This is an optimization exercise on Yosys and OpenROAD, whose aim is small area, a short achievable clock period and few clock cycles, not a production implementation.
RTL that was checked went through simulation tests only; none was proved equivalent to the original.
Not every run is shown, and edits may drop behaviour that the tests do not exercise.
Only the layout flow was run in runs 2 to 9; the RTL was not checked for function there.

**flow/config.mk**
```make
export PLATFORM = sky130hd
export DESIGN_NAME = bas
export DESIGN_NICKNAME = bas
export VERILOG_FILES = /design/flow/design.v
export SDC_FILE = /design/flow/constraint.sdc
export NUM_CORES = 8
export LEC_CHECK = 0
export CAP_MARGIN = 20
export CORE_MARGIN = 2
export CORE_UTILIZATION = 45
export SLEW_MARGIN = 20
```
**flow/constraint.sdc**
```tcl
create_clock -name core_clock -period 27.0 [get_ports {clock}]
set_input_delay 5.4000 -clock core_clock [delete_from_list [all_inputs] [get_ports {clock}]]
set_output_delay 5.4000 -clock core_clock [all_outputs]
set_load 0.01 [all_outputs]
```
**flow/design.v**
```verilog
`timescale 1ns / 1ps
module lfsr(clock,reset,load,seed_x,seed_y,dir_x,dir_y);
input clock,reset,load;
input [8:0] seed_x,seed_y;
output reg [8:0] dir_x,dir_y;
always@(posedge clock)
begin
    if(reset)
    begin
        dir_x<=9'b0;
        dir_y<=9'b0;
    end
    else if(load)
    begin
        dir_x<=seed_x;
        dir_y<=seed_y;
    end
    else
    begin
        dir_x[8:1]<=dir_x[7:0];
        dir_x[0]<= (dir_x[1] ^ dir_x[2]) ^ (dir_x[3] ^ dir_x[7]);
        dir_y[8:1]<=dir_y[8:0];
        dir_y[0]<= (dir_y[1] ^ dir_y[2]) ^ (dir_y[3] ^ dir_y[7]);
    end
 end
 endmodule
`timescale 1ns / 1ps
module beetle_left_antenna(dir_x,dir_y,x,y,sense,x_l,y_l);
input signed [8:0] dir_x,dir_y;
input signed [15:0] x,y;
input signed [13:0] sense;  
output signed [15:0] x_l,y_l; 
wire  signed [22:0] temp_x,temp_y;
assign temp_x=dir_x*sense;
assign temp_y=dir_y*sense;
assign x_l= x + (temp_x>>>8);
assign y_l= y + (temp_y>>>8);
endmodule
`timescale 1ns / 1ps
module beetle_right_antenna(dir_x,dir_y,x,y,sense,x_r,y_r);
input signed [8:0] dir_x,dir_y;
input signed [15:0] x,y;
input  signed [13:0] sense;  
output signed [15:0] x_r,y_r;
wire  signed [22:0] temp_x,temp_y;
assign temp_x=dir_x*sense;
assign temp_y=dir_y*sense;
assign x_r= x - (temp_x>>>8);
assign y_r= y - (temp_y>>>8);
endmodule
`timescale 1ns / 1ps
module beetle_position(move,dir_x,dir_y,odour_left,odour_right,updated_x,updated_y,x,y);
input signed [13:0] move;  
input signed [8:0] dir_x,dir_y;
input signed [15:0] x,y;
input signed [31:0] odour_left,odour_right;
output signed [15:0] updated_x,updated_y;
wire signed [13:0] move_x,move_y;
wire signed [22:0] temp_x,temp_y;
assign temp_x= move*dir_x;
assign temp_y= move*dir_y;
assign move_x= (temp_x>>> 8);
assign move_y=(temp_y >>> 8);
assign updated_x= (odour_left>odour_right)?(x-move_x):(x+move_x);
assign updated_y= (odour_left>odour_right)?(y-move_y):(y+move_y);
endmodule
`timescale 1ns / 1ps
module bas(clock,reset,load, seed_x,seed_y,iterations,x,y,x_extreme,y_extreme,out_value,done );
    input clock,reset,load;
    input [8:0] seed_x,seed_y;
    input [8:0] iterations;
    input [15:0] x,y;
    output signed [15:0] x_extreme,y_extreme;
    output signed [39:0] out_value;
    output reg done;
    wire signed [15:0] x_l,y_l,x_r,y_r;
    wire signed [8:0] dir_x,dir_y;
    reg signed [13:0] sense,move;
    reg  [9:0] count;
    wire signed [8:0] sense_c,move_c;
    wire signed [39:0] odour_left;
    wire signed [39:0] odour_right;
    wire signed [39:0] value;
    reg signed [39:0] value_best;
    reg signed [15:0] x_curr,y_curr,x_best,y_best;
    wire signed[15:0] x_updated,y_updated;
    wire signed [22:0] temp_sense,temp_move;
    assign sense_c=9'h0FF;  
    assign move_c=9'h0FF;   
    assign temp_sense= (sense*sense_c);
    assign temp_move= (move*move_c);
    wire [39:0] temp_value_left1,temp_value_left2,temp_value_left4,temp_value_left5 ;
    wire [39:0] temp_value_left3,temp_value_left6 ;
    assign temp_value_left1=16'sh0200 * y_l;
    assign temp_value_left2=(x_l + (temp_value_left1 >>> 8)-16'sh0700) ;
    assign temp_value_left3= temp_value_left2 * temp_value_left2;
    assign temp_value_left4= 16'sh0200*x_l;
    assign temp_value_left5= ((temp_value_left4>>>8) + y_l -16'sh0500) ;
    assign temp_value_left6= temp_value_left5*temp_value_left5;
    assign odour_left= (temp_value_left3>>>8)  + (temp_value_left6>>>8);
    wire [39:0] temp_value_right1,temp_value_right2,temp_value_right4,temp_value_right5 ;
    wire [39:0] temp_value_right3,temp_value_right6 ;
    assign temp_value_right1=16'sh0200 * y_r;
    assign temp_value_right2=(x_r + (temp_value_right1 >>> 8)-16'sh0700) ;
    assign temp_value_right3= temp_value_right2 * temp_value_right2;
    assign temp_value_right4= 16'sh0200*x_r;
    assign temp_value_right5= ((temp_value_right4>>>8) + y_r -16'sh0500) ; 
    assign temp_value_right6= temp_value_right5*temp_value_right5;
    assign odour_right= (temp_value_right3>>>8)  + (temp_value_right6>>>8);
    wire [39:0] temp_value1,temp_value2,temp_value4,temp_value5;
    wire [39:0] temp_value3,temp_value6 ;
    assign temp_value1= 16'sh0200 * y_curr;
    assign temp_value2= (x_curr + (temp_value1 >>> 8)-16'sh0700) ;
    assign temp_value3= temp_value2*temp_value2;
    assign temp_value4= 16'sh0200*x_curr;
    assign temp_value5= ((temp_value4>>>8) + y_curr -16'sh0500) ;
    assign temp_value6= temp_value5*temp_value5;
    assign value= (temp_value3>>>8)  + (temp_value6>>>8);
    assign x_extreme=x_best;
    assign y_extreme=y_best;
    assign out_value=value_best;
    always@(posedge clock)
    begin
        if(reset)
        begin
            sense<=14'b0;
            move<=14'b0;
            count<=10'b0;
            value_best<=39'h0FFFFFFFFF;
            x_curr<=x; 
            y_curr<=y; 
            x_best<=0;
            y_best<=0;
            done<=0;
        end
        else if(load)
        begin
            sense<=14'h1900;  
            move<=14'h1900;   
            count<=10'b0;
            value_best<=39'h0FFFFFFFFF;  
        end
        else
        begin
            if(count<iterations)
            begin
                sense <= (temp_sense >>>8);
                move <= (temp_move >>> 8);
                count<=count+1;
                x_curr<=x_updated;
                y_curr<=y_updated;
                if(value<value_best)
                begin
                    value_best<=value;
                    x_best<=x_curr;
                    y_best<=y_curr;
                end
            end
            else
            begin
                sense<=14'b0;
                move<=14'b0;
                done<=1'b1;
            end
        end
    end    
    lfsr lfsr1(clock,reset,load,seed_x,seed_y,dir_x,dir_y);
    beetle_left_antenna bla1(dir_x,dir_y,x_curr,y_curr,sense,x_l,y_l);
    beetle_right_antenna bra1(dir_x,dir_y,x_curr,y_curr,sense,x_r,y_r);
    beetle_position bp1 (move,dir_x,dir_y,odour_left,odour_right,x_updated,y_updated,x_curr,y_curr);
endmodule
```
**flow/run.sh**
```bash
#!/bin/bash
# synth_recipe.tcl (not shown) runs the flow's synth.tcl, then flattens the netlist and writes it again
# the make line also repeats each setting of config.mk as NAME=value (left out here)
make -C /OpenROAD-flow-scripts/flow DESIGN_CONFIG=/design/flow/config.mk WORK_HOME=/design/flow/orfs CLKGATE_MAP_FILE= SYNTH_SCRIPT=/design/flow/synth_recipe.tcl finish
```
Run 1, register map, names as in the netlist:
(1 px per µm)
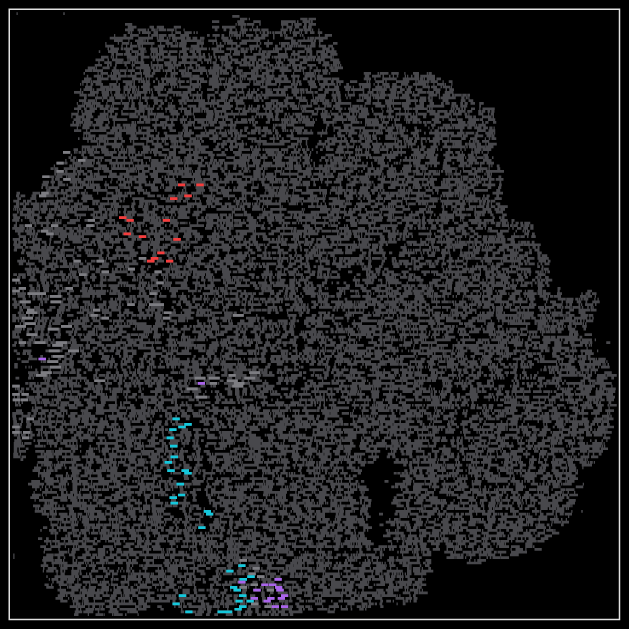
[y_best] purple | sequential cells: 16 | where: south
[sense] red | sequential cells: 14
[value_best] cyan | sequential cells: 34
area occupied by registers: 3430 µm²
sequential cell area share: 1.98%
final core occ: 47.4%

Run 1, metal 1:
(1 px per µm)
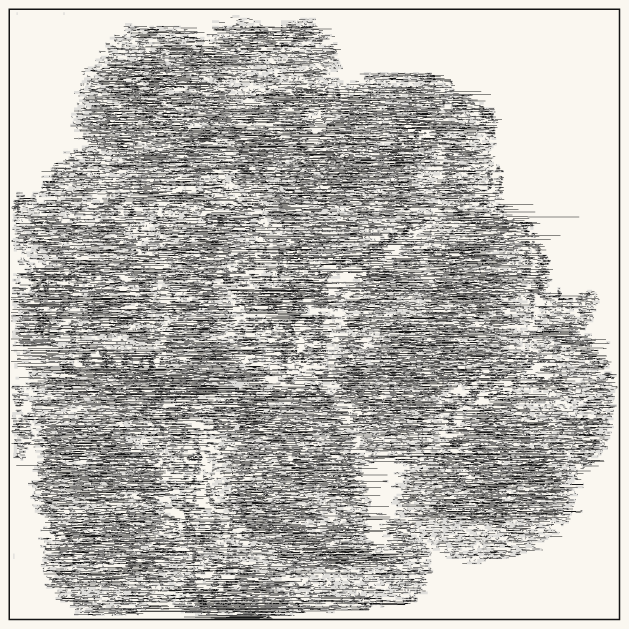
main direction: horizontal
nets with wire on the layer: 22555
wire length on this layer: 206 mm
global-route met1 utilization: 37.6%
Total Wirelength: 489 mm
vias: 118000

==> impl_metrics.toml, run 1 <==
[setup_path]
crit_path_frequent_cell = "fa_1"
slowest_stage = "dfxtp_1"
required_ns = 27.27
crit_type = "flop to flop"
max_stage_delay_ns = 0.98

[synth]
ys_ff_latch = 155
ys.flop_type = "dfxtp_1"
seq_area_frac_synth_pct = 2.08
yosysWarningCount = 4
synth_area_leaders = "fa_1, ha_1, inv_1"
synthMostInstantiatedCell = "inv_1"
synth_top_area_share_pct = 50.6
yosys.area.top_type = "fa_1"
synth_common_cells = "inv_1, fa_1, ha_1"
ys_async_sr_fraction_pct = 0

[timing]
finalHoldViolations = 0
rsz0062_at_grt = "no"
drv_slew = 0
setup_viol = 0
fmax_ghz = 0.0394

[placed_design]
place.gp.congestion = 0.960

[drt]
routedWlPerCell_um = 21.5
detail-route-antenna-nets = 0
vias_per_cell = 5.16
dr.pass1.iters = 6

[floorplanning]
die_w_um = 609
initial_core_util_pct = 45.1
die_area_um2 = 371000
die_h_um = 609
core_um2 = 365000

[layout]
drive_gt1_share_pct = 2.74
nets = 23900
final_area_um2 = 173000

[cts]
cts_tree = "done"
cts-root-buf = "clkbuf_16"
ctsResizeCount = 0
clock_path_buffers = 2
hold_buffers = 0

[hold_path]
hp-class = "flop to flop"

[global_routing]
antenna_found_initial = 13
grt_max_degree = 72

[outcome]
status = "finished clean"

[flow_run]
cap_violations = 0
Testbench counts for the RTL of run 1, summed over its fixed seeds: cycles 49,176.
Run 1, routed clock nets over the placement:
(1 px per µm)
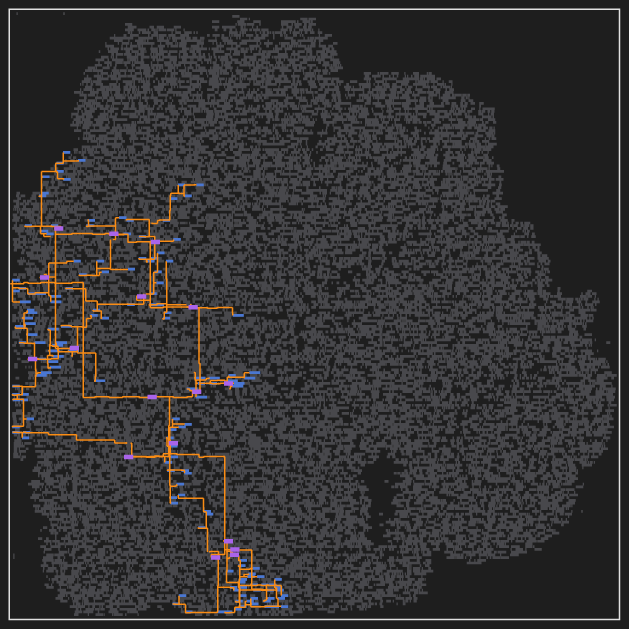
[flip-flops] blue | count: 155
[clock wires] orange | length: 3880 µm
[cells driving clock nets] purple | count: 17
routed clock nets: 18
Final Skew: 0.0341 ns
worst-skew pair later-pin latency: 0.55 ns

run 1: logic make-up after synthesis:
| logic type | after synthesis | synth area share [%] |
|---|---|---|
| buffers and inverters | 6151 | 14.0 |
| adders and majority gates | 5875 | 63.7 |
| and+or+nand+nor | 3962 | 11.0 |
| AOI/OAI and AO/OA | 1157 | 4.61 |
| xor gates and xnor gates | 740 | 3.98 |
| DFF | 155 | 2.08 |
| muxes | 96 | 0.587 |
| other | 1 | 0.00228 |
run 1: critical path, delay by kind of cell (launching register included):
family / cells / cell delay (ns)
fa+ha+maj: 20 / 9.12
compound gates: 34 / 6.83
simple gates: 16 / 3.99
xor+xnor: 7 / 2.37
buf+inv: 11 / 1.75
flops: 1 / 0.98
run 1: cells in the final DEF (no fill, tap or decap), types with 129 or more instances in the layout:
master	instances
a21oi_1	305
nand2_1	1183
ha_1	1710
nand3_1	332
nand2b_1	158
xor2_1	178
a21o_1	199
fa_1	4162
o21ai_0	210
buf_4	290
xnor2_1	526
inv_1	5504
and2_1	343
nor2_1	1138
nor3_1	408
clkdlybuf4s50_1	129
run 1: final cells by class:
class / instances / area [µm²]
well taps: 4816 / 6030
diodes: 8 / 20.0
fillers: 35400 / 192000
multi-input cells: 11800 / 139000
clock inverters: 15 / 168
flip-flops and latches: 155 / 3430
repair buffers: 419 / 3470
clock buffers: 17 / 425
inverters: 5531 / 20800
run 1: per-layer routing:
metal,global-route usage (%),vias up,part of all wire [%]
met5,0,-,0.020
met4,9.74,14,4.4
met3,5.21,828,8.7
met2,42.4,4387,45
met1,37.6,59700,42
li1,-,52600,-
run 1: worst paths after layout:
check	from	endpoint	slack, ns	cells past startpoint
min reg2reg	y_best[15]	y_best[15]	0.50	2
min	y_best[15]	y_best[15]	0.50	2
max reg2reg	sense[5]	y_curr[14]	1.64	88
max	sense[5]	y_curr[14]	1.64	88
run 1: registers in the layout, summed over array words and instances, names as in the netlist:
register     flops
count           10
done             1
lfsr1.dir_x      9
lfsr1.dir_y      9
move            14
sense           14
value_best      34
x_best          16
x_curr          16
y_best          16
y_curr          16
run 1: stage by stage:
| stage | std cells | hold WS [ns] | utilization, % | setup slack [ns] |
|---|---|---|---|---|
| floorplan | 18100 | 0.438 | - | 5.01 |
| global placement | 22800 | 0.476 | 47.2 | 1.83 |
| detailed placement | 22800 | 0.488 | 47.2 | 1.73 |
| CTS | 22800 | 0.503 | 47.4 | 1.64 |
| global route | 22800 | 0.536 | 47.4 | 0.0310 |
| finish | 22800 | 0.500 | 47.4 | 1.64 |
Run 1, clock routing:
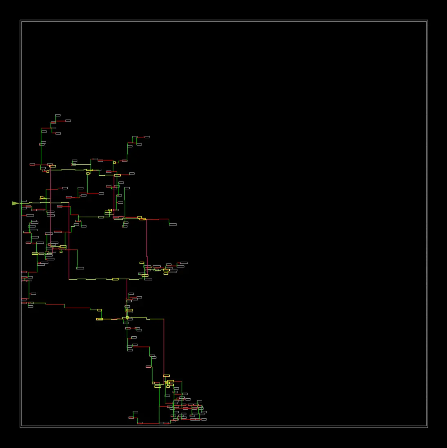

==> run 2: changes to the inputs <==
==> flow/design.v (replaced) <==
module lfsr(d, n);
input  [8:0] d;
output [8:0] n;
assign n = {d[7:0], d[1] ^ d[2] ^ d[3] ^ d[7]};
endmodule
module beetle_left_antenna(x, y, odour);
input  [15:0] x, y;
output [32:0] odour;
wire signed [17:0] d1 = {2'b00, x} + {y[15], y, 1'b0} - 18'sd1792;
wire signed [17:0] d2 = {x[15], x, 1'b0} + {2'b00, y} - 18'sd1280;
wire [35:0] s1 = d1 * d1;
wire [35:0] s2 = d2 * d2;
wire [31:0] t1 = {6'b0, s1[33:8]} + {(y[15] ? d1[6:0] : 7'd0), 25'd0};
wire [31:0] t2 = {6'b0, s2[33:8]} + {(x[15] ? d2[6:0] : 7'd0), 25'd0};
assign odour = {1'b0, t1} + {1'b0, t2};
endmodule
module beetle_right_antenna(dir, sense, step);
input  signed [8:0]  dir;
input         [12:0] sense;
output signed [13:0] step;
wire signed [22:0] p = dir * $signed({1'b0, sense});
assign step = p[21:8];
endmodule
module beetle_position(x, y, sx, sy, xl, yl, xr, yr, ol, or_, go_right);
input  [15:0] x, y;
input  signed [13:0] sx, sy;
output [15:0] xl, yl, xr, yr;
input  [32:0] ol, or_;
output go_right;
assign xl = x + {{2{sx[13]}}, sx};
assign yl = y + {{2{sy[13]}}, sy};
assign xr = x - {{2{sx[13]}}, sx};
assign yr = y - {{2{sy[13]}}, sy};
assign go_right = $signed(ol[31:0]) > $signed(or_[31:0]);
endmodule
module bas(clock,reset,load, seed_x,seed_y,iterations,x,y,x_extreme,y_extreme,out_value,done );
    input clock,reset,load;
    input [8:0] seed_x,seed_y;
    input [8:0] iterations;
    input [15:0] x,y;
    output signed [15:0] x_extreme,y_extreme;
    output signed [39:0] out_value;
    output reg done;
    reg [15:0] x_curr, y_curr;        
    reg signed [13:0] step_x, step_y;  
    reg [8:0] dir_x, dir_y;           
    reg [12:0] sense;                 
    reg [8:0] remain;                 
    reg run;
    reg [15:0] x_best, y_best;
    reg [32:0] value_best;
    reg value_init;                   
    wire [15:0] x_l, y_l, x_r, y_r;
    wire [32:0] odour_l, odour_r;
    wire go_right;
    beetle_position bp(x_curr, y_curr, step_x, step_y, x_l, y_l, x_r, y_r, odour_l, odour_r, go_right);
    beetle_left_antenna ol(x_l, y_l, odour_l);
    beetle_left_antenna or_(x_r, y_r, odour_r);
    wire [15:0] x_next = go_right ? x_r : x_l;
    wire [15:0] y_next = go_right ? y_r : y_l;
    wire [32:0] v_next = go_right ? odour_r : odour_l;
    wire better = go_right ? (odour_r < value_best) : (odour_l < value_best);
    wire [8:0] dir_x_n, dir_y_n, seed_x_n, seed_y_n;
    lfsr lx(dir_x, dir_x_n);
    lfsr ly(dir_y, dir_y_n);
    lfsr lsx(seed_x, seed_x_n);
    lfsr lsy(seed_y, seed_y_n);
    wire signed [13:0] step_x_n, step_y_n;
    beetle_right_antenna sxn(dir_x, sense, step_x_n);
    beetle_right_antenna syn(dir_y, sense, step_y_n);
    wire first = iterations != 9'd0;
    wire record = load ? first : run;
    assign x_extreme = x_best;
    assign y_extreme = y_best;
    assign out_value = {4'b0, {3{value_init}}, value_best};
    always @(posedge clock) begin
        if (reset) begin
            x_curr <= x;
            y_curr <= y;
            step_x <= 14'd0;
            step_y <= 14'd0;
            run <= 1'b0;
            done <= 1'b0;
            x_best <= 16'd0;
            y_best <= 16'd0;
            value_best <= {33{1'b1}};
            value_init <= 1'b1;
        end else begin
            if (load) begin
                step_x <= $signed(seed_x) * 14'sd25;
                step_y <= $signed(seed_y) * 14'sd25;
                dir_x <= seed_x_n;
                dir_y <= seed_y_n;
                sense <= 13'd6375;
                remain <= iterations - 9'd1;
                run <= iterations > 9'd1;
                done <= iterations <= 9'd1;
            end else if (run) begin
                step_x <= step_x_n;
                step_y <= step_y_n;
                dir_x <= dir_x_n;
                dir_y <= dir_y_n;
                sense <= sense - {8'd0, sense[12:8]} - {12'd0, sense[7:0] != 8'd0};
                remain <= remain - 9'd1;
                if (remain == 9'd1) begin
                    run <= 1'b0;
                    done <= 1'b1;
                end
            end
            if (load | run) begin
                x_curr <= x_next;
                y_curr <= y_next;
            end
            if (record & better) begin
                x_best <= x_next;
                y_best <= y_next;
                value_best <= v_next;
                value_init <= 1'b0;
            end
        end
    end
endmodule
Run 2, clock routing:
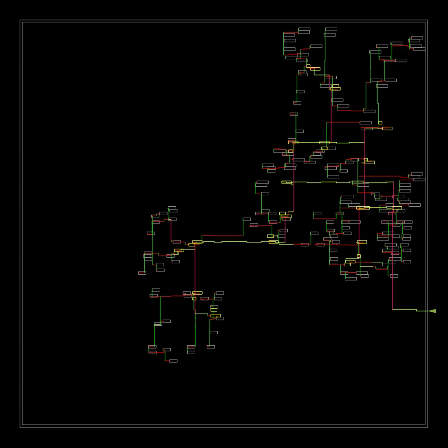
Final Skew: 0.0237 ns
Seq cells: 168
worst-skew pair later-pin latency: 0.51 ns
Clock Sinks: 168

Run 2, metal 1:
(1 px per µm)
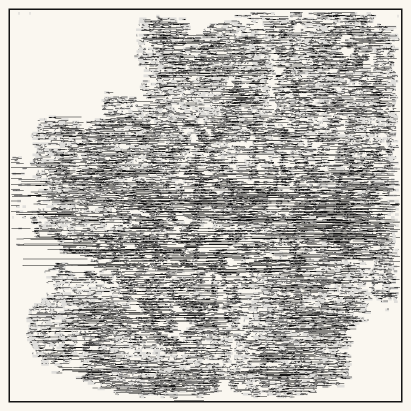
global-route met1 utilization: 35.4%
Total Wirelength: 200 mm
vias: 51100

==> impl_metrics.toml, run 2 <==
[cts]
hold_buffers = 0
clock_path_buffers = 2
ctsResizeCount = 0

[timing]
fmax_ghz = 0.0540
drv_slew = 0
finalHoldViolations = 0
setup_slack_ns = 8.47
setup_viol = 0
rsz0062_at_grt = "no"

[synth]
synth_top_area_share_pct = 38.7
yosys.area.top_type = "fa_1"
synth_common_cells = "inv_1, fa_1, ha_1"
ys_async_sr_fraction_pct = 0

[layout]
final_cell_mix = "inv_1, fa_1, ha_1"
largest_register_ffs = 33
final_common_cell = "inv_1"
nets = 9879
fillCellCount = 14400
top_register = "value_best"

[floorplanning]
die_w_um = 391
die_h_um = 391
initial_core_util_pct = 45.2
die_area_um2 = 153000
core_um2 = 149000

[setup_path]
slowest_stage = "a21boi_4"
reg2reg_from = "step_y[1]"
crit_type = "flop to flop"
max_stage_delay_ns = 0.84
rr_endpoint = "x_best[1]"

[drt]
vias_per_cell = 5.32
routedWlPerCell_um = 20.8
dr.pass1.iters = 9

[flow_run]
cap_violations = 0

[global_routing]
antenna_found_initial = 8
grt_max_degree = 61

[outcome]
status = "finished clean"

[hold_path]
hold_depth = 1
hp-class = "flop to flop"
min_to = "x_best[8]"
hp-start = "x_best[8]"

[placed_design]
place_ws_ns = 8.79
place.gp.congestion = 0.955
Run 2, routed clock nets over the placement:
(1 px per µm)
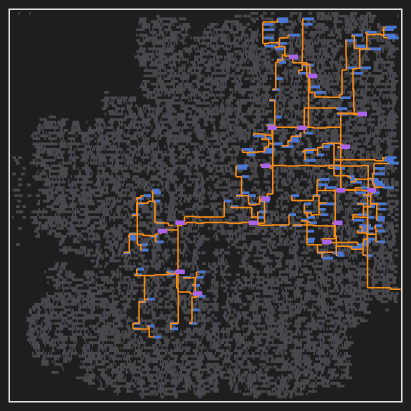

[run 2: cell types whose count changed after synthesis, sizes merged, moves of 326 or more]
| cell | before | now |
|---|---|---|
| fa | 4163 | 1304 |
| nand2 | 1184 | 617 |
| nor2 | 1142 | 535 |
| inv | 5509 | 2001 |
| ha | 1712 | 880 |
| nor3 | 413 | 87 |
| clkbuf | 566 | 155 |
[run 2: cell families after synthesis]
kind of cell	Yosys count	share of synthesized area (%)
buf+inv	2219	12.5
fa+ha+maj	2184	55.1
simple gates	1682	11.2
compound gates	867	8.80
xor+xnor	422	5.52
flops	168	6.06
mux	54	0.837
other cells	1	0.00556
[run 2: area by class of cell]
class | instances | area [µm²] | area share, %
tap | 1944 | 2430 | 3.39
antenna | 2 | 5.00 | 0.00698
clock buffer | 17 | 425 | 0.593
clock inverter | 15 | 189 | 0.263
inverter | 2016 | 7570 | 10.6
multi-input combinational | 5213 | 55100 | 76.8
sequential | 168 | 4080 | 5.69
timing repair buffer | 217 | 1960 | 2.73
[run 2: through the flow]
step | hold WS [ns] | cell area, µm² | utilization, % | std cells
floorplan | 0.475 | 67400 | - | 7600
global placement | 0.456 | 71100 | 47.6 | 9557
detailed placement | 0.475 | 71100 | 47.6 | 9558
CTS | 0.496 | 71700 | 48.0 | 9590
global route | 0.506 | 71700 | 48.1 | 9590
finish | 0.497 | 71700 | 48.1 | 9592
[run 2: critical path: cells and delay by family, from the launching register on]
kind / cells / cell delay (ns)
buffers and inverters: 9 / 1.55
adders and majority gates: 12 / 4.97
DFF: 1 / 0.40
xor gates and xnor gates: 1 / 0.35
AOI/OAI and AO/OA: 29 / 7.16
and+or+nand+nor: 16 / 4.01
[run 2: layer usage]
layer / wire length [µm] / global-route usage (%) / vias up
met5: 17 / 0 / -
met4: 7520 / 9.33 / 4
met3: 11300 / 2.77 / 285
met2: 98200 / 46.6 / 1537
met1: 82800 / 35.4 / 25900
li1: - / - / 23300
[run 2: worst max path at each step]
stage | from | end | slack, ns
after floorplan | x_curr[0] | x_curr[7] | 12.34
after detailed placement | x_curr[1] | y_best[8] | 8.79
after global placement | x_curr[1] | value_best[10] | 9.14
after CTS | step_x[1] | y_best[1] | 8.72
after global routing | step_x[1] | y_best[1] | 7.57
final | step_y[1] | x_best[1] | 8.47
Run 2, metal layers overlaid:
(1 px per µm) Two of the layers only.
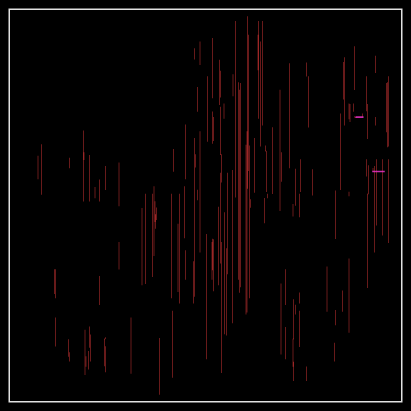

## Run 3: large edit since run 2, in outline
flow/design.v: 122 -> 749 lines; modules unchanged: 2
  beetle_left_antenna: edited, 11 -> 615 lines
  beetle_position: edited, 12 -> 23 lines
  bas: edited, 87 -> 99 lines
==> module bas as of run 3 <==
module bas(clock,reset,load, seed_x,seed_y,iterations,x,y,x_extreme,y_extreme,out_value,done );
    input clock,reset,load;
    input [8:0] seed_x,seed_y;
    input [8:0] iterations;
    input [15:0] x,y;
    output signed [15:0] x_extreme,y_extreme;
    output signed [39:0] out_value;
    output reg done;
    reg [15:0] x_curr, y_curr;         
    reg [17:0] b1, b2;                 
    reg [32:0] value_curr;             
    reg signed [13:0] step_x, step_y;  
    reg signed [15:0] g1, g2;          
    reg [8:0] dir_x, dir_y;            
    reg [12:0] sense;                  
    reg [8:0] remain;                  
    reg run;
    reg [15:0] x_best, y_best;
    reg [32:0] value_best;
    reg value_init;                    
    wire [15:0] x_l, y_l, x_r, y_r;
    wire [17:0] d1_l, d2_l, d1_r, d2_r;
    wire [32:0] odour_l, odour_r;
    beetle_position pl(x_curr, y_curr, step_x, step_y, b1, b2, g1, g2, x_l, y_l, d1_l, d2_l);
    beetle_position #(1) pr(x_curr, y_curr, step_x, step_y, b1, b2, g1, g2, x_r, y_r, d1_r, d2_r);
    beetle_left_antenna ol(d1_l, d2_l, y_l[15], x_l[15], odour_l);
    beetle_left_antenna or_(d1_r, d2_r, y_r[15], x_r[15], odour_r);
    wire go_right = $signed(odour_l[31:0]) > $signed(odour_r[31:0]);
    wire [8:0] dir_x_n, dir_y_n, seed_x_n, seed_y_n;
    lfsr lx(dir_x, dir_x_n);
    lfsr ly(dir_y, dir_y_n);
    lfsr lsx(seed_x, seed_x_n);
    lfsr lsy(seed_y, seed_y_n);
    wire signed [13:0] step_x_n, step_y_n;
    beetle_right_antenna mulx(dir_x, sense, step_x_n);
    beetle_right_antenna muly(dir_y, sense, step_y_n);
    wire signed [13:0] step_x_0 = $signed(seed_x) * 14'sd25;
    wire signed [13:0] step_y_0 = $signed(seed_y) * 14'sd25;
    wire signed [13:0] sxn = load ? step_x_0 : step_x_n;
    wire signed [13:0] syn = load ? step_y_0 : step_y_n;
    assign x_extreme = x_best;
    assign y_extreme = y_best;
    assign out_value = {4'b0, {3{value_init}}, value_best};
    always @(posedge clock) begin
        if (reset) begin
            x_curr <= x;
            y_curr <= y;
            b1 <= {2'b00, x} + {y[15], y, 1'b0} - 18'd1792;
            b2 <= {x[15], x, 1'b0} + {2'b00, y} - 18'd1280;
            step_x <= 14'd0;
            step_y <= 14'd0;
            g1 <= 16'd0;
            g2 <= 16'd0;
        end else begin
            x_curr <= go_right ? x_r : x_l;
            y_curr <= go_right ? y_r : y_l;
            b1 <= go_right ? d1_r : d1_l;
            b2 <= go_right ? d2_r : d2_l;
            step_x <= sxn;
            step_y <= syn;
            g1 <= {{2{sxn[13]}}, sxn} + {syn[13], syn, 1'b0};
            g2 <= {sxn[13], sxn, 1'b0} + {{2{syn[13]}}, syn};
        end
        value_curr <= go_right ? odour_r : odour_l;
        if (load) begin
            dir_x <= seed_x_n;
            dir_y <= seed_y_n;
            sense <= 13'd6375;
        end else begin
            dir_x <= dir_x_n;
            dir_y <= dir_y_n;
            sense <= sense - {8'd0, sense[12:8]} - {12'd0, sense[7:0] != 8'd0};
        end
        if (reset) begin
            run <= 1'b0;
            done <= 1'b0;
            x_best <= 16'd0;
            y_best <= 16'd0;
            value_best <= {33{1'b1}};
            value_init <= 1'b1;
        end else if (load) begin
            remain <= iterations;
            run <= iterations != 9'd0;
            done <= iterations == 9'd0;
        end else if (run) begin
            remain <= remain - 9'd1;
            if (remain == 9'd1) begin
                run <= 1'b0;
                done <= 1'b1;
            end
            if (value_curr < value_best) begin
                x_best <= x_curr;
                y_best <= y_curr;
                value_best <= value_curr;
                value_init <= 1'b0;
            end
        end
    end
endmodule
==> module beetle_position as of run 3 <==
module beetle_position(x, y, sx, sy, b1, b2, g1, g2, xa, ya, d1, d2);
parameter SUB = 0;    
input  [15:0] x, y;
input  signed [13:0] sx, sy;
input  [17:0] b1, b2;
input  signed [15:0] g1, g2;
output [15:0] xa, ya;
output [17:0] d1, d2;
wire signed [17:0] ux = SUB ? $signed({2'b00, x}) - sx : $signed({2'b00, x}) + sx;   
wire signed [17:0] uy = SUB ? $signed({2'b00, y}) - sy : $signed({2'b00, y}) + sy;
wire signed [17:0] vx = SUB ? $signed({{2{x[15]}}, x}) - sx : $signed({{2{x[15]}}, x}) + sx;   
wire signed [17:0] vy = SUB ? $signed({{2{y[15]}}, y}) - sy : $signed({{2{y[15]}}, y}) + sy;
assign xa = ux[15:0];
assign ya = uy[15:0];
wire [1:0] cux = ux[17] ? 2'd1 : (ux[16] ? 2'd3 : 2'd0);
wire [1:0] cuy = uy[17] ? 2'd1 : (uy[16] ? 2'd3 : 2'd0);
wire ovx = vx[16] != vx[15];
wire ovy = vy[16] != vy[15];
wire [17:0] e1 = SUB ? b1 - {{2{g1[15]}}, g1} : b1 + {{2{g1[15]}}, g1};
wire [17:0] e2 = SUB ? b2 - {{2{g2[15]}}, g2} : b2 + {{2{g2[15]}}, g2};
assign d1 = {e1[17:16] + cux + {ovy, 1'b0}, e1[15:0]};
assign d2 = {e2[17:16] + cuy + {ovx, 1'b0}, e2[15:0]};
endmodule
Run 3, metal layers overlaid:
(1 px per µm) Two of the layers only.
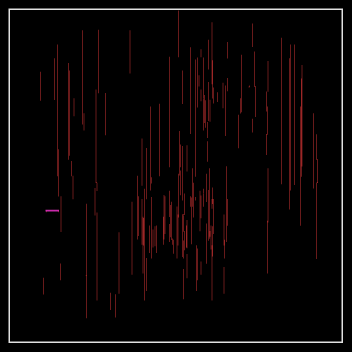
[met5] magenta | wire length: 12.0 µm
[met4] red | wire length: 6190 µm
wire length per cell: 20.7 µm
Total GRT Usage: 27.2%
vias: 38800

Run 3, clock routing:
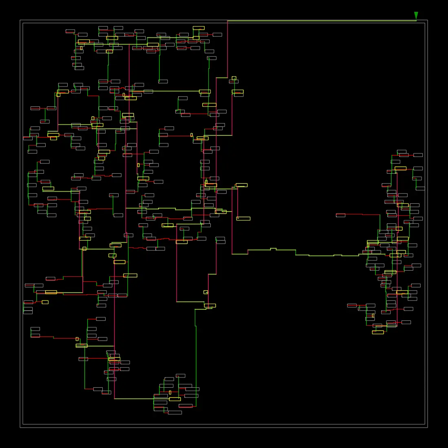
worst-skew pair later-pin latency: 0.61 ns
clkbuf count: 52

==> impl_metrics.toml, run 3 <==
[outcome]
status = "finished clean"

[synth]
seq_area_frac_synth_pct = 11.3
ys_async_sr_fraction_pct = 0
synth_area_leaders = "fa_1, ha_1, dfxtp_1"
synth_top_area_share_pct = 30.0
ys.flop_type = "dfxtp_1"
yosys.area.top_type = "fa_1"
yosysWarningCount = 1
synth_common_cells = "inv_1, fa_1, nor2_1"
ys_ff_latch = 267
synthMostInstantiatedCell = "inv_1"

[timing]
drv_slew = 0
setup_viol = 0
rsz0062_at_grt = "no"
fin_crit_sh_pct = 52.2
fmax_ghz = 0.0709
finalHoldViolations = 0
setup_slack_ns = 12.90

[cts]
cts-root-buf = "clkbuf_16"
hold_buffers = 0
clock-sinks = 267
cts_tree = "done"
clock_path_buffers = 3
ctsResizeCount = 0

[floorplanning]
initial_core_util_pct = 45.2
die_area_um2 = 110000
die_w_um = 332

[setup_path]
worst_setup_path_end_kind = "flop"
max_stage_delay_ns = 0.69
critPathBufInv = 9
cp_max_fo = 84
crit_type = "flop to flop"
reg2reg_from = "step_x[0]"
cpLargestDelayFamily = "adder cells"
crit_path_frequent_cell = "fa_1"
ff2ff_path_depth = 55
slowest_stage = "buf_4"
r2r_slack_ns = 12.90
required_ns = 27.47

[layout]
drive_gt1_share_pct = 3.70
final_cell_mix = "inv_1, fa_1, nor2_1"
final_common_cell = "inv_1"
reg.largest.list = "value_best (33), value_curr (33)"
nets = 7114
syn_to_final_growth_pct = 8.50

[drt]
detail-route-antenna-nets = 0
vias_per_cell = 5.42
dr.pass1.iters = 5
wl_mm = 148

[hold_path]
hold_depth = 1
min_to = "value_best[8]"
hp-start = "value_curr[8]"
hp-class = "flop to flop"

[placed_design]
place.gp.congestion = 0.967
place_ws_ns = 13.13

[flow_run]
cap_violations = 0

[global_routing]
antenna_found_initial = 3
grt_pass1_wl_mm = 231
Run 3, routed clock nets over the placement:
(1.5 px per µm)
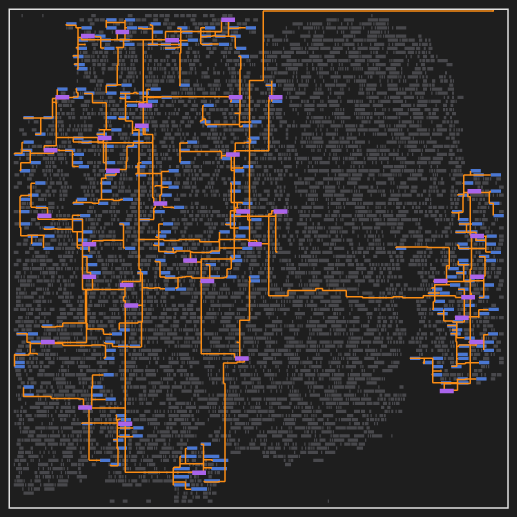
[cells driving clock nets] purple | count: 37
[flip-flops] blue | count: 267
[clock wires] orange | length: 5210 µm
routed clock nets: 38
Final Skew: 0.0429 ns

run 3: cell types whose count changed in the layout (fill, tap and decap cells not counted), moves of 86 or more:
cell / delta
inv_1: -1003
fa_1: -580
ha_1: -283
dfxtp_1: +162
nand2_1: -101
nor2_1: +99
xnor2_1: -86
run 3: how the worst max path moves through the flow:
stage	cells past startpoint	end	start	slack, ns
after detailed placement	54	x_curr[13]	step_x[0]	13.13
after CTS	54	x_curr[13]	step_x[0]	13.09
after global routing	53	x_curr[13]	step_y[0]	12.04
final	55	x_curr[13]	step_x[0]	12.90
after floorplan	55	value_curr[5]	step_x[0]	15.16
after global placement	53	x_curr[13]	step_y[0]	13.26
run 3: worst register-to-register path: cells and delay by family, from the launching register on:
| family | cells | cell delay [ns] |
|---|---|---|
| compound gates | 15 | 3.74 |
| simple gates | 10 | 1.52 |
| buf+inv | 9 | 2.14 |
| xor+xnor | 7 | 1.43 |
| mux | 3 | 0.62 |
| flops | 1 | 0.37 |
| fa+ha+maj | 11 | 4.13 |
run 3: logic make-up after synthesis:
| logic type | Yosys count | share of synthesized area (%) |
|---|---|---|
| AOI/OAI and AO/OA | 822 | 10.8 |
| xor gates and xnor gates | 285 | 5.21 |
| adders and majority gates | 1321 | 45.5 |
| buffers and inverters | 1250 | 9.85 |
| DFF | 267 | 11.3 |
| muxes | 74 | 1.60 |
| other | 1 | 0.00777 |
| and+or+nand+nor | 1683 | 15.7 |
run 3: final cells by class:
class | instances | area [µm²]
fillers | 10300 | 54400
multi-input cells | 4189 | 38200
flip-flops and latches | 267 | 5440
inverters | 1031 | 3870
repair buffers | 205 | 1880
well taps | 1403 | 1760
clock buffers | 52 | 1050
clock inverters | 11 | 169
diodes | 1 | 2.50
run 3: metal layers:
layer	GRT usage [%]	part of all wire (%)	up-vias	wire [µm]
met5	0	0.0074	-	11
met4	10.0	4.2	2	6190
met3	4.83	8.1	335	12000
met2	43.9	45	1460	66300
met1	36.5	43	19000	64000
li1	-	-	18000	-
run 3: through the flow:
stage / cell area (µm²) / instances / hold WS (ns) / utilization [%]
after global routing: 52400 / 7158 / 0.480 / 49.1
final: 52400 / 7159 / 0.462 / 49.1
after CTS: 52400 / 7158 / 0.467 / 49.1
after global placement: 51100 / 7095 / 0.452 / 47.9
after detailed placement: 51200 / 7095 / 0.451 / 47.9
after floorplan: 48300 / 5706 / 0.426 / -
Run 3, metal 1:
(1.5 px per µm)
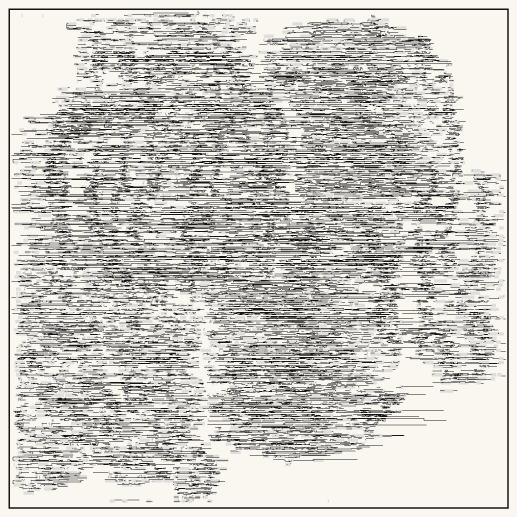

--- run 4: outline of the changes from run 3 ---
flow/design.v: 749 -> 920 lines; modules unchanged: 2
  beetle_left_antenna: edited, 615 -> 613 lines
  beetle_compare: new, 142 lines
  beetle_position: edited, 23 -> 17 lines
  bas: edited, 99 -> 136 lines
==> module beetle_compare as of run 4 <==
module beetle_compare(al, bl, ar, br, gt);
input [32:0] al, bl, ar, br;
output gt;
wire [31:0] a = {~al[31], al[30:0]};
wire [31:0] b = bl[31:0];
wire [31:0] c = ~{~ar[31], ar[30:0]};
wire [31:0] e = ~br[31:0];
wire [32:0] tl = {1'b0, a} + {1'b0, b};
wire [32:0] tr = {1'b0, ~c} + {1'b0, br[31:0]};
wire xs0, xk0;
assign {xk0, xs0} = {1'b0, a[0]} + {1'b0, b[0]} + {1'b0, c[0]};
wire xs1, xk1;
assign {xk1, xs1} = {1'b0, a[1]} + {1'b0, b[1]} + {1'b0, c[1]};
wire xs2, xk2;
assign {xk2, xs2} = {1'b0, a[2]} + {1'b0, b[2]} + {1'b0, c[2]};
wire xs3, xk3;
assign {xk3, xs3} = {1'b0, a[3]} + {1'b0, b[3]} + {1'b0, c[3]};
wire xs4, xk4;
assign {xk4, xs4} = {1'b0, a[4]} + {1'b0, b[4]} + {1'b0, c[4]};
wire xs5, xk5;
assign {xk5, xs5} = {1'b0, a[5]} + {1'b0, b[5]} + {1'b0, c[5]};
wire xs6, xk6;
assign {xk6, xs6} = {1'b0, a[6]} + {1'b0, b[6]} + {1'b0, c[6]};
wire xs7, xk7;
assign {xk7, xs7} = {1'b0, a[7]} + {1'b0, b[7]} + {1'b0, c[7]};
wire xs8, xk8;
assign {xk8, xs8} = {1'b0, a[8]} + {1'b0, b[8]} + {1'b0, c[8]};
wire xs9, xk9;
assign {xk9, xs9} = {1'b0, a[9]} + {1'b0, b[9]} + {1'b0, c[9]};
wire xs10, xk10;
assign {xk10, xs10} = {1'b0, a[10]} + {1'b0, b[10]} + {1'b0, c[10]};
wire xs11, xk11;
assign {xk11, xs11} = {1'b0, a[11]} + {1'b0, b[11]} + {1'b0, c[11]};
wire xs12, xk12;
assign {xk12, xs12} = {1'b0, a[12]} + {1'b0, b[12]} + {1'b0, c[12]};
wire xs13, xk13;
assign {xk13, xs13} = {1'b0, a[13]} + {1'b0, b[13]} + {1'b0, c[13]};
wire xs14, xk14;
assign {xk14, xs14} = {1'b0, a[14]} + {1'b0, b[14]} + {1'b0, c[14]};
wire xs15, xk15;
assign {xk15, xs15} = {1'b0, a[15]} + {1'b0, b[15]} + {1'b0, c[15]};
wire xs16, xk16;
assign {xk16, xs16} = {1'b0, a[16]} + {1'b0, b[16]} + {1'b0, c[16]};
wire xs17, xk17;
assign {xk17, xs17} = {1'b0, a[17]} + {1'b0, b[17]} + {1'b0, c[17]};
wire xs18, xk18;
assign {xk18, xs18} = {1'b0, a[18]} + {1'b0, b[18]} + {1'b0, c[18]};
wire xs19, xk19;
assign {xk19, xs19} = {1'b0, a[19]} + {1'b0, b[19]} + {1'b0, c[19]};
wire xs20, xk20;
assign {xk20, xs20} = {1'b0, a[20]} + {1'b0, b[20]} + {1'b0, c[20]};
wire xs21, xk21;
assign {xk21, xs21} = {1'b0, a[21]} + {1'b0, b[21]} + {1'b0, c[21]};
wire xs22, xk22;
assign {xk22, xs22} = {1'b0, a[22]} + {1'b0, b[22]} + {1'b0, c[22]};
wire xs23, xk23;
assign {xk23, xs23} = {1'b0, a[23]} + {1'b0, b[23]} + {1'b0, c[23]};
wire xs24, xk24;
assign {xk24, xs24} = {1'b0, a[24]} + {1'b0, b[24]} + {1'b0, c[24]};
wire xs25, xk25;
assign {xk25, xs25} = {1'b0, a[25]} + {1'b0, b[25]} + {1'b0, c[25]};
wire xs26, xk26;
assign {xk26, xs26} = {1'b0, a[26]} + {1'b0, b[26]} + {1'b0, c[26]};
wire xs27, xk27;
assign {xk27, xs27} = {1'b0, a[27]} + {1'b0, b[27]} + {1'b0, c[27]};
wire xs28, xk28;
assign {xk28, xs28} = {1'b0, a[28]} + {1'b0, b[28]} + {1'b0, c[28]};
wire xs29, xk29;
assign {xk29, xs29} = {1'b0, a[29]} + {1'b0, b[29]} + {1'b0, c[29]};
wire xs30, xk30;
assign {xk30, xs30} = {1'b0, a[30]} + {1'b0, b[30]} + {1'b0, c[30]};
wire xs31, xk31;
assign {xk31, xs31} = {1'b0, a[31]} + {1'b0, b[31]} + {1'b0, c[31]};
wire ys32, yk32;
assign {yk32, ys32} = {1'b0, xs0} + {1'b0, e[0]} + {1'b0, 1'b1};
wire ys33, yk33;
assign {yk33, ys33} = {1'b0, xs1} + {1'b0, e[1]} + {1'b0, xk0};
wire ys34, yk34;
assign {yk34, ys34} = {1'b0, xs2} + {1'b0, e[2]} + {1'b0, xk1};
wire ys35, yk35;
assign {yk35, ys35} = {1'b0, xs3} + {1'b0, e[3]} + {1'b0, xk2};
wire ys36, yk36;
assign {yk36, ys36} = {1'b0, xs4} + {1'b0, e[4]} + {1'b0, xk3};
wire ys37, yk37;
assign {yk37, ys37} = {1'b0, xs5} + {1'b0, e[5]} + {1'b0, xk4};
wire ys38, yk38;
assign {yk38, ys38} = {1'b0, xs6} + {1'b0, e[6]} + {1'b0, xk5};
wire ys39, yk39;
assign {yk39, ys39} = {1'b0, xs7} + {1'b0, e[7]} + {1'b0, xk6};
wire ys40, yk40;
assign {yk40, ys40} = {1'b0, xs8} + {1'b0, e[8]} + {1'b0, xk7};
wire ys41, yk41;
assign {yk41, ys41} = {1'b0, xs9} + {1'b0, e[9]} + {1'b0, xk8};
wire ys42, yk42;
assign {yk42, ys42} = {1'b0, xs10} + {1'b0, e[10]} + {1'b0, xk9};
wire ys43, yk43;
assign {yk43, ys43} = {1'b0, xs11} + {1'b0, e[11]} + {1'b0, xk10};
wire ys44, yk44;
assign {yk44, ys44} = {1'b0, xs12} + {1'b0, e[12]} + {1'b0, xk11};
wire ys45, yk45;
assign {yk45, ys45} = {1'b0, xs13} + {1'b0, e[13]} + {1'b0, xk12};
wire ys46, yk46;
assign {yk46, ys46} = {1'b0, xs14} + {1'b0, e[14]} + {1'b0, xk13};
wire ys47, yk47;
assign {yk47, ys47} = {1'b0, xs15} + {1'b0, e[15]} + {1'b0, xk14};
wire ys48, yk48;
assign {yk48, ys48} = {1'b0, xs16} + {1'b0, e[16]} + {1'b0, xk15};
wire ys49, yk49;
assign {yk49, ys49} = {1'b0, xs17} + {1'b0, e[17]} + {1'b0, xk16};
wire ys50, yk50;
assign {yk50, ys50} = {1'b0, xs18} + {1'b0, e[18]} + {1'b0, xk17};
wire ys51, yk51;
assign {yk51, ys51} = {1'b0, xs19} + {1'b0, e[19]} + {1'b0, xk18};
wire ys52, yk52;
assign {yk52, ys52} = {1'b0, xs20} + {1'b0, e[20]} + {1'b0, xk19};
wire ys53, yk53;
assign {yk53, ys53} = {1'b0, xs21} + {1'b0, e[21]} + {1'b0, xk20};
wire ys54, yk54;
assign {yk54, ys54} = {1'b0, xs22} + {1'b0, e[22]} + {1'b0, xk21};
wire ys55, yk55;
assign {yk55, ys55} = {1'b0, xs23} + {1'b0, e[23]} + {1'b0, xk22};
wire ys56, yk56;
assign {yk56, ys56} = {1'b0, xs24} + {1'b0, e[24]} + {1'b0, xk23};
wire ys57, yk57;
assign {yk57, ys57} = {1'b0, xs25} + {1'b0, e[25]} + {1'b0, xk24};
wire ys58, yk58;
assign {yk58, ys58} = {1'b0, xs26} + {1'b0, e[26]} + {1'b0, xk25};
wire ys59, yk59;
assign {yk59, ys59} = {1'b0, xs27} + {1'b0, e[27]} + {1'b0, xk26};
wire ys60, yk60;
assign {yk60, ys60} = {1'b0, xs28} + {1'b0, e[28]} + {1'b0, xk27};
wire ys61, yk61;
assign {yk61, ys61} = {1'b0, xs29} + {1'b0, e[29]} + {1'b0, xk28};
wire ys62, yk62;
assign {yk62, ys62} = {1'b0, xs30} + {1'b0, e[30]} + {1'b0, xk29};
wire ys63, yk63;
assign {yk63, ys63} = {1'b0, xs31} + {1'b0, e[31]} + {1'b0, xk30};
wire [31:0] xs = {ys63, ys62, ys61, ys60, ys59, ys58, ys57, ys56, ys55, ys54, ys53, ys52, ys51, ys50, ys49, ys48, ys47, ys46, ys45, ys44, ys43, ys42, ys41, ys40, ys39, ys38, ys37, ys36, ys35, ys34, ys33, ys32};
wire [31:0] xk = {yk62, yk61, yk60, yk59, yk58, yk57, yk56, yk55, yk54, yk53, yk52, yk51, yk50, yk49, yk48, yk47, yk46, yk45, yk44, yk43, yk42, yk41, yk40, yk39, yk38, yk37, yk36, yk35, yk34, yk33, yk32, 1'b0};
wire [32:0] ts = {1'b0, xs} + {1'b0, xk};
assign gt = ~(ts[32] ^ xk31 ^ yk63 ^ tl[32] ^ tr[32]);
endmodule
==> module bas as of run 4 <==
module bas(clock,reset,load, seed_x,seed_y,iterations,x,y,x_extreme,y_extreme,out_value,done );
    input clock,reset,load;
    input [8:0] seed_x,seed_y;
    input [8:0] iterations;
    input [15:0] x,y;
    output signed [15:0] x_extreme,y_extreme;
    output signed [39:0] out_value;
    output reg done;
    reg [15:0] x_curr, y_curr;         
    reg [17:0] bl1, bl2, br1, br2;     
    reg ql1, ql2, qr1, qr2;            
    reg signed [13:0] step_x, step_y;  
    reg signed [15:0] g1, g2;          
    reg [32:0] value_curr;             
    reg [8:0] dir_x, dir_y;            
    reg [12:0] sense;                  
    reg [8:0] remain;
    reg run;
    reg [15:0] x_best, y_best;
    reg [32:0] value_best;
    reg value_init;                    
    wire [15:0] x_l = x_curr + {{2{step_x[13]}}, step_x};
    wire [15:0] y_l = y_curr + {{2{step_y[13]}}, step_y};
    wire [15:0] x_r = x_curr - {{2{step_x[13]}}, step_x};
    wire [15:0] y_r = y_curr - {{2{step_y[13]}}, step_y};
    wire [17:0] d1_l = bl1 + {{2{g1[15]}}, g1};
    wire [17:0] d2_l = bl2 + {{2{g2[15]}}, g2};
    wire [17:0] d1_r = br1 - {{2{g1[15]}}, g1};
    wire [17:0] d2_r = br2 - {{2{g2[15]}}, g2};
    wire [32:0] al, bl, ar, br;
    beetle_left_antenna ol(d1_l, d2_l, ql1, ql2, al, bl);
    beetle_left_antenna or_(d1_r, d2_r, qr1, qr2, ar, br);
    wire go_right;
    beetle_compare cmp(al, bl, ar, br, go_right);
    wire [32:0] odour_l = al + bl;
    wire [32:0] odour_r = ar + br;
    wire signed [13:0] nstep_x, nstep_y;
    beetle_right_antenna mulx(dir_x, sense, nstep_x);
    beetle_right_antenna muly(dir_y, sense, nstep_y);
    wire [8:0] dir_x_n, dir_y_n;
    lfsr lx(dir_x, dir_x_n);
    lfsr ly(dir_y, dir_y_n);
    wire [1:0] cll1, cll2, clr1, clr2, crl1, crl2, crr1, crr2;
    wire sll1, sll2, slr1, slr2, srl1, srl2, srr1, srr2;
    beetle_position #(0) wll(x_l, y_l, nstep_x, nstep_y, cll1, cll2, sll1, sll2);
    beetle_position #(1) wlr(x_l, y_l, nstep_x, nstep_y, clr1, clr2, slr1, slr2);
    beetle_position #(0) wrl(x_r, y_r, nstep_x, nstep_y, crl1, crl2, srl1, srl2);
    beetle_position #(1) wrr(x_r, y_r, nstep_x, nstep_y, crr1, crr2, srr1, srr2);
    assign x_extreme = x_best;
    assign y_extreme = y_best;
    assign out_value = {4'b0, {3{value_init}}, value_best};
    always @(posedge clock) begin
        if (reset) begin
            x_curr <= x;
            y_curr <= y;
            bl1 <= {2'b00, x} + {y[15], y, 1'b0} - 18'd1792;
            bl2 <= {x[15], x, 1'b0} + {2'b00, y} - 18'd1280;
            br1 <= {2'b00, x} + {y[15], y, 1'b0} - 18'd1792;
            br2 <= {x[15], x, 1'b0} + {2'b00, y} - 18'd1280;
            ql1 <= y[15];
            ql2 <= x[15];
            qr1 <= y[15];
            qr2 <= x[15];
            step_x <= 14'd0;
            step_y <= 14'd0;
            g1 <= 16'd0;
            g2 <= 16'd0;
            dir_x <= 9'd0;
            dir_y <= 9'd0;
        end else begin
            if (go_right) begin
                x_curr <= x_r;
                y_curr <= y_r;
                bl1 <= {d1_r[17:16] + crl1, d1_r[15:0]};
                bl2 <= {d2_r[17:16] + crl2, d2_r[15:0]};
                br1 <= {d1_r[17:16] + crr1, d1_r[15:0]};
                br2 <= {d2_r[17:16] + crr2, d2_r[15:0]};
                ql1 <= srl1;
                ql2 <= srl2;
                qr1 <= srr1;
                qr2 <= srr2;
            end else begin
                x_curr <= x_l;
                y_curr <= y_l;
                bl1 <= {d1_l[17:16] + cll1, d1_l[15:0]};
                bl2 <= {d2_l[17:16] + cll2, d2_l[15:0]};
                br1 <= {d1_l[17:16] + clr1, d1_l[15:0]};
                br2 <= {d2_l[17:16] + clr2, d2_l[15:0]};
                ql1 <= sll1;
                ql2 <= sll2;
                qr1 <= slr1;
                qr2 <= slr2;
            end
            step_x <= nstep_x;
            step_y <= nstep_y;
            g1 <= {{2{nstep_x[13]}}, nstep_x} + {nstep_y[13], nstep_y, 1'b0};
            g2 <= {nstep_x[13], nstep_x, 1'b0} + {{2{nstep_y[13]}}, nstep_y};
            if (load) begin
                dir_x <= seed_x;
                dir_y <= seed_y;
            end else begin
                dir_x <= dir_x_n;
                dir_y <= dir_y_n;
            end
        end
        value_curr <= go_right ? odour_r : odour_l;
        if (reset | load)
            sense <= 13'd6400;
        else
            sense <= sense - {8'd0, sense[12:8]} - {12'd0, sense[7:0] != 8'd0};
        if (reset) begin
            run <= 1'b0;
            done <= 1'b0;
            x_best <= 16'd0;
            y_best <= 16'd0;
            value_best <= {33{1'b1}};
            value_init <= 1'b1;
        end else if (load) begin
            remain <= iterations;
            run <= iterations != 9'd0;
            done <= iterations == 9'd0;
        end else if (run) begin
            remain <= remain - 9'd1;
            if (remain == 9'd0) begin
                run <= 1'b0;
                done <= 1'b1;
            end
            if (value_curr < value_best) begin
                x_best <= x_curr;
                y_best <= y_curr;
                value_best <= value_curr;
                value_init <= 1'b0;
            end
        end
    end
endmodule
==> module beetle_position as of run 4 <==
module beetle_position(x, y, sx, sy, c1, c2, s1, s2);
parameter SUB = 0;
input  [15:0] x, y;
input  signed [13:0] sx, sy;
output [1:0] c1, c2;
output s1, s2;
wire signed [17:0] ux = SUB ? $signed({2'b00, x}) - sx : $signed({2'b00, x}) + sx;
wire signed [17:0] uy = SUB ? $signed({2'b00, y}) - sy : $signed({2'b00, y}) + sy;
wire [1:0] cux = ux[17] ? 2'd1 : (ux[16] ? 2'd3 : 2'd0);
wire [1:0] cuy = uy[17] ? 2'd1 : (uy[16] ? 2'd3 : 2'd0);
wire ovx = SUB ? (x[15] != sx[13]) && (ux[15] != x[15]) : (x[15] == sx[13]) && (ux[15] != x[15]);
wire ovy = SUB ? (y[15] != sy[13]) && (uy[15] != y[15]) : (y[15] == sy[13]) && (uy[15] != y[15]);
assign c1 = cux + {ovy, 1'b0};
assign c2 = cuy + {ovx, 1'b0};
assign s1 = uy[15];
assign s2 = ux[15];
endmodule
Run 4, metal 1:
(1.5 px per µm)
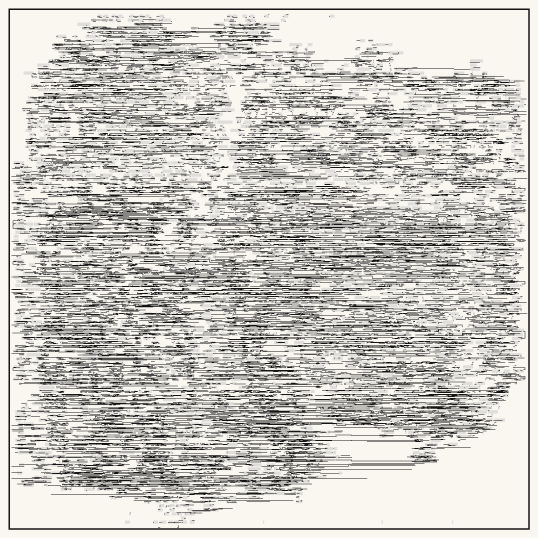
main direction: horizontal
share of all routed wire: 41%
longest straight run: 68.1 µm
nets with wire on the layer: 6981
Total Wirelength: 166 mm
vias: 41900
global-route met1 utilization: 35.2%

Run 4, metal layers overlaid:
(1 px per µm) Two of the layers only.
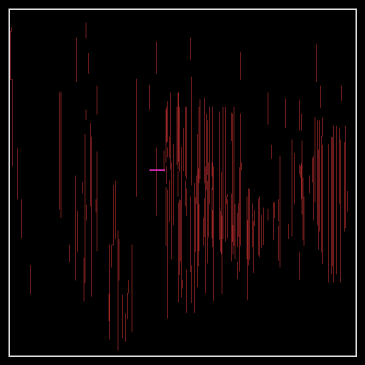
[met5] magenta | wire length: 13.8 µm
[met4] red | wire length: 10600 µm
wire length per cell: 21.6 µm
Total GRT Usage: 28.1%

==> impl_metrics.toml, run 4 <==
[outcome]
status = "finished clean"

[hold_path]
hp-class = "flop to flop"

[global_routing]
grt_max_degree = 80
met3_usage_pct = 3.96
grt.busiest_layer = "met2"

[setup_path]
slowest_stage = "buf_4"
crit_type = "flop to flop"
worst_setup_path_end_kind = "flop"
max_stage_delay_ns = 0.71

[cts]
clock-sinks = 275
ctsResizeCount = 0
hold_buffers = 0
cts_tree = "done"

[drt]
detail-route-antenna-nets = 0
dr.pass1.iters = 5

[timing]
drv_slew = 0
fin_crit_sh_pct = 47.4

[flow_run]
cap_violations = 0

[synth]
seq_area_frac_synth_pct = 10.7
ys.flop_type = "dfxtp_1"
yosys.area.top_type = "fa_1"
Run 4, routed clock nets over the placement:
(1.5 px per µm)
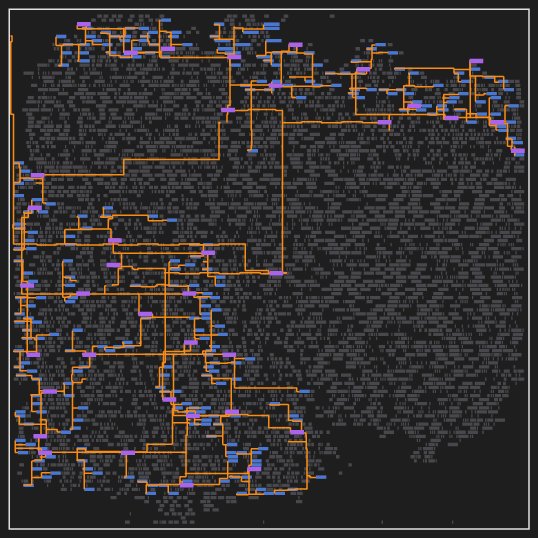
[flip-flops] blue | count: 275
[cells driving clock nets] purple | count: 38
[clock wires] orange | length: 5330 µm
routed clock nets: 39
worst-skew pair later-pin latency: 0.64 ns
Final Skew: 0.0760 ns

-- run 4: worst max-delay path, delay by kind of cell, from the launching register on --
kind | cells | cell delay [ns]
fa+ha+maj | 11 | 4.88
simple gates | 5 | 1.49
flops | 1 | 0.34
mux | 3 | 1.02
buf+inv | 5 | 1.37
compound gates | 15 | 3.41
xor+xnor | 1 | 0.16
-- run 4: cell type report --
type | instances | area (µm²) | share of cell area, %
diodes | 1 | 2.50 | 0.00439
clock buffers | 49 | 1050 | 1.84
clock inverters | 20 | 290 | 0.509
inverters | 943 | 3550 | 6.22
multi-input cells | 4662 | 42600 | 74.6
flip-flops and latches | 275 | 5600 | 9.81
well taps | 1524 | 1910 | 3.34
repair buffers | 234 | 2080 | 3.64
-- run 4: layer usage --
| metal | vias to the layer above | wire length (µm) | share of wire (%) |
|---|---|---|---|
| li1 | 19500 | - | - |
| met1 | 20700 | 68100 | 41 |
| met2 | 1267 | 77300 | 47 |
| met3 | 353 | 10100 | 6.1 |
| met4 | 2 | 10600 | 6.4 |
| met5 | - | 13 | 0.0078 |
-- run 4: path summary, 6_finish.rpt --
kind	depth (start not counted)	from	slack [ns]	end
setup / recovery	40	br2[0]	14.19	br1[15]
hold / removal	2	x_best[14]	0.46	x_best[14]
setup reg to reg	40	br2[0]	14.19	br1[15]
hold reg to reg	2	x_best[14]	0.46	x_best[14]
-- run 4: cells by family after synthesis --
group	after synthesis	share of synthesized area (%)
buf+inv	1182	8.62
fa+ha+maj	1442	45.5
flops	275	10.7
compound gates	854	10.3
other cells	1	0.00715
mux	182	3.53
xor+xnor	311	5.34
simple gates	1869	16.1
-- run 4: metrics by stage --
stage                     worst slack [ns]  area [µm²]  utilization [%]  cells
final                                14.19       57100             49.2   7708
after detailed placement             14.44       55700             48.1   7638
after global routing                 13.31       57100             49.2   7707
after global placement               14.70       55700             48.1   7637
after CTS                            14.35       57100             49.2   7707
after floorplan                      16.81       52500                -   6119
Run 4, placement by cell class:
(1.5 px per µm)
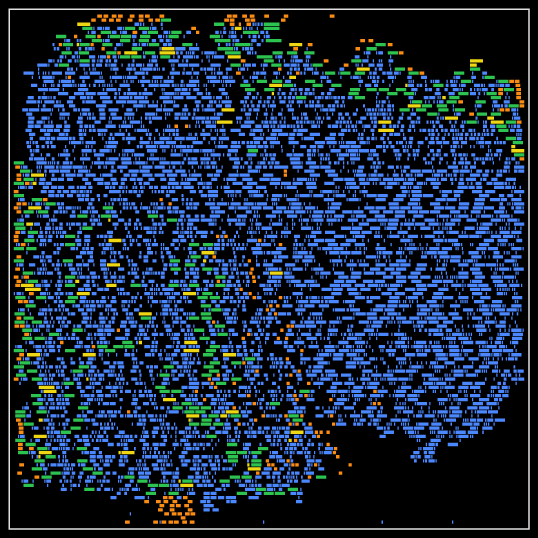

==> run 5: changes to the inputs <==
==> flow/flow/run.sh (new file) <==
#!/bin/bash
# The standard layout, with timing repair aiming for 17 ns of setup slack
# at the design's clock period (over-fixing, as SETUP_SLACK_MARGIN does).
set -euo pipefail
bash standard.sh SETUP_SLACK_MARGIN=17 finish > orfs_make.log 2>&1
==> flow/standard.sh (new file) <==
#!/bin/bash
# synth_recipe.tcl (not shown) runs the flow's synth.tcl, then flattens the netlist and writes it again
# the make line also repeats each setting of config.mk as NAME=value (left out here)
make -C /OpenROAD-flow-scripts/flow DESIGN_CONFIG=/design/flow/config.mk WORK_HOME=/design/flow/orfs CLKGATE_MAP_FILE= SYNTH_SCRIPT=/design/flow/synth_recipe.tcl "${@:-finish}"
removed: flow/run.sh
Run 5, placement by cell class:
(1.5 px per µm)
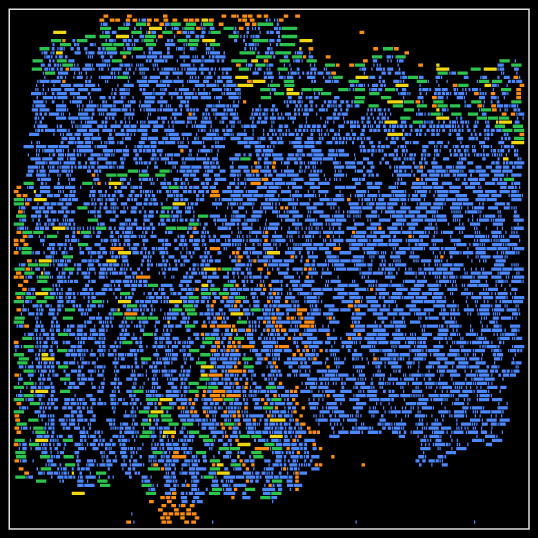
[clock drivers and dummy loads] yellow | cells: 70 | share of their area: 2.3%
[flip-flops] green | cells: 275 | share of their area: 9.8%
[other buffers and delay cells] orange | cells: 347 | share of their area: 5.8%
[all other logic] blue | cells: 5605 | share of their area: 82%
Row Count: 125
sequential cell area share: 9.45%
fin area: 59500 µm²
core area: 116000 µm²
final core occ: 51.4%

Run 5, metal 1:
(1.5 px per µm)
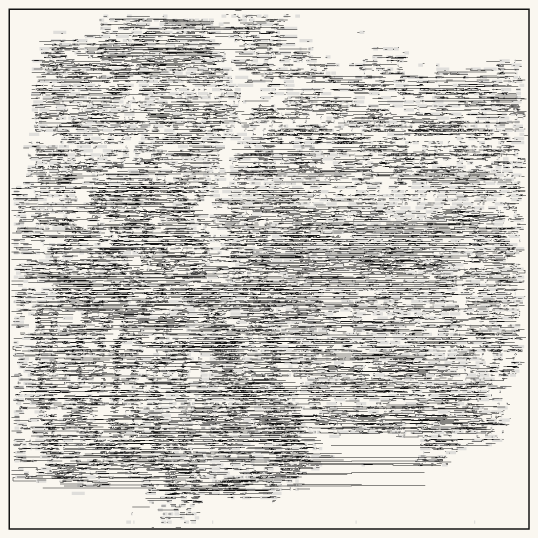
main direction: horizontal
share of all routed wire: 40%
wire length on this layer: 68.2 mm
vias: 42800
global-route met1 utilization: 35.7%
Total Wirelength: 171 mm

Run 5, metal layers overlaid:
(1 px per µm) Two of the layers only.
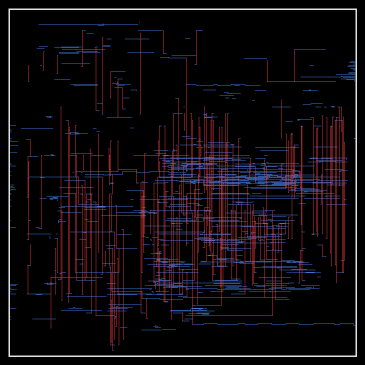
[met3] blue | wire length: 10900 µm
[met4] red | wire length: 12000 µm
Total GRT Usage: 28.6%
wire length per cell: 21.8 µm

==> impl_metrics.toml, run 5 <==
[synth]
synth_common_cells = "inv_1, nor2_1, fa_1"
synth_area_leaders = "fa_1, ha_1, dfxtp_1"
ys_async_sr_fraction_pct = 0
seq_area_frac_synth_pct = 10.7

[global_routing]
grt.busiest_layer = "met2"
grt_util_met2_pct = 47.4
grt_max_degree = 67
grt_pass1_wl_mm = 262

[placed_design]
place.gp.congestion = 0.946

[timing]
fin_worst_skew_ns = 0.0554
drv_slew = 0
fmax_ghz = 0.0994
fin_crit_sh_pct = 37.3

[setup_path]
reg2reg_from = "br1[0]"
cp_max_fo = 6
crit_type = "flop to flop"
r2r_slack_ns = 16.94
required_ns = 27.55
crit_path_frequent_cell = "fa_1"

[cts]
clock_path_buffers = 3

[drt]
dr.pass1.iters = 9

[hold_path]
hp-class = "flop to flop"

[floorplanning]
die_h_um = 345

[layout]
reg.largest.list = "value_best (33), value_curr (33)"
drive_gt1_share_pct = 10.3

[outcome]
status = "finished clean"
## run 5: cell counts after synthesis
No cell type changed its count.
## run 5: metal layers
layer | up-vias | part of all wire [%]
met4 | 0 | 7.1
met2 | 1518 | 47
li1 | 19800 | -
met5 | - | 0
met3 | 430 | 6.4
met1 | 21100 | 40
## run 5: cell type report
cell class / instances / area, µm²
repair buffers: 347 / 3350
well taps: 1524 / 1910
clock buffers: 51 / 1110
inverters: 943 / 3570
fillers: 11000 / 56300
clock inverters: 19 / 224
flip-flops and latches: 275 / 5630
multi-input cells: 4662 / 43800
## run 5: what timing repair did
item,in CTS,in global routing
buffers inserted,70,35
endpoints found under the setup margin,105,105
hold buffers,0,0
resized for setup,217,156
cloned,7,4
pin swaps,145,157
## run 5: worst min path at each step
stage / cells after the start / end / slack [ns] / startpoint
floorplan: 2 / x_best[15] / 0.45 / x_curr[15]
global placement: 2 / x_best[2] / 0.44 / x_best[2]
detailed placement: 2 / y_best[3] / 0.45 / y_best[3]
CTS: 2 / y_best[12] / 0.46 / y_best[12]
global route: 2 / y_best[12] / 0.47 / y_best[12]
finish: 2 / y_best[12] / 0.45 / y_best[12]
## run 5: through the flow
stage | util (%) | setup WS (ns) | hold WS [ns]
after floorplan | - | 17.01 | 0.450
final | 51.4 | 16.94 | 0.452
after detailed placement | 48.1 | 14.18 | 0.445
after CTS | 50.6 | 16.88 | 0.457
after global placement | 48.0 | 14.34 | 0.444
after global routing | 51.4 | 16.61 | 0.470
## run 5: kinds of logic after synthesis
group | Yosys count | synth area share [%]
mux | 182 | 3.53
xor+xnor | 311 | 5.34
compound gates | 854 | 10.3
fa+ha+maj | 1442 | 45.5
flops | 275 | 10.7
other cells | 1 | 0.00715
buf+inv | 1182 | 8.62
simple gates | 1869 | 16.1
## run 5: worst max-delay path, delay by kind of cell, from the launching register on
kind                     cells  cell delay, ns
multiplexers                 2            0.44
buffers and inverters        8            0.97
flip-flops                   1            0.35
AO/OA/AOI/OAI               13            2.17
XOR/XNOR                     1            0.18
adder cells (fa/ha/maj)     11            4.60
AND/OR/NAND/NOR              6            1.27
Run 5, clock routing:
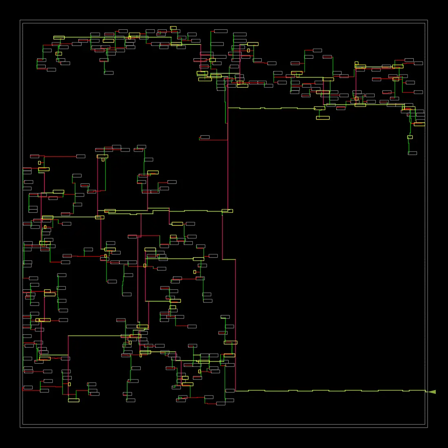

==> run 6: changes to the inputs <==
==> flow/flow/run.sh (replaced) <==
#!/bin/bash
# The standard layout, with timing repair aiming for 20 ns of setup slack
# at the design's clock period (over-fixing, as SETUP_SLACK_MARGIN does).
set -euo pipefail
bash standard.sh SETUP_SLACK_MARGIN=20 finish > orfs_make.log 2>&1
Run 6, clock routing:
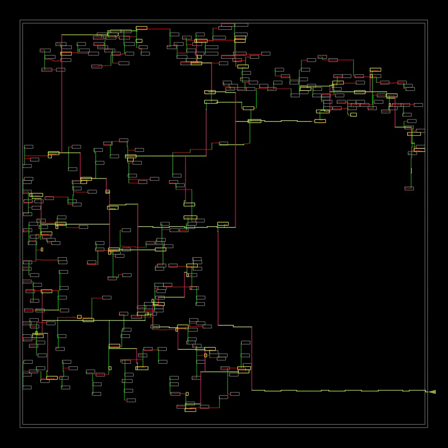
Clock Sinks: 275
Final Skew: 0.0681 ns
CTS buffer count: 40
Seq cells: 275

Run 6, routed clock nets over the placement:
(1.5 px per µm)
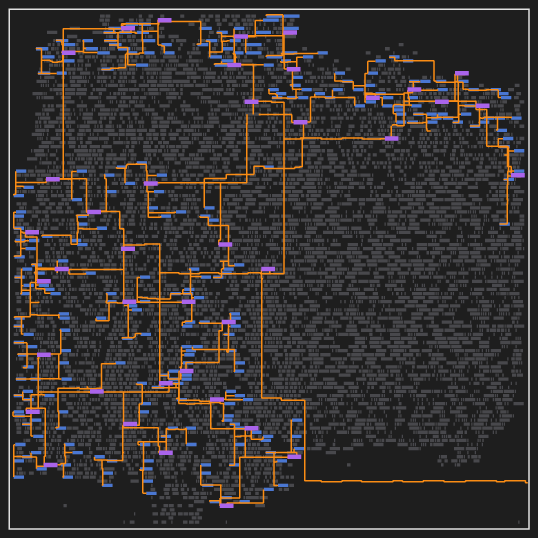
[clock wires] orange | length: 5540 µm
[cells driving clock nets] purple | count: 40
[flip-flops] blue | count: 275
routed clock nets: 41

==> impl_metrics.toml, run 6 <==
[drt]
vias_per_cell = 5.51
wl_mm = 174
dr.pass1.iters = 5
routedWlPerCell_um = 22.0
num_vias = 43600
detail-route-antenna-nets = 0

[cts]
clock_latency_ns = 0.64
clock_path_buffers = 3
h-tree-depth = 2
cts-root-buf = "clkbuf_16"
cts_tree = "done"

[floorplanning]
die_h_um = 345
die_w_um = 345
die_area_um2 = 119000
rows = 125
core_um2 = 116000
initial_core_util_pct = 45.3
io_pins = 135

[setup_path]
critPathBufInv = 8
worst_setup_path_end_kind = "flop"
cpLargestDelayFamily = "adder cells"
max_stage_delay_ns = 0.55
crit_path_frequent_cell = "fa_2"
slowest_stage = "fa_2"
cp_max_fo = 5

[synth]
yosysWarningCount = 1
ys_async_sr_fraction_pct = 0
synth_area_leaders = "fa_1, ha_1, dfxtp_1"
synthMostInstantiatedCell = "inv_1"
yosys.area.top_type = "fa_1"
synth_common_cells = "inv_1, nor2_1, fa_1"
seq_area_frac_synth_pct = 10.7
ys_ff_latch = 275

[layout]
nets = 7864
final_common_cell = "inv_1"
drive_gt1_share_pct = 13.1
syn_to_final_growth_pct = 16.6
final_cell_mix = "inv_1, nor2_1, fa_1"
reg.largest.list = "value_best (33), value_curr (33)"

[timing]
fmax_ghz = 0.0989
fin_crit_sh_pct = 37.5
setup_viol = 0
hold_slack_ns = 0.457
rsz0062_at_grt = "yes"
finalHoldViolations = 0
drv_slew = 0

[global_routing]
grt_max_degree = 70
antenna_found_initial = 1
grt_pass1_wl_mm = 268
grt_usage_pct = 29.2

[placed_design]
dpl-instance-area_um2 = 55700
place.gp.congestion = 0.954

[outcome]
status = "finished clean"

[flow_run]
cap_violations = 0
Run 6, placement by cell class:
(1.5 px per µm)
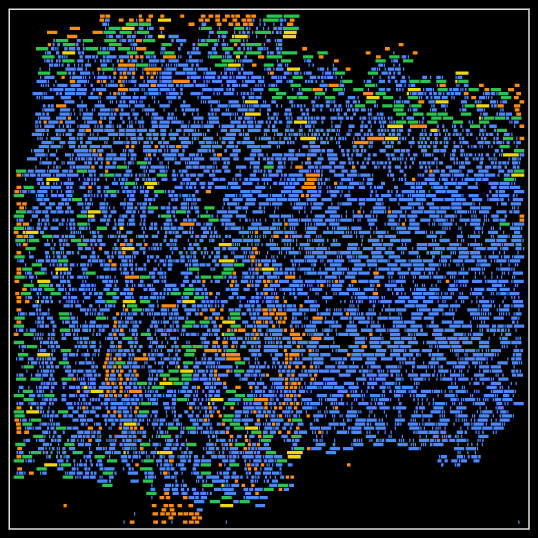
[flip-flops] green | cells: 275 | share of their area: 9.6%
[other buffers and delay cells] orange | cells: 438 | share of their area: 7.4%
[all other logic] blue | cells: 5605 | share of their area: 81%
[clock drivers and dummy loads] yellow | cells: 71 | share of their area: 2.3%
final core occ: 52.8%
sequential cell area share: 9.32%
fin area: 61200 µm²

==> run 6: cell counts after synthesis <==
No cell type changed its count.
==> run 6: routing by layer <==
layer / wire [µm] / global-route usage [%] / vias up / share of wire, %
met5: 0 / 0 / - / 0
met4: 14400 / 19.9 / 0 / 8.3
met3: 11600 / 4.33 / 516 / 6.6
met2: 79900 / 47.6 / 1459 / 46
met1: 68500 / 35.8 / 21600 / 39
li1: - / - / 20000 / -
==> run 6: what timing repair did <==
action | 4_1_cts | 5_1_grt
hold buffers | 0 | 0
buffers inserted | 162 | 44
pin swaps | 201 | 170
gates resized for setup | 359 | 153
endpoints found under the setup margin | 208 | 170
gates cloned | 14 | 4
==> run 6: metrics by stage <==
| step | worst slack, ns | util, % | instances |
|---|---|---|---|
| finish | 16.88 | 52.8 | 7914 |
| global route | 16.51 | 52.8 | 7913 |
| CTS | 16.96 | 51.9 | 7865 |
| detailed placement | 15.67 | 48.1 | 7618 |
| global placement | 15.95 | 48.1 | 7618 |
| floorplan | 17.68 | - | 6119 |
==> run 6: layout make-up <==
class                      instances  area (µm²)
sequential                       275        5700
clock buffer                      54        1110
multi-input combinational       4662       44200
timing repair buffer             438        4360
fill                           10700       54700
tap                             1524        1910
antenna                            1        2.50
clock inverter                    17         249
inverter                         943        3590
==> run 6: cell families after synthesis <==
group	count (synthesis)	synth area share, %
buffers and inverters	1182	8.62
xor gates and xnor gates	311	5.34
AOI/OAI and AO/OA	854	10.3
adders and majority gates	1442	45.5
muxes	182	3.53
other	1	0.00715
DFF	275	10.7
and+or+nand+nor	1869	16.1
==> run 6: worst reg2reg max path: cells and delay by family (launching register included) <==
family | cells | cell delay [ns]
simple gates | 6 | 0.84
buf+inv | 8 | 0.87
mux | 2 | 0.46
flops | 1 | 0.38
compound gates | 14 | 2.49
fa+ha+maj | 11 | 4.63
xor+xnor | 2 | 0.32
==> run 6: final timing paths <==
path / startpoint / to / slack [ns] / cells past startpoint
worst min register to register: y_best[2] / y_best[2] / 0.46 / 2
worst min-delay path: y_best[2] / y_best[2] / 0.46 / 2
worst max register to register: step_x[0] / br1[15] / 16.88 / 43
worst max-delay path: step_x[0] / br1[15] / 16.88 / 43
Run 6, metal 1:
(1.5 px per µm)
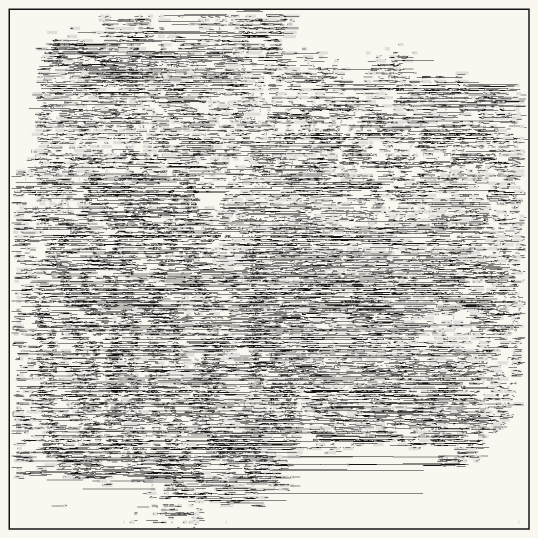

==> run 7: changes to the inputs <==
--- a/flow/design.v
+++ b/flow/design.v
@@ -765,22 +765,37 @@
 wire signed [22:0] p = dir * $signed({1'b0, sense});
 assign step = p[21:8];
 endmodule
-module beetle_position(x, y, sx, sy, c1, c2, s1, s2);
-parameter SUB = 0;
+module beetle_position(x, y, mx, my, sx, sy, nx, ny, d1, d2, e1, e2, q1, q2);
+parameter MA = 0;
+parameter NB = 0;
 input  [15:0] x, y;
-input  signed [13:0] sx, sy;
-output [1:0] c1, c2;
-output s1, s2;
-wire signed [17:0] ux = SUB ? $signed({2'b00, x}) - sx : $signed({2'b00, x}) + sx;
-wire signed [17:0] uy = SUB ? $signed({2'b00, y}) - sy : $signed({2'b00, y}) + sy;
-wire [1:0] cux = ux[17] ? 2'd1 : (ux[16] ? 2'd3 : 2'd0);
-wire [1:0] cuy = uy[17] ? 2'd1 : (uy[16] ? 2'd3 : 2'd0);
-wire ovx = SUB ? (x[15] != sx[13]) && (ux[15] != x[15]) : (x[15] == sx[13]) && (ux[15] != x[15]);
-wire ovy = SUB ? (y[15] != sy[13]) && (uy[15] != y[15]) : (y[15] == sy[13]) && (uy[15] != y[15]);
-assign c1 = cux + {ovy, 1'b0};
-assign c2 = cuy + {ovx, 1'b0};
-assign s1 = uy[15];
-assign s2 = ux[15];
+input  signed [13:0] sx, sy, nx, ny;
+input  signed [17:0] mx, my;    
+input  [17:0] d1, d2;
+output [17:0] e1, e2;
+output q1, q2;
+wire signed [17:0] rx = NB ? (MA ? $signed({2'b00, x}) - sx - nx : $signed({2'b00, x}) + sx - nx)
+                           : (MA ? $signed({2'b00, x}) - sx + nx : $signed({2'b00, x}) + sx + nx);
+wire signed [17:0] ry = NB ? (MA ? $signed({2'b00, y}) - sy - ny : $signed({2'b00, y}) + sy - ny)
+                           : (MA ? $signed({2'b00, y}) - sy + ny : $signed({2'b00, y}) + sy + ny);
+wire [1:0] wmx = mx[17] ? 2'b11 : (mx[16] ? 2'b01 : 2'b00);
+wire [1:0] wmy = my[17] ? 2'b11 : (my[16] ? 2'b01 : 2'b00);
+wire [2:0] tx = {rx[17:16] - wmx, rx[15]};
+wire [2:0] ty = {ry[17:16] - wmy, ry[15]};
+wire [2:0] ux = {tx[2:1] - {1'b0, mx[15]}, tx[0]};
+wire [2:0] uy = {ty[2:1] - {1'b0, my[15]}, ty[0]};
+wire [1:0] cux = tx[2] ? 2'd1 : (tx[1] ? 2'd3 : 2'd0);
+wire [1:0] cuy = ty[2] ? 2'd1 : (ty[1] ? 2'd3 : 2'd0);
+wire ovx = !(ux == 3'b000 || ux == 3'b111);
+wire ovy = !(uy == 3'b000 || uy == 3'b111);
+wire [17:0] f1 = NB ? d1 - {{4{nx[13]}}, nx} - {{3{ny[13]}}, ny, 1'b0}
+                    : d1 + {{4{nx[13]}}, nx} + {{3{ny[13]}}, ny, 1'b0};
+wire [17:0] f2 = NB ? d2 - {{3{nx[13]}}, nx, 1'b0} - {{4{ny[13]}}, ny}
+                    : d2 + {{3{nx[13]}}, nx, 1'b0} + {{4{ny[13]}}, ny};
+assign e1 = {f1[17:16] + cux + {ovy, 1'b0}, f1[15:0]};
+assign e2 = {f2[17:16] + cuy + {ovx, 1'b0}, f2[15:0]};
+assign q1 = ry[15];
+assign q2 = rx[15];
 endmodule
 module bas(clock,reset,load, seed_x,seed_y,iterations,x,y,x_extreme,y_extreme,out_value,done );
     input clock,reset,load;
@@ -790,46 +805,46 @@
     output signed [15:0] x_extreme,y_extreme;
     output signed [39:0] out_value;
     output reg done;
-    reg [15:0] x_curr, y_curr;         
-    reg [17:0] bl1, bl2, br1, br2;     
-    reg ql1, ql2, qr1, qr2;            
-    reg signed [13:0] step_x, step_y;  
-    reg signed [15:0] g1, g2;          
-    reg [32:0] value_curr;             
-    reg [8:0] dir_x, dir_y;            
-    reg [12:0] sense;                  
-    reg [8:0] remain;
+    reg [15:0] x_curr, y_curr;           
+    reg signed [13:0] step_x, step_y;    
+    reg signed [13:0] step_nx, step_ny;  
+    reg [17:0] dl1, dl2, dr1, dr2;       
+    reg ql1, ql2, qr1, qr2;              
+    reg [32:0] value_curr;               
+    reg [8:0] dir_x, dir_y;              
+    reg [12:0] sense;                    
+    reg [9:0] remain;
     reg run;
     reg [15:0] x_best, y_best;
     reg [32:0] value_best;
-    reg value_init;                    
-    wire [15:0] x_l = x_curr + {{2{step_x[13]}}, step_x};
-    wire [15:0] y_l = y_curr + {{2{step_y[13]}}, step_y};
-    wire [15:0] x_r = x_curr - {{2{step_x[13]}}, step_x};
-    wire [15:0] y_r = y_curr - {{2{step_y[13]}}, step_y};
-    wire [17:0] d1_l = bl1 + {{2{g1[15]}}, g1};
-    wire [17:0] d2_l = bl2 + {{2{g2[15]}}, g2};
-    wire [17:0] d1_r = br1 - {{2{g1[15]}}, g1};
-    wire [17:0] d2_r = br2 - {{2{g2[15]}}, g2};
+    reg value_init;                      
     wire [32:0] al, bl, ar, br;
-    beetle_left_antenna ol(d1_l, d2_l, ql1, ql2, al, bl);
-    beetle_left_antenna or_(d1_r, d2_r, qr1, qr2, ar, br);
+    beetle_left_antenna ol(dl1, dl2, ql1, ql2, al, bl);
+    beetle_left_antenna or_(dr1, dr2, qr1, qr2, ar, br);
     wire go_right;
     beetle_compare cmp(al, bl, ar, br, go_right);
     wire [32:0] odour_l = al + bl;
     wire [32:0] odour_r = ar + br;
-    wire signed [13:0] nstep_x, nstep_y;
-    beetle_right_antenna mulx(dir_x, sense, nstep_x);
-    beetle_right_antenna muly(dir_y, sense, nstep_y);
+    wire signed [17:0] mx_l = $signed({2'b00, x_curr}) + step_x;
+    wire signed [17:0] my_l = $signed({2'b00, y_curr}) + step_y;
+    wire signed [17:0] mx_r = $signed({2'b00, x_curr}) - step_x;
+    wire signed [17:0] my_r = $signed({2'b00, y_curr}) - step_y;
+    wire [15:0] x_l = mx_l[15:0];
+    wire [15:0] y_l = my_l[15:0];
+    wire [15:0] x_r = mx_r[15:0];
+    wire [15:0] y_r = my_r[15:0];
+    wire [17:0] ell1, ell2, elr1, elr2, erl1, erl2, err1, err2;
+    wire qll1, qll2, qlr1, qlr2, qrl1, qrl2, qrr1, qrr2;
+    beetle_position #(0, 0) pll(x_curr, y_curr, mx_l, my_l, step_x, step_y, step_nx, step_ny, dl1, dl2, ell1, ell2, qll1, qll2);
+    beetle_position #(0, 1) plr(x_curr, y_curr, mx_l, my_l, step_x, step_y, step_nx, step_ny, dl1, dl2, elr1, elr2, qlr1, qlr2);
+    beetle_position #(1, 0) prl(x_curr, y_curr, mx_r, my_r, step_x, step_y, step_nx, step_ny, dr1, dr2, erl1, erl2, qrl1, qrl2);
+    beetle_position #(1, 1) prr(x_curr, y_curr, mx_r, my_r, step_x, step_y, step_nx, step_ny, dr1, dr2, err1, err2, qrr1, qrr2);
+    wire signed [13:0] mul_x, mul_y;
+    beetle_right_antenna mulx(dir_x, sense, mul_x);
+    beetle_right_antenna muly(dir_y, sense, mul_y);
     wire [8:0] dir_x_n, dir_y_n;
     lfsr lx(dir_x, dir_x_n);
     lfsr ly(dir_y, dir_y_n);
-    wire [1:0] cll1, cll2, clr1, clr2, crl1, crl2, crr1, crr2;
-    wire sll1, sll2, slr1, slr2, srl1, srl2, srr1, srr2;
-    beetle_position #(0) wll(x_l, y_l, nstep_x, nstep_y, cll1, cll2, sll1, sll2);
-    beetle_position #(1) wlr(x_l, y_l, nstep_x, nstep_y, clr1, clr2, slr1, slr2);
-    beetle_position #(0) wrl(x_r, y_r, nstep_x, nstep_y, crl1, crl2, srl1, srl2);
-    beetle_position #(1) wrr(x_r, y_r, nstep_x, nstep_y, crr1, crr2, srr1, srr2);
     assign x_extreme = x_best;
     assign y_extreme = y_best;
     assign out_value = {4'b0, {3{value_init}}, value_best};
@@ -837,48 +852,48 @@
         if (reset) begin
             x_curr <= x;
             y_curr <= y;
-            bl1 <= {2'b00, x} + {y[15], y, 1'b0} - 18'd1792;
-            bl2 <= {x[15], x, 1'b0} + {2'b00, y} - 18'd1280;
-            br1 <= {2'b00, x} + {y[15], y, 1'b0} - 18'd1792;
-            br2 <= {x[15], x, 1'b0} + {2'b00, y} - 18'd1280;
+            dl1 <= {2'b00, x} + {y[15], y, 1'b0} - 18'd1792;
+            dl2 <= {x[15], x, 1'b0} + {2'b00, y} - 18'd1280;
+            dr1 <= {2'b00, x} + {y[15], y, 1'b0} - 18'd1792;
+            dr2 <= {x[15], x, 1'b0} + {2'b00, y} - 18'd1280;
             ql1 <= y[15];
             ql2 <= x[15];
             qr1 <= y[15];
             qr2 <= x[15];
             step_x <= 14'd0;
             step_y <= 14'd0;
-            g1 <= 16'd0;
-            g2 <= 16'd0;
+            step_nx <= 14'd0;
+            step_ny <= 14'd0;
             dir_x <= 9'd0;
             dir_y <= 9'd0;
         end else begin
             if (go_right) begin
                 x_curr <= x_r;
                 y_curr <= y_r;
-                bl1 <= {d1_r[17:16] + crl1, d1_r[15:0]};
-                bl2 <= {d2_r[17:16] + crl2, d2_r[15:0]};
-                br1 <= {d1_r[17:16] + crr1, d1_r[15:0]};
-                br2 <= {d2_r[17:16] + crr2, d2_r[15:0]};
-                ql1 <= srl1;
-                ql2 <= srl2;
-                qr1 <= srr1;
-                qr2 <= srr2;
+                dl1 <= erl1;
+                dl2 <= erl2;
+                dr1 <= err1;
+                dr2 <= err2;
+                ql1 <= qrl1;
+                ql2 <= qrl2;
+                qr1 <= qrr1;
+                qr2 <= qrr2;
             end else begin
                 x_curr <= x_l;
                 y_curr <= y_l;
-                bl1 <= {d1_l[17:16] + cll1, d1_l[15:0]};
-                bl2 <= {d2_l[17:16] + cll2, d2_l[15:0]};
-                br1 <= {d1_l[17:16] + clr1, d1_l[15:0]};
-                br2 <= {d2_l[17:16] + clr2, d2_l[15:0]};
-                ql1 <= sll1;
-                ql2 <= sll2;
-                qr1 <= slr1;
-                qr2 <= slr2;
+                dl1 <= ell1;
+                dl2 <= ell2;
+                dr1 <= elr1;
+                dr2 <= elr2;
+                ql1 <= qll1;
+                ql2 <= qll2;
+                qr1 <= qlr1;
+                qr2 <= qlr2;
             end
-            step_x <= nstep_x;
-            step_y <= nstep_y;
-            g1 <= {{2{nstep_x[13]}}, nstep_x} + {nstep_y[13], nstep_y, 1'b0};
-            g2 <= {nstep_x[13], nstep_x, 1'b0} + {{2{nstep_y[13]}}, nstep_y};
+            step_x <= step_nx;
+            step_y <= step_ny;
+            step_nx <= mul_x;
+            step_ny <= mul_y;
             if (load) begin
                 dir_x <= seed_x;
                 dir_y <= seed_y;
@@ -900,12 +915,12 @@
             value_best <= {33{1'b1}};
             value_init <= 1'b1;
         end else if (load) begin
-            remain <= iterations;
+            remain <= {1'b0, iterations} + 10'd1;
             run <= iterations != 9'd0;
             done <= iterations == 9'd0;
         end else if (run) begin
-            remain <= remain - 9'd1;
-            if (remain == 9'd0) begin
+            remain <= remain - 10'd1;
+            if (remain == 10'd0) begin
                 run <= 1'b0;
                 done <= 1'b1;
             end
==> flow/flow/run.sh (replaced) <==
#!/bin/bash
# The standard layout, with timing repair aiming for 18 ns of setup slack
# at the design's clock period (over-fixing, as SETUP_SLACK_MARGIN does).
set -euo pipefail
bash standard.sh SETUP_SLACK_MARGIN=18 finish > orfs_make.log 2>&1
Run 7, metal 1:
(1 px per µm)
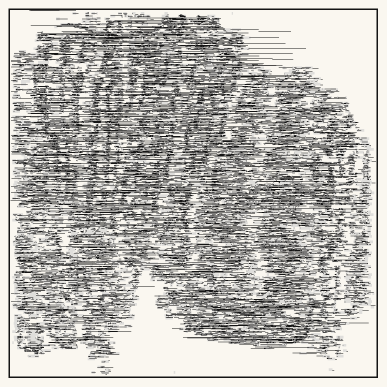
longest straight run: 92.0 µm
main direction: horizontal
wire length on this layer: 77.3 mm
vias: 46000
global-route met1 utilization: 34.5%
Total Wirelength: 176 mm

Run 7, metal layers overlaid:
(1 px per µm) Two of the layers only.
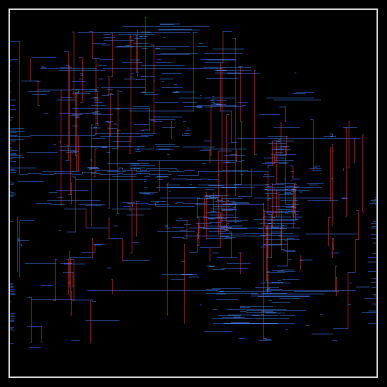
[met4] red | wire length: 5670 µm
[met3] blue | wire length: 10600 µm
wire length per cell: 20.9 µm
Total GRT Usage: 26.2%

Run 7, clock routing:
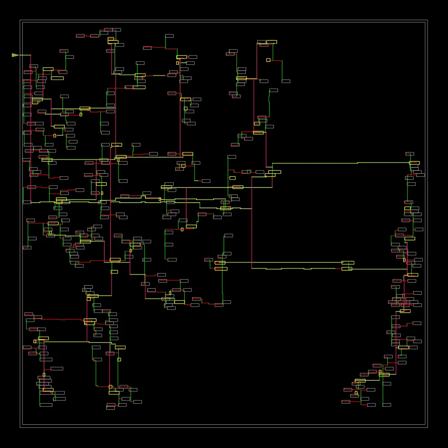
Seq cells: 306
CTS buffer count: 42
clkbuf count: 53
Clock Sinks: 306

==> impl_metrics.toml, run 7 <==
[layout]
multi_input_area_um2 = 48600
final_common_cell = "inv_1"
regArea_um2 = 6230
reg.largest.list = "value_best (33), value_curr (33)"
nets = 8338
drive_gt1_share_pct = 3.47
syn_to_final_growth_pct = 8.10
fillCellCount = 12500

[setup_path]
worst_setup_path_end_kind = "flop"
cp_max_fo = 3
crit_type = "input port to flop"

[outcome]
status = "finished clean"

[synth]
synth_top_area_share_pct = 30.5
synth_area_leaders = "fa_1, ha_1, dfxtp_1"
synthSimpleGateAreaFrac_pct = 16.4
synth_fa_ha_area_share_pct = 46.3
synth_compound_area_share_pct = 11.0
seq_area_frac_synth_pct = 10.5
synth_top_family_by_area = "adder cells"
synth_common_cells = "inv_1, fa_1, ha_1"
ys_async_sr_fraction_pct = 0
ys.flop_type = "dfxtp_1"
yosys.area.top_type = "fa_1"
synthMostInstantiatedCell = "inv_1"
yosysWarningCount = 1
ys_ff_latch = 306
synth.mux.area_fraction_pct = 2.50

[cts]
cts-root-buf = "clkbuf_16"
clock_latency_ns = 0.67
cts_tree = "done"
clock_path_buffers = 3
h-tree-depth = 2

[floorplanning]
die_h_um = 367
die_area_um2 = 134000
core_um2 = 131000
rows = 133
io_pins = 135
die_w_um = 367
initial_core_util_pct = 45.2

[global_routing]
grt_max_degree = 106
antenna_found_initial = 3
grt_pass1_vias = 48600

[drt]
vias_per_cell = 5.46
detail-route-antenna-nets = 0

[timing]
fin_crit_sh_pct = 32.6
fin_worst_skew_ns = 0.0520
finalHoldViolations = 0
fmax_ghz = 0.113
rsz0062_at_grt = "no"

[hold_path]
hp-class = "flop to flop"

[placed_design]
place.gp.congestion = 0.944
[run 7: cell types whose count changed after synthesis, moves of 66 or more]
| cell | delta |
|---|---|
| fa_1 | +126 |
| o21ai_1 | +66 |
| nor2_1 | -402 |
| ha_1 | +78 |
| and2_1 | +432 |
| nand2_1 | +84 |
[run 7: per-stage QoR]
stage	cells	setup WS (ns)	util (%)	cell area [µm²]
2_1_floorplan	6610	18.55	-	59200
3_3_place_gp	8335	17.16	47.6	62300
3_5_place_dp	8335	17.13	47.6	62300
4_1_cts	8413	17.98	48.7	63800
5_1_grt	8418	18.04	48.8	63900
6_report	8420	18.19	48.8	63900
[run 7: what timing repair did]
| action | CTS | global route |
|---|---|---|
| hold buffers | 0 | 0 |
| endpoints found under the hold margin | 0 | 0 |
| gates cloned | 2 | 1 |
| setup endpoints to repair | 48 | 106 |
| buffers inserted | 0 | 3 |
| gates resized for setup | 6 | 4 |
[run 7: cell families after synthesis]
logic type | Yosys count
simple gates | 1948
other cells | 1
xor+xnor | 375
flops | 306
mux | 146
compound gates | 1023
fa+ha+maj | 1646
buf+inv | 1162
[run 7: worst max-delay path, cell delays in order]
cell and delay [ns]:
clkdlybuf4s50_1 0.47, ha_1 0.33, ha_1 0.23, fa_1 0.41, a21o_1 0.21, a21oi_1 0.22
o21bai_1 0.11, a21oi_2 0.30, o21bai_1 0.17, a211o_1 0.36, a2111oi_2 0.46, nor2_1 0.12
xnor2_1 0.26, nor2_1 0.08, a211o_1 0.25
[run 7: final cells by class]
type                            instances  area share [%]
Inverter                              914            5.37
Timing Repair Buffer                  222            3.20
Clock inverter                         23           0.462
Tap cell                             1755            3.43
Antenna cell                            3          0.0117
Clock buffer                           53            1.80
Sequential cell                       306            9.75
Multi-Input combinational cell       5144            76.0
[run 7: worst paths after layout]
kind / start / to / slack [ns] / cells after the start
setup / recovery: y[1] / dl1[14] / 18.19 / 15
hold / removal: x_best[9] / x_best[9] / 0.46 / 2
setup reg to reg: dl1[9] / x_curr[14] / 18.49 / 25
hold reg to reg: x_best[9] / x_best[9] / 0.46 / 2
[run 7: routing by layer]
metal	vias up	global-route usage, %	routed length (µm)
met2	1351	44.4	82400
met4	0	7.51	5670
met1	23100	34.5	77300
met3	287	3.82	10600
li1	21300	-	-
met5	-	0	0
Run 7, routed clock nets over the placement:
(1 px per µm)
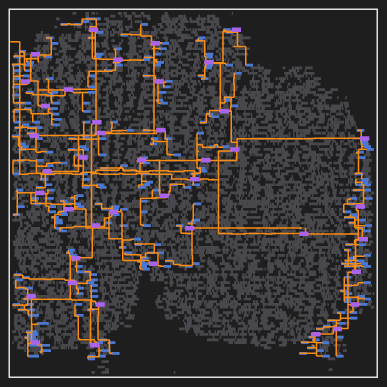

==> run 8: changes to the inputs <==
==> flow/flow/run.sh (replaced) <==
#!/bin/bash
# The standard layout, with timing repair aiming for 20 ns of setup slack
# at the design's clock period (over-fixing, as SETUP_SLACK_MARGIN does).
set -euo pipefail
bash standard.sh SETUP_SLACK_MARGIN=20 finish > orfs_make.log 2>&1
Run 8, routed clock nets over the placement:
(1 px per µm)
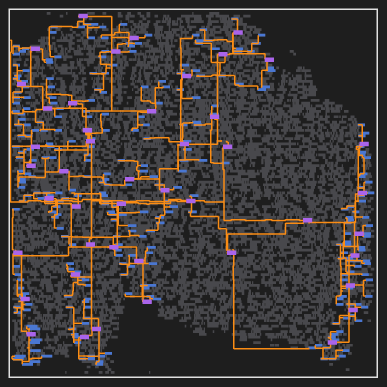
[cells driving clock nets] purple | count: 45
[flip-flops] blue | count: 306
[clock wires] orange | length: 6730 µm
flops lie: spread over the die
routed clock nets: 46
Final Skew: 0.0278 ns

Run 8, metal layers overlaid:
(1 px per µm) Two of the layers only.
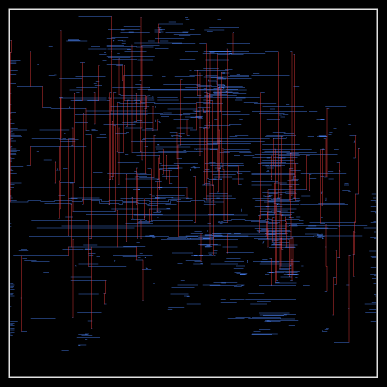
[met3] blue | wire length: 11900 µm
[met4] red | wire length: 7360 µm
Total Wirelength: 190 mm
vias: 46900

==> impl_metrics.toml, run 8 <==
[layout]
drive_gt1_share_pct = 8.94
final_cell_mix = "inv_1, fa_1, ha_1"
stdcell_count = 8504
syn_to_final_growth_pct = 13.6
final_common_cell = "inv_1"
reg.largest.list = "value_best (33), value_curr (33)"

[cts]
clock-sinks = 306
clock_latency_ns = 0.65
h-tree-depth = 2
clock_path_buffers = 3
cts-root-buf = "clkbuf_16"
numCtsBuffers = 45

[floorplanning]
initial_core_util_pct = 45.2
rows = 133
die_h_um = 367
die_area_um2 = 134000
core_um2 = 131000

[timing]
fin_crit_sh_pct = 29.4
fmax_ghz = 0.126
setup_slack_ns = 19.07

[synth]
synth_common_cells = "inv_1, fa_1, ha_1"
synth_area_leaders = "fa_1, ha_1, dfxtp_1"
ys_ff_latch = 306
ys.flop_type = "dfxtp_1"
ys_async_sr_fraction_pct = 0
yosysWarningCount = 1

[outcome]
status = "finished clean"

[flow_run]
cap_violations = 0

[hold_path]
hp-class = "flop to flop"

[placed_design]
place_ws_ns = 17.63

[drt]
vias_per_cell = 5.52
detail-route-antenna-nets = 0
routedWlPerCell_um = 22.3

[global_routing]
antenna_found_initial = 2

[setup_path]
required_ns = 27.52
ff2ff_path_depth = 27
crit_type = "input port to flop"
worst_setup_path_end_kind = "flop"

[power_and_ir_drop]
Run 8, metal 1:
(1 px per µm)
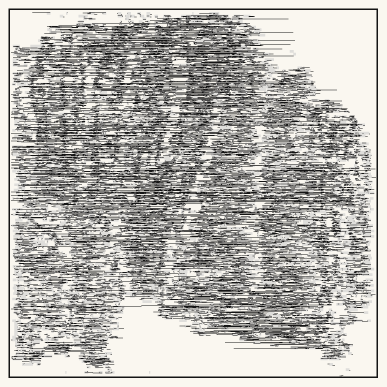
wire length on this layer: 81.5 mm
nets with wire on the layer: 7640
share of all routed wire: 43%
main direction: horizontal
global-route met1 utilization: 36.5%

[run 8: cell counts after synthesis]
No cell type changed its count.
[run 8: worst paths after layout]
kind / start / endpoint / slack, ns
max: y[1] / dl1[14] / 19.07
min: x_best[11] / x_best[11] / 0.46
min reg2reg: x_best[11] / x_best[11] / 0.46
max reg2reg: dl1[12] / dr2[2] / 19.33
[run 8: layout make-up]
type	instances	area (µm²)	area share [%]
tap	1755	2200	3.27
timing repair buffer	306	3710	5.52
antenna	1	2.50	0.00373
inverter	914	3440	5.12
sequential	306	6390	9.51
multi-input combinational	5142	49900	74.2
clock inverter	22	335	0.499
clock buffer	58	1250	1.86
[run 8: repair_timing]
action	CTS	global route
resized for setup	330	221
setup endpoints to repair	187	185
cloned	17	13
pin swaps	64	69
buffers inserted	36	36
[run 8: critical path, stage by stage]
cell	delay, ns
buf_8	0.10
ha_4	0.23
ha_4	0.16
fa_2	0.35
a21o_1	0.21
a21oi_2	0.17
o21bai_2	0.11
a21oi_4	0.21
o21bai_4	0.10
a211o_1	0.33
a2111oi_4	0.41
nor2_1	0.09
xnor2_1	0.27
nor2_1	0.06
a211o_1	0.24
[run 8: logic make-up after synthesis]
logic type      synth area share, %
compound gates                 11.0
xor+xnor                       5.79
fa+ha+maj                      46.3
buf+inv                        7.54
flops                          10.5
mux                            2.50
other cells                 0.00634
simple gates                   16.4
[run 8: metal layers]
metal	part of all wire, %	vias up	GRT usage (%)
met1	43	23600	36.5
met2	47	1563	45.8
met4	3.9	0	8.90
met5	0	-	0
met3	6.3	331	3.24
li1	-	21500	-
[run 8: metrics by stage]
stage / utilization, % / hold slack (ns) / area, µm²
after global placement: 47.7 / 0.444 / 62400
after floorplan: - / 0.455 / 59400
after CTS: 50.2 / 0.461 / 65700
after global routing: 51.3 / 0.473 / 67200
after detailed placement: 47.7 / 0.446 / 62400
final: 51.3 / 0.458 / 67200
Run 8, clock routing:
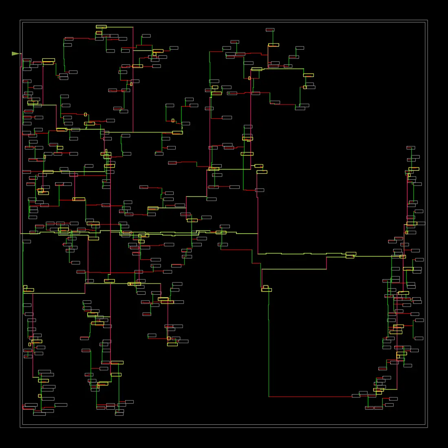

==> run 9: changes to the inputs <==
--- a/flow/design.v
+++ b/flow/design.v
@@ -765,37 +765,20 @@
 wire signed [22:0] p = dir * $signed({1'b0, sense});
 assign step = p[21:8];
 endmodule
-module beetle_position(x, y, mx, my, sx, sy, nx, ny, d1, d2, e1, e2, q1, q2);
-parameter MA = 0;
+module beetle_position(mx, my, nx, ny, d1, d2, q1, q2);
 parameter NB = 0;
-input  [15:0] x, y;
-input  signed [13:0] sx, sy, nx, ny;
-input  signed [17:0] mx, my;    
-input  [17:0] d1, d2;
-output [17:0] e1, e2;
+input  [15:0] mx, my;
+input  signed [13:0] nx, ny;
+output [17:0] d1, d2;
 output q1, q2;
-wire signed [17:0] rx = NB ? (MA ? $signed({2'b00, x}) - sx - nx : $signed({2'b00, x}) + sx - nx)
-                           : (MA ? $signed({2'b00, x}) - sx + nx : $signed({2'b00, x}) + sx + nx);
-wire signed [17:0] ry = NB ? (MA ? $signed({2'b00, y}) - sy - ny : $signed({2'b00, y}) + sy - ny)
-                           : (MA ? $signed({2'b00, y}) - sy + ny : $signed({2'b00, y}) + sy + ny);
-wire [1:0] wmx = mx[17] ? 2'b11 : (mx[16] ? 2'b01 : 2'b00);
-wire [1:0] wmy = my[17] ? 2'b11 : (my[16] ? 2'b01 : 2'b00);
-wire [2:0] tx = {rx[17:16] - wmx, rx[15]};
-wire [2:0] ty = {ry[17:16] - wmy, ry[15]};
-wire [2:0] ux = {tx[2:1] - {1'b0, mx[15]}, tx[0]};
-wire [2:0] uy = {ty[2:1] - {1'b0, my[15]}, ty[0]};
-wire [1:0] cux = tx[2] ? 2'd1 : (tx[1] ? 2'd3 : 2'd0);
-wire [1:0] cuy = ty[2] ? 2'd1 : (ty[1] ? 2'd3 : 2'd0);
-wire ovx = !(ux == 3'b000 || ux == 3'b111);
-wire ovy = !(uy == 3'b000 || uy == 3'b111);
-wire [17:0] f1 = NB ? d1 - {{4{nx[13]}}, nx} - {{3{ny[13]}}, ny, 1'b0}
-                    : d1 + {{4{nx[13]}}, nx} + {{3{ny[13]}}, ny, 1'b0};
-wire [17:0] f2 = NB ? d2 - {{3{nx[13]}}, nx, 1'b0} - {{4{ny[13]}}, ny}
-                    : d2 + {{3{nx[13]}}, nx, 1'b0} + {{4{ny[13]}}, ny};
-assign e1 = {f1[17:16] + cux + {ovy, 1'b0}, f1[15:0]};
-assign e2 = {f2[17:16] + cuy + {ovx, 1'b0}, f2[15:0]};
-assign q1 = ry[15];
-assign q2 = rx[15];
+wire [15:0] fx = {{2{nx[13]}}, nx};
+wire [15:0] fy = {{2{ny[13]}}, ny};
+wire [15:0] ax = NB ? mx - fx : mx + fx;
+wire [15:0] ay = NB ? my - fy : my + fy;
+assign d1 = {2'b00, ax} + {ay[15], ay, 1'b0} - 18'd1792;
+assign d2 = {ax[15], ax, 1'b0} + {2'b00, ay} - 18'd1280;
+assign q1 = ay[15];
+assign q2 = ax[15];
 endmodule
 module bas(clock,reset,load, seed_x,seed_y,iterations,x,y,x_extreme,y_extreme,out_value,done );
     input clock,reset,load;
@@ -815,6 +798,7 @@
     reg [12:0] sense;                    
     reg [9:0] remain;
     reg run;
+    reg first;                           
     reg [15:0] x_best, y_best;
     reg [32:0] value_best;
     reg value_init;                      
@@ -825,20 +809,16 @@
     beetle_compare cmp(al, bl, ar, br, go_right);
     wire [32:0] odour_l = al + bl;
     wire [32:0] odour_r = ar + br;
-    wire signed [17:0] mx_l = $signed({2'b00, x_curr}) + step_x;
-    wire signed [17:0] my_l = $signed({2'b00, y_curr}) + step_y;
-    wire signed [17:0] mx_r = $signed({2'b00, x_curr}) - step_x;
-    wire signed [17:0] my_r = $signed({2'b00, y_curr}) - step_y;
-    wire [15:0] x_l = mx_l[15:0];
-    wire [15:0] y_l = my_l[15:0];
-    wire [15:0] x_r = mx_r[15:0];
-    wire [15:0] y_r = my_r[15:0];
+    wire [15:0] x_l = x_curr + {{2{step_x[13]}}, step_x};
+    wire [15:0] y_l = y_curr + {{2{step_y[13]}}, step_y};
+    wire [15:0] x_r = x_curr - {{2{step_x[13]}}, step_x};
+    wire [15:0] y_r = y_curr - {{2{step_y[13]}}, step_y};
     wire [17:0] ell1, ell2, elr1, elr2, erl1, erl2, err1, err2;
     wire qll1, qll2, qlr1, qlr2, qrl1, qrl2, qrr1, qrr2;
-    beetle_position #(0, 0) pll(x_curr, y_curr, mx_l, my_l, step_x, step_y, step_nx, step_ny, dl1, dl2, ell1, ell2, qll1, qll2);
-    beetle_position #(0, 1) plr(x_curr, y_curr, mx_l, my_l, step_x, step_y, step_nx, step_ny, dl1, dl2, elr1, elr2, qlr1, qlr2);
-    beetle_position #(1, 0) prl(x_curr, y_curr, mx_r, my_r, step_x, step_y, step_nx, step_ny, dr1, dr2, erl1, erl2, qrl1, qrl2);
-    beetle_position #(1, 1) prr(x_curr, y_curr, mx_r, my_r, step_x, step_y, step_nx, step_ny, dr1, dr2, err1, err2, qrr1, qrr2);
+    beetle_position #(0) pll(x_l, y_l, step_nx, step_ny, ell1, ell2, qll1, qll2);
+    beetle_position #(1) plr(x_l, y_l, step_nx, step_ny, elr1, elr2, qlr1, qlr2);
+    beetle_position #(0) prl(x_r, y_r, step_nx, step_ny, erl1, erl2, qrl1, qrl2);
+    beetle_position #(1) prr(x_r, y_r, step_nx, step_ny, err1, err2, qrr1, qrr2);
     wire signed [13:0] mul_x, mul_y;
     beetle_right_antenna mulx(dir_x, sense, mul_x);
     beetle_right_antenna muly(dir_y, sense, mul_y);
@@ -852,14 +832,14 @@
         if (reset) begin
             x_curr <= x;
             y_curr <= y;
-            dl1 <= {2'b00, x} + {y[15], y, 1'b0} - 18'd1792;
-            dl2 <= {x[15], x, 1'b0} + {2'b00, y} - 18'd1280;
-            dr1 <= {2'b00, x} + {y[15], y, 1'b0} - 18'd1792;
-            dr2 <= {x[15], x, 1'b0} + {2'b00, y} - 18'd1280;
-            ql1 <= y[15];
-            ql2 <= x[15];
-            qr1 <= y[15];
-            qr2 <= x[15];
+            dl1 <= 18'd0;
+            dl2 <= 18'd0;
+            dr1 <= 18'd0;
+            dr2 <= 18'd0;
+            ql1 <= 1'b0;
+            ql2 <= 1'b0;
+            qr1 <= 1'b0;
+            qr2 <= 1'b0;
             step_x <= 14'd0;
             step_y <= 14'd0;
             step_nx <= 14'd0;
@@ -916,15 +896,17 @@
             value_init <= 1'b1;
         end else if (load) begin
             remain <= {1'b0, iterations} + 10'd1;
+            first <= 1'b1;
             run <= iterations != 9'd0;
             done <= iterations == 9'd0;
         end else if (run) begin
             remain <= remain - 10'd1;
+            first <= 1'b0;
             if (remain == 10'd0) begin
                 run <= 1'b0;
                 done <= 1'b1;
             end
-            if (value_curr < value_best) begin
+            if (!first && value_curr < value_best) begin
                 x_best <= x_curr;
                 y_best <= y_curr;
                 value_best <= value_curr;
==> flow/flow/run.sh (replaced) <==
#!/bin/bash
# The standard layout, with timing repair aiming for 18 ns of setup slack
# at the design's clock period (over-fixing, as SETUP_SLACK_MARGIN does).
set -euo pipefail
bash standard.sh SETUP_SLACK_MARGIN=18 finish > orfs_make.log 2>&1
Run 9, clock routing:
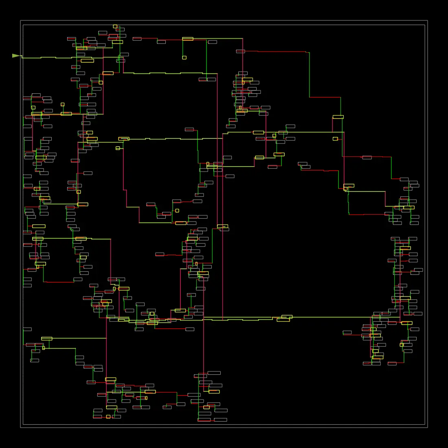
Seq cells: 307

Run 9, routed clock nets over the placement:
(1.5 px per µm)
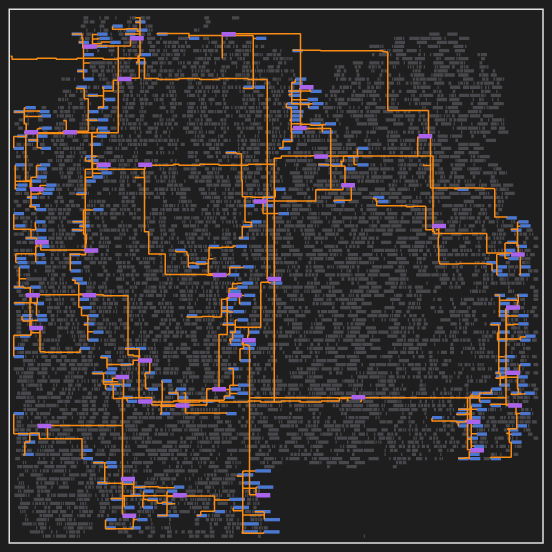
[clock wires] orange | length: 6190 µm
[cells driving clock nets] purple | count: 42
[flip-flops] blue | count: 307
flops lie: spread over the die
worst-skew pair later-pin latency: 0.65 ns
Final Skew: 0.0445 ns

==> impl_metrics.toml, run 9 <==
[layout]
final_cell_mix = "inv_1, fa_1, ha_1"
multi_input_area_um2 = 44500
drive_gt1_share_pct = 3.45
final_common_cell = "inv_1"

[setup_path]
reg2reg_from = "dr2[1]"
rr_endpoint = "y_curr[9]"
worst_setup_path_end_kind = "flop"
ff2ff_path_depth = 24

[cts]
clock_path_buffers = 3
cts_tree = "done"
h-tree-depth = 2
clock-sinks = 307

[synth]
synth_common_cells = "inv_1, fa_1, ha_1"
synth_area_leaders = "fa_1, ha_1, dfxtp_1"
synthMostInstantiatedCell = "inv_1"
ys_async_sr_fraction_pct = 0
seq_area_frac_synth_pct = 11.3
ys_ff_latch = 307

[floorplanning]
io_pins = 135
die_area_um2 = 126000
core_um2 = 122000
die_h_um = 355

[drt]
vias_per_cell = 5.30

[global_routing]
grt_usage_pct = 26.3
grt_pass1_wl_mm = 256
grt_pass1_vias = 43600

[hold_path]
hold_depth = 1
hp-class = "flop to flop"
min_to = "value_best[11]"

[timing]
rsz0062_at_grt = "no"

[outcome]
status = "finished clean"

[placed_design]
dpl-instance-area_um2 = 58000
Run 9, metal layers overlaid:
(1 px per µm) Two of the layers only.
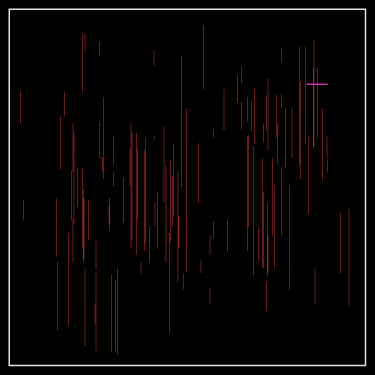
[met4] red | wire length: 6180 µm
[met5] magenta | wire length: 19.3 µm
vias: 42400
Total Wirelength: 164 mm

==> run 9: stage by stage <==
step	util, %	setup WS [ns]
after floorplan	-	19.63
after global placement	47.6	17.78
after detailed placement	47.6	17.63
after CTS	48.8	18.02
after global routing	48.9	18.03
final	48.9	18.50
==> run 9: worst max path at each step <==
stage	startpoint	to	slack, ns
floorplan	dl1[11]	y_curr[2]	19.63
global placement	dr1[14]	x_curr[4]	17.78
detailed placement	dl2[5]	y_curr[9]	17.63
CTS	dr1[14]	y_curr[9]	18.02
global route	dr1[14]	x_curr[8]	18.03
finish	dr2[1]	y_curr[9]	18.50
==> run 9: cell type report <==
cell class / count / area share [%]
Timing Repair Buffer: 161 / 2.63
Clock buffer: 52 / 1.95
Clock inverter: 23 / 0.429
Sequential cell: 307 / 10.6
Antenna cell: 1 / 0.00420
Inverter: 984 / 6.20
Tap cell: 1625 / 3.41
Multi-Input combinational cell: 4848 / 74.8
==> run 9: cell families after synthesis <==
kind of cell | after synthesis | share of synthesized area (%)
buffers and inverters | 1225 | 8.40
flip-flops | 307 | 11.3
multiplexers | 86 | 1.56
AO/OA/AOI/OAI | 955 | 10.9
AND/OR/NAND/NOR | 1915 | 17.1
XOR/XNOR | 369 | 5.88
other | 1 | 0.00677
adder cells (fa/ha/maj) | 1519 | 44.9
==> run 9: critical path, cell delays in order, from the launching register on <==
cell and delay (ns):
dfxtp_1 0.81, and2_1 0.25, fa_1 0.41, inv_1 0.09
fa_1 0.41, fa_1 0.51, fa_1 0.46, fa_1 0.51
fa_1 0.55, fa_1 0.53, fa_1 0.49, ha_1 0.30
a21o_1 0.11, a211o_1 0.13, nor2_1 0.04, nor4b_1 0.31
o31ai_1 0.14, a21oi_1 0.19, xnor2_1 0.12, xnor2_2 0.44
xor2_4 0.19, buf_8 0.43, buf_8 0.43, mux2i_1 0.26
o21ai_1 0.08
==> run 9: layer usage <==
metal,part of all wire [%],vias to the layer above
li1,-,20300
met1,44,20900
met2,48,1008
met3,4.7,232
met4,3.8,2
met5,0.012,-
==> run 9: repair_timing <==
item	in CTS	in global routing
buffers inserted	0	0
gates resized for setup	3	56
hold buffers	0	0
endpoints found under the setup margin	44	95

==> screenshots <==
Placement by cell class.
picture 1
(1 px per µm)
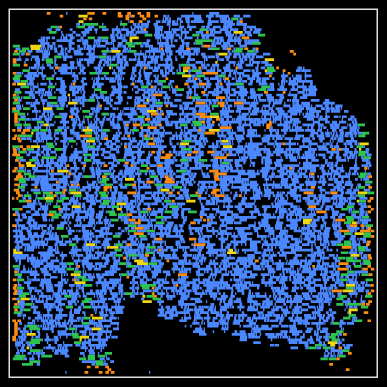
picture 2
(1.5 px per µm)
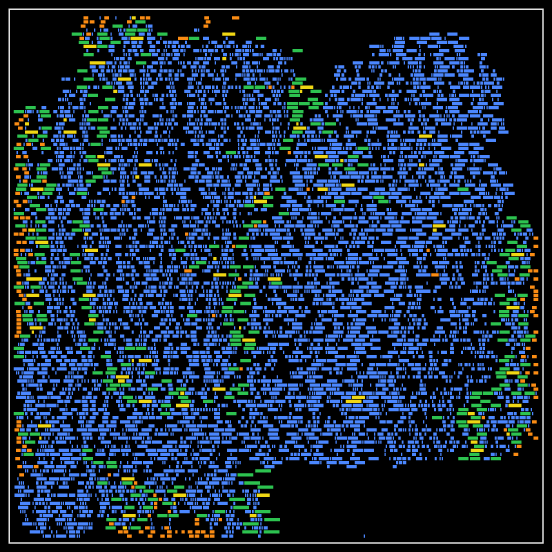
- run 9 = picture 2
- run 8 = picture 1

Key to picture 1:
[other buffers and delay cells] orange | cells: 306 | share of their area: 5.7%
[flip-flops] green | cells: 306 | share of their area: 9.8%
[clock drivers and dummy loads] yellow | cells: 80 | share of their area: 2.4%
[all other logic] blue | cells: 6056 | share of their area: 82%

what the ideal ports hide:
No port has a modelled driver above. Below, the same layouts with a new extraction and two added sets of constraints.
Step 1 (the two cells are an assumption about what drives the block):
set clk [get_ports {clock}]
set_driving_cell -lib_cell sky130_fd_sc_hd__clkbuf_16 $clk
set_driving_cell -lib_cell sky130_fd_sc_hd__buf_2 [delete_from_list [all_inputs] $clk]
Step 2 also shifts input and output timing later by t, the mid clock arrival at the registers, as if the neighbouring blocks saw the same clock.
a / b / c = no drivers / after step 1 / after step 2; a / b = the first two.
run	t (ns)	setup WS [ns]	worst setup path at the end	slew at the worst register clock pin (ns)	pins driven straight from the clock port
run 1	0.598	1.643 / 1.643 / 1.643	register to register	0.09 / 0.09	1
run 2	0.573	8.466 / 8.466 / 8.466	register to register	0.09 / 0.09	1
run 3	0.663	12.900 / 12.900 / 12.900	register to register	0.07 / 0.07	1
run 4	0.680	14.191 / 14.191 / 14.191	register to register	0.07 / 0.07	1
run 5	0.680	16.942 / 16.942 / 16.942	register to register	0.06 / 0.06	1
run 6	0.681	16.884 / 16.884 / 16.884	register to register	0.07 / 0.07	1
run 7	0.718	18.185 / 18.243 / 17.526	input to register	0.07 / 0.07	1
run 8	0.708	19.069 / 19.095 / 18.387	input to register	0.09 / 0.09	1
run 9	0.707	18.502 / 18.502 / 18.502	register to register	0.09 / 0.09	1
After both steps setup and hold are still met in every run listed. For run 8, which loses most, drivers alone change the setup slack by +0.026 ns; drivers and shift together by -0.682 ns.
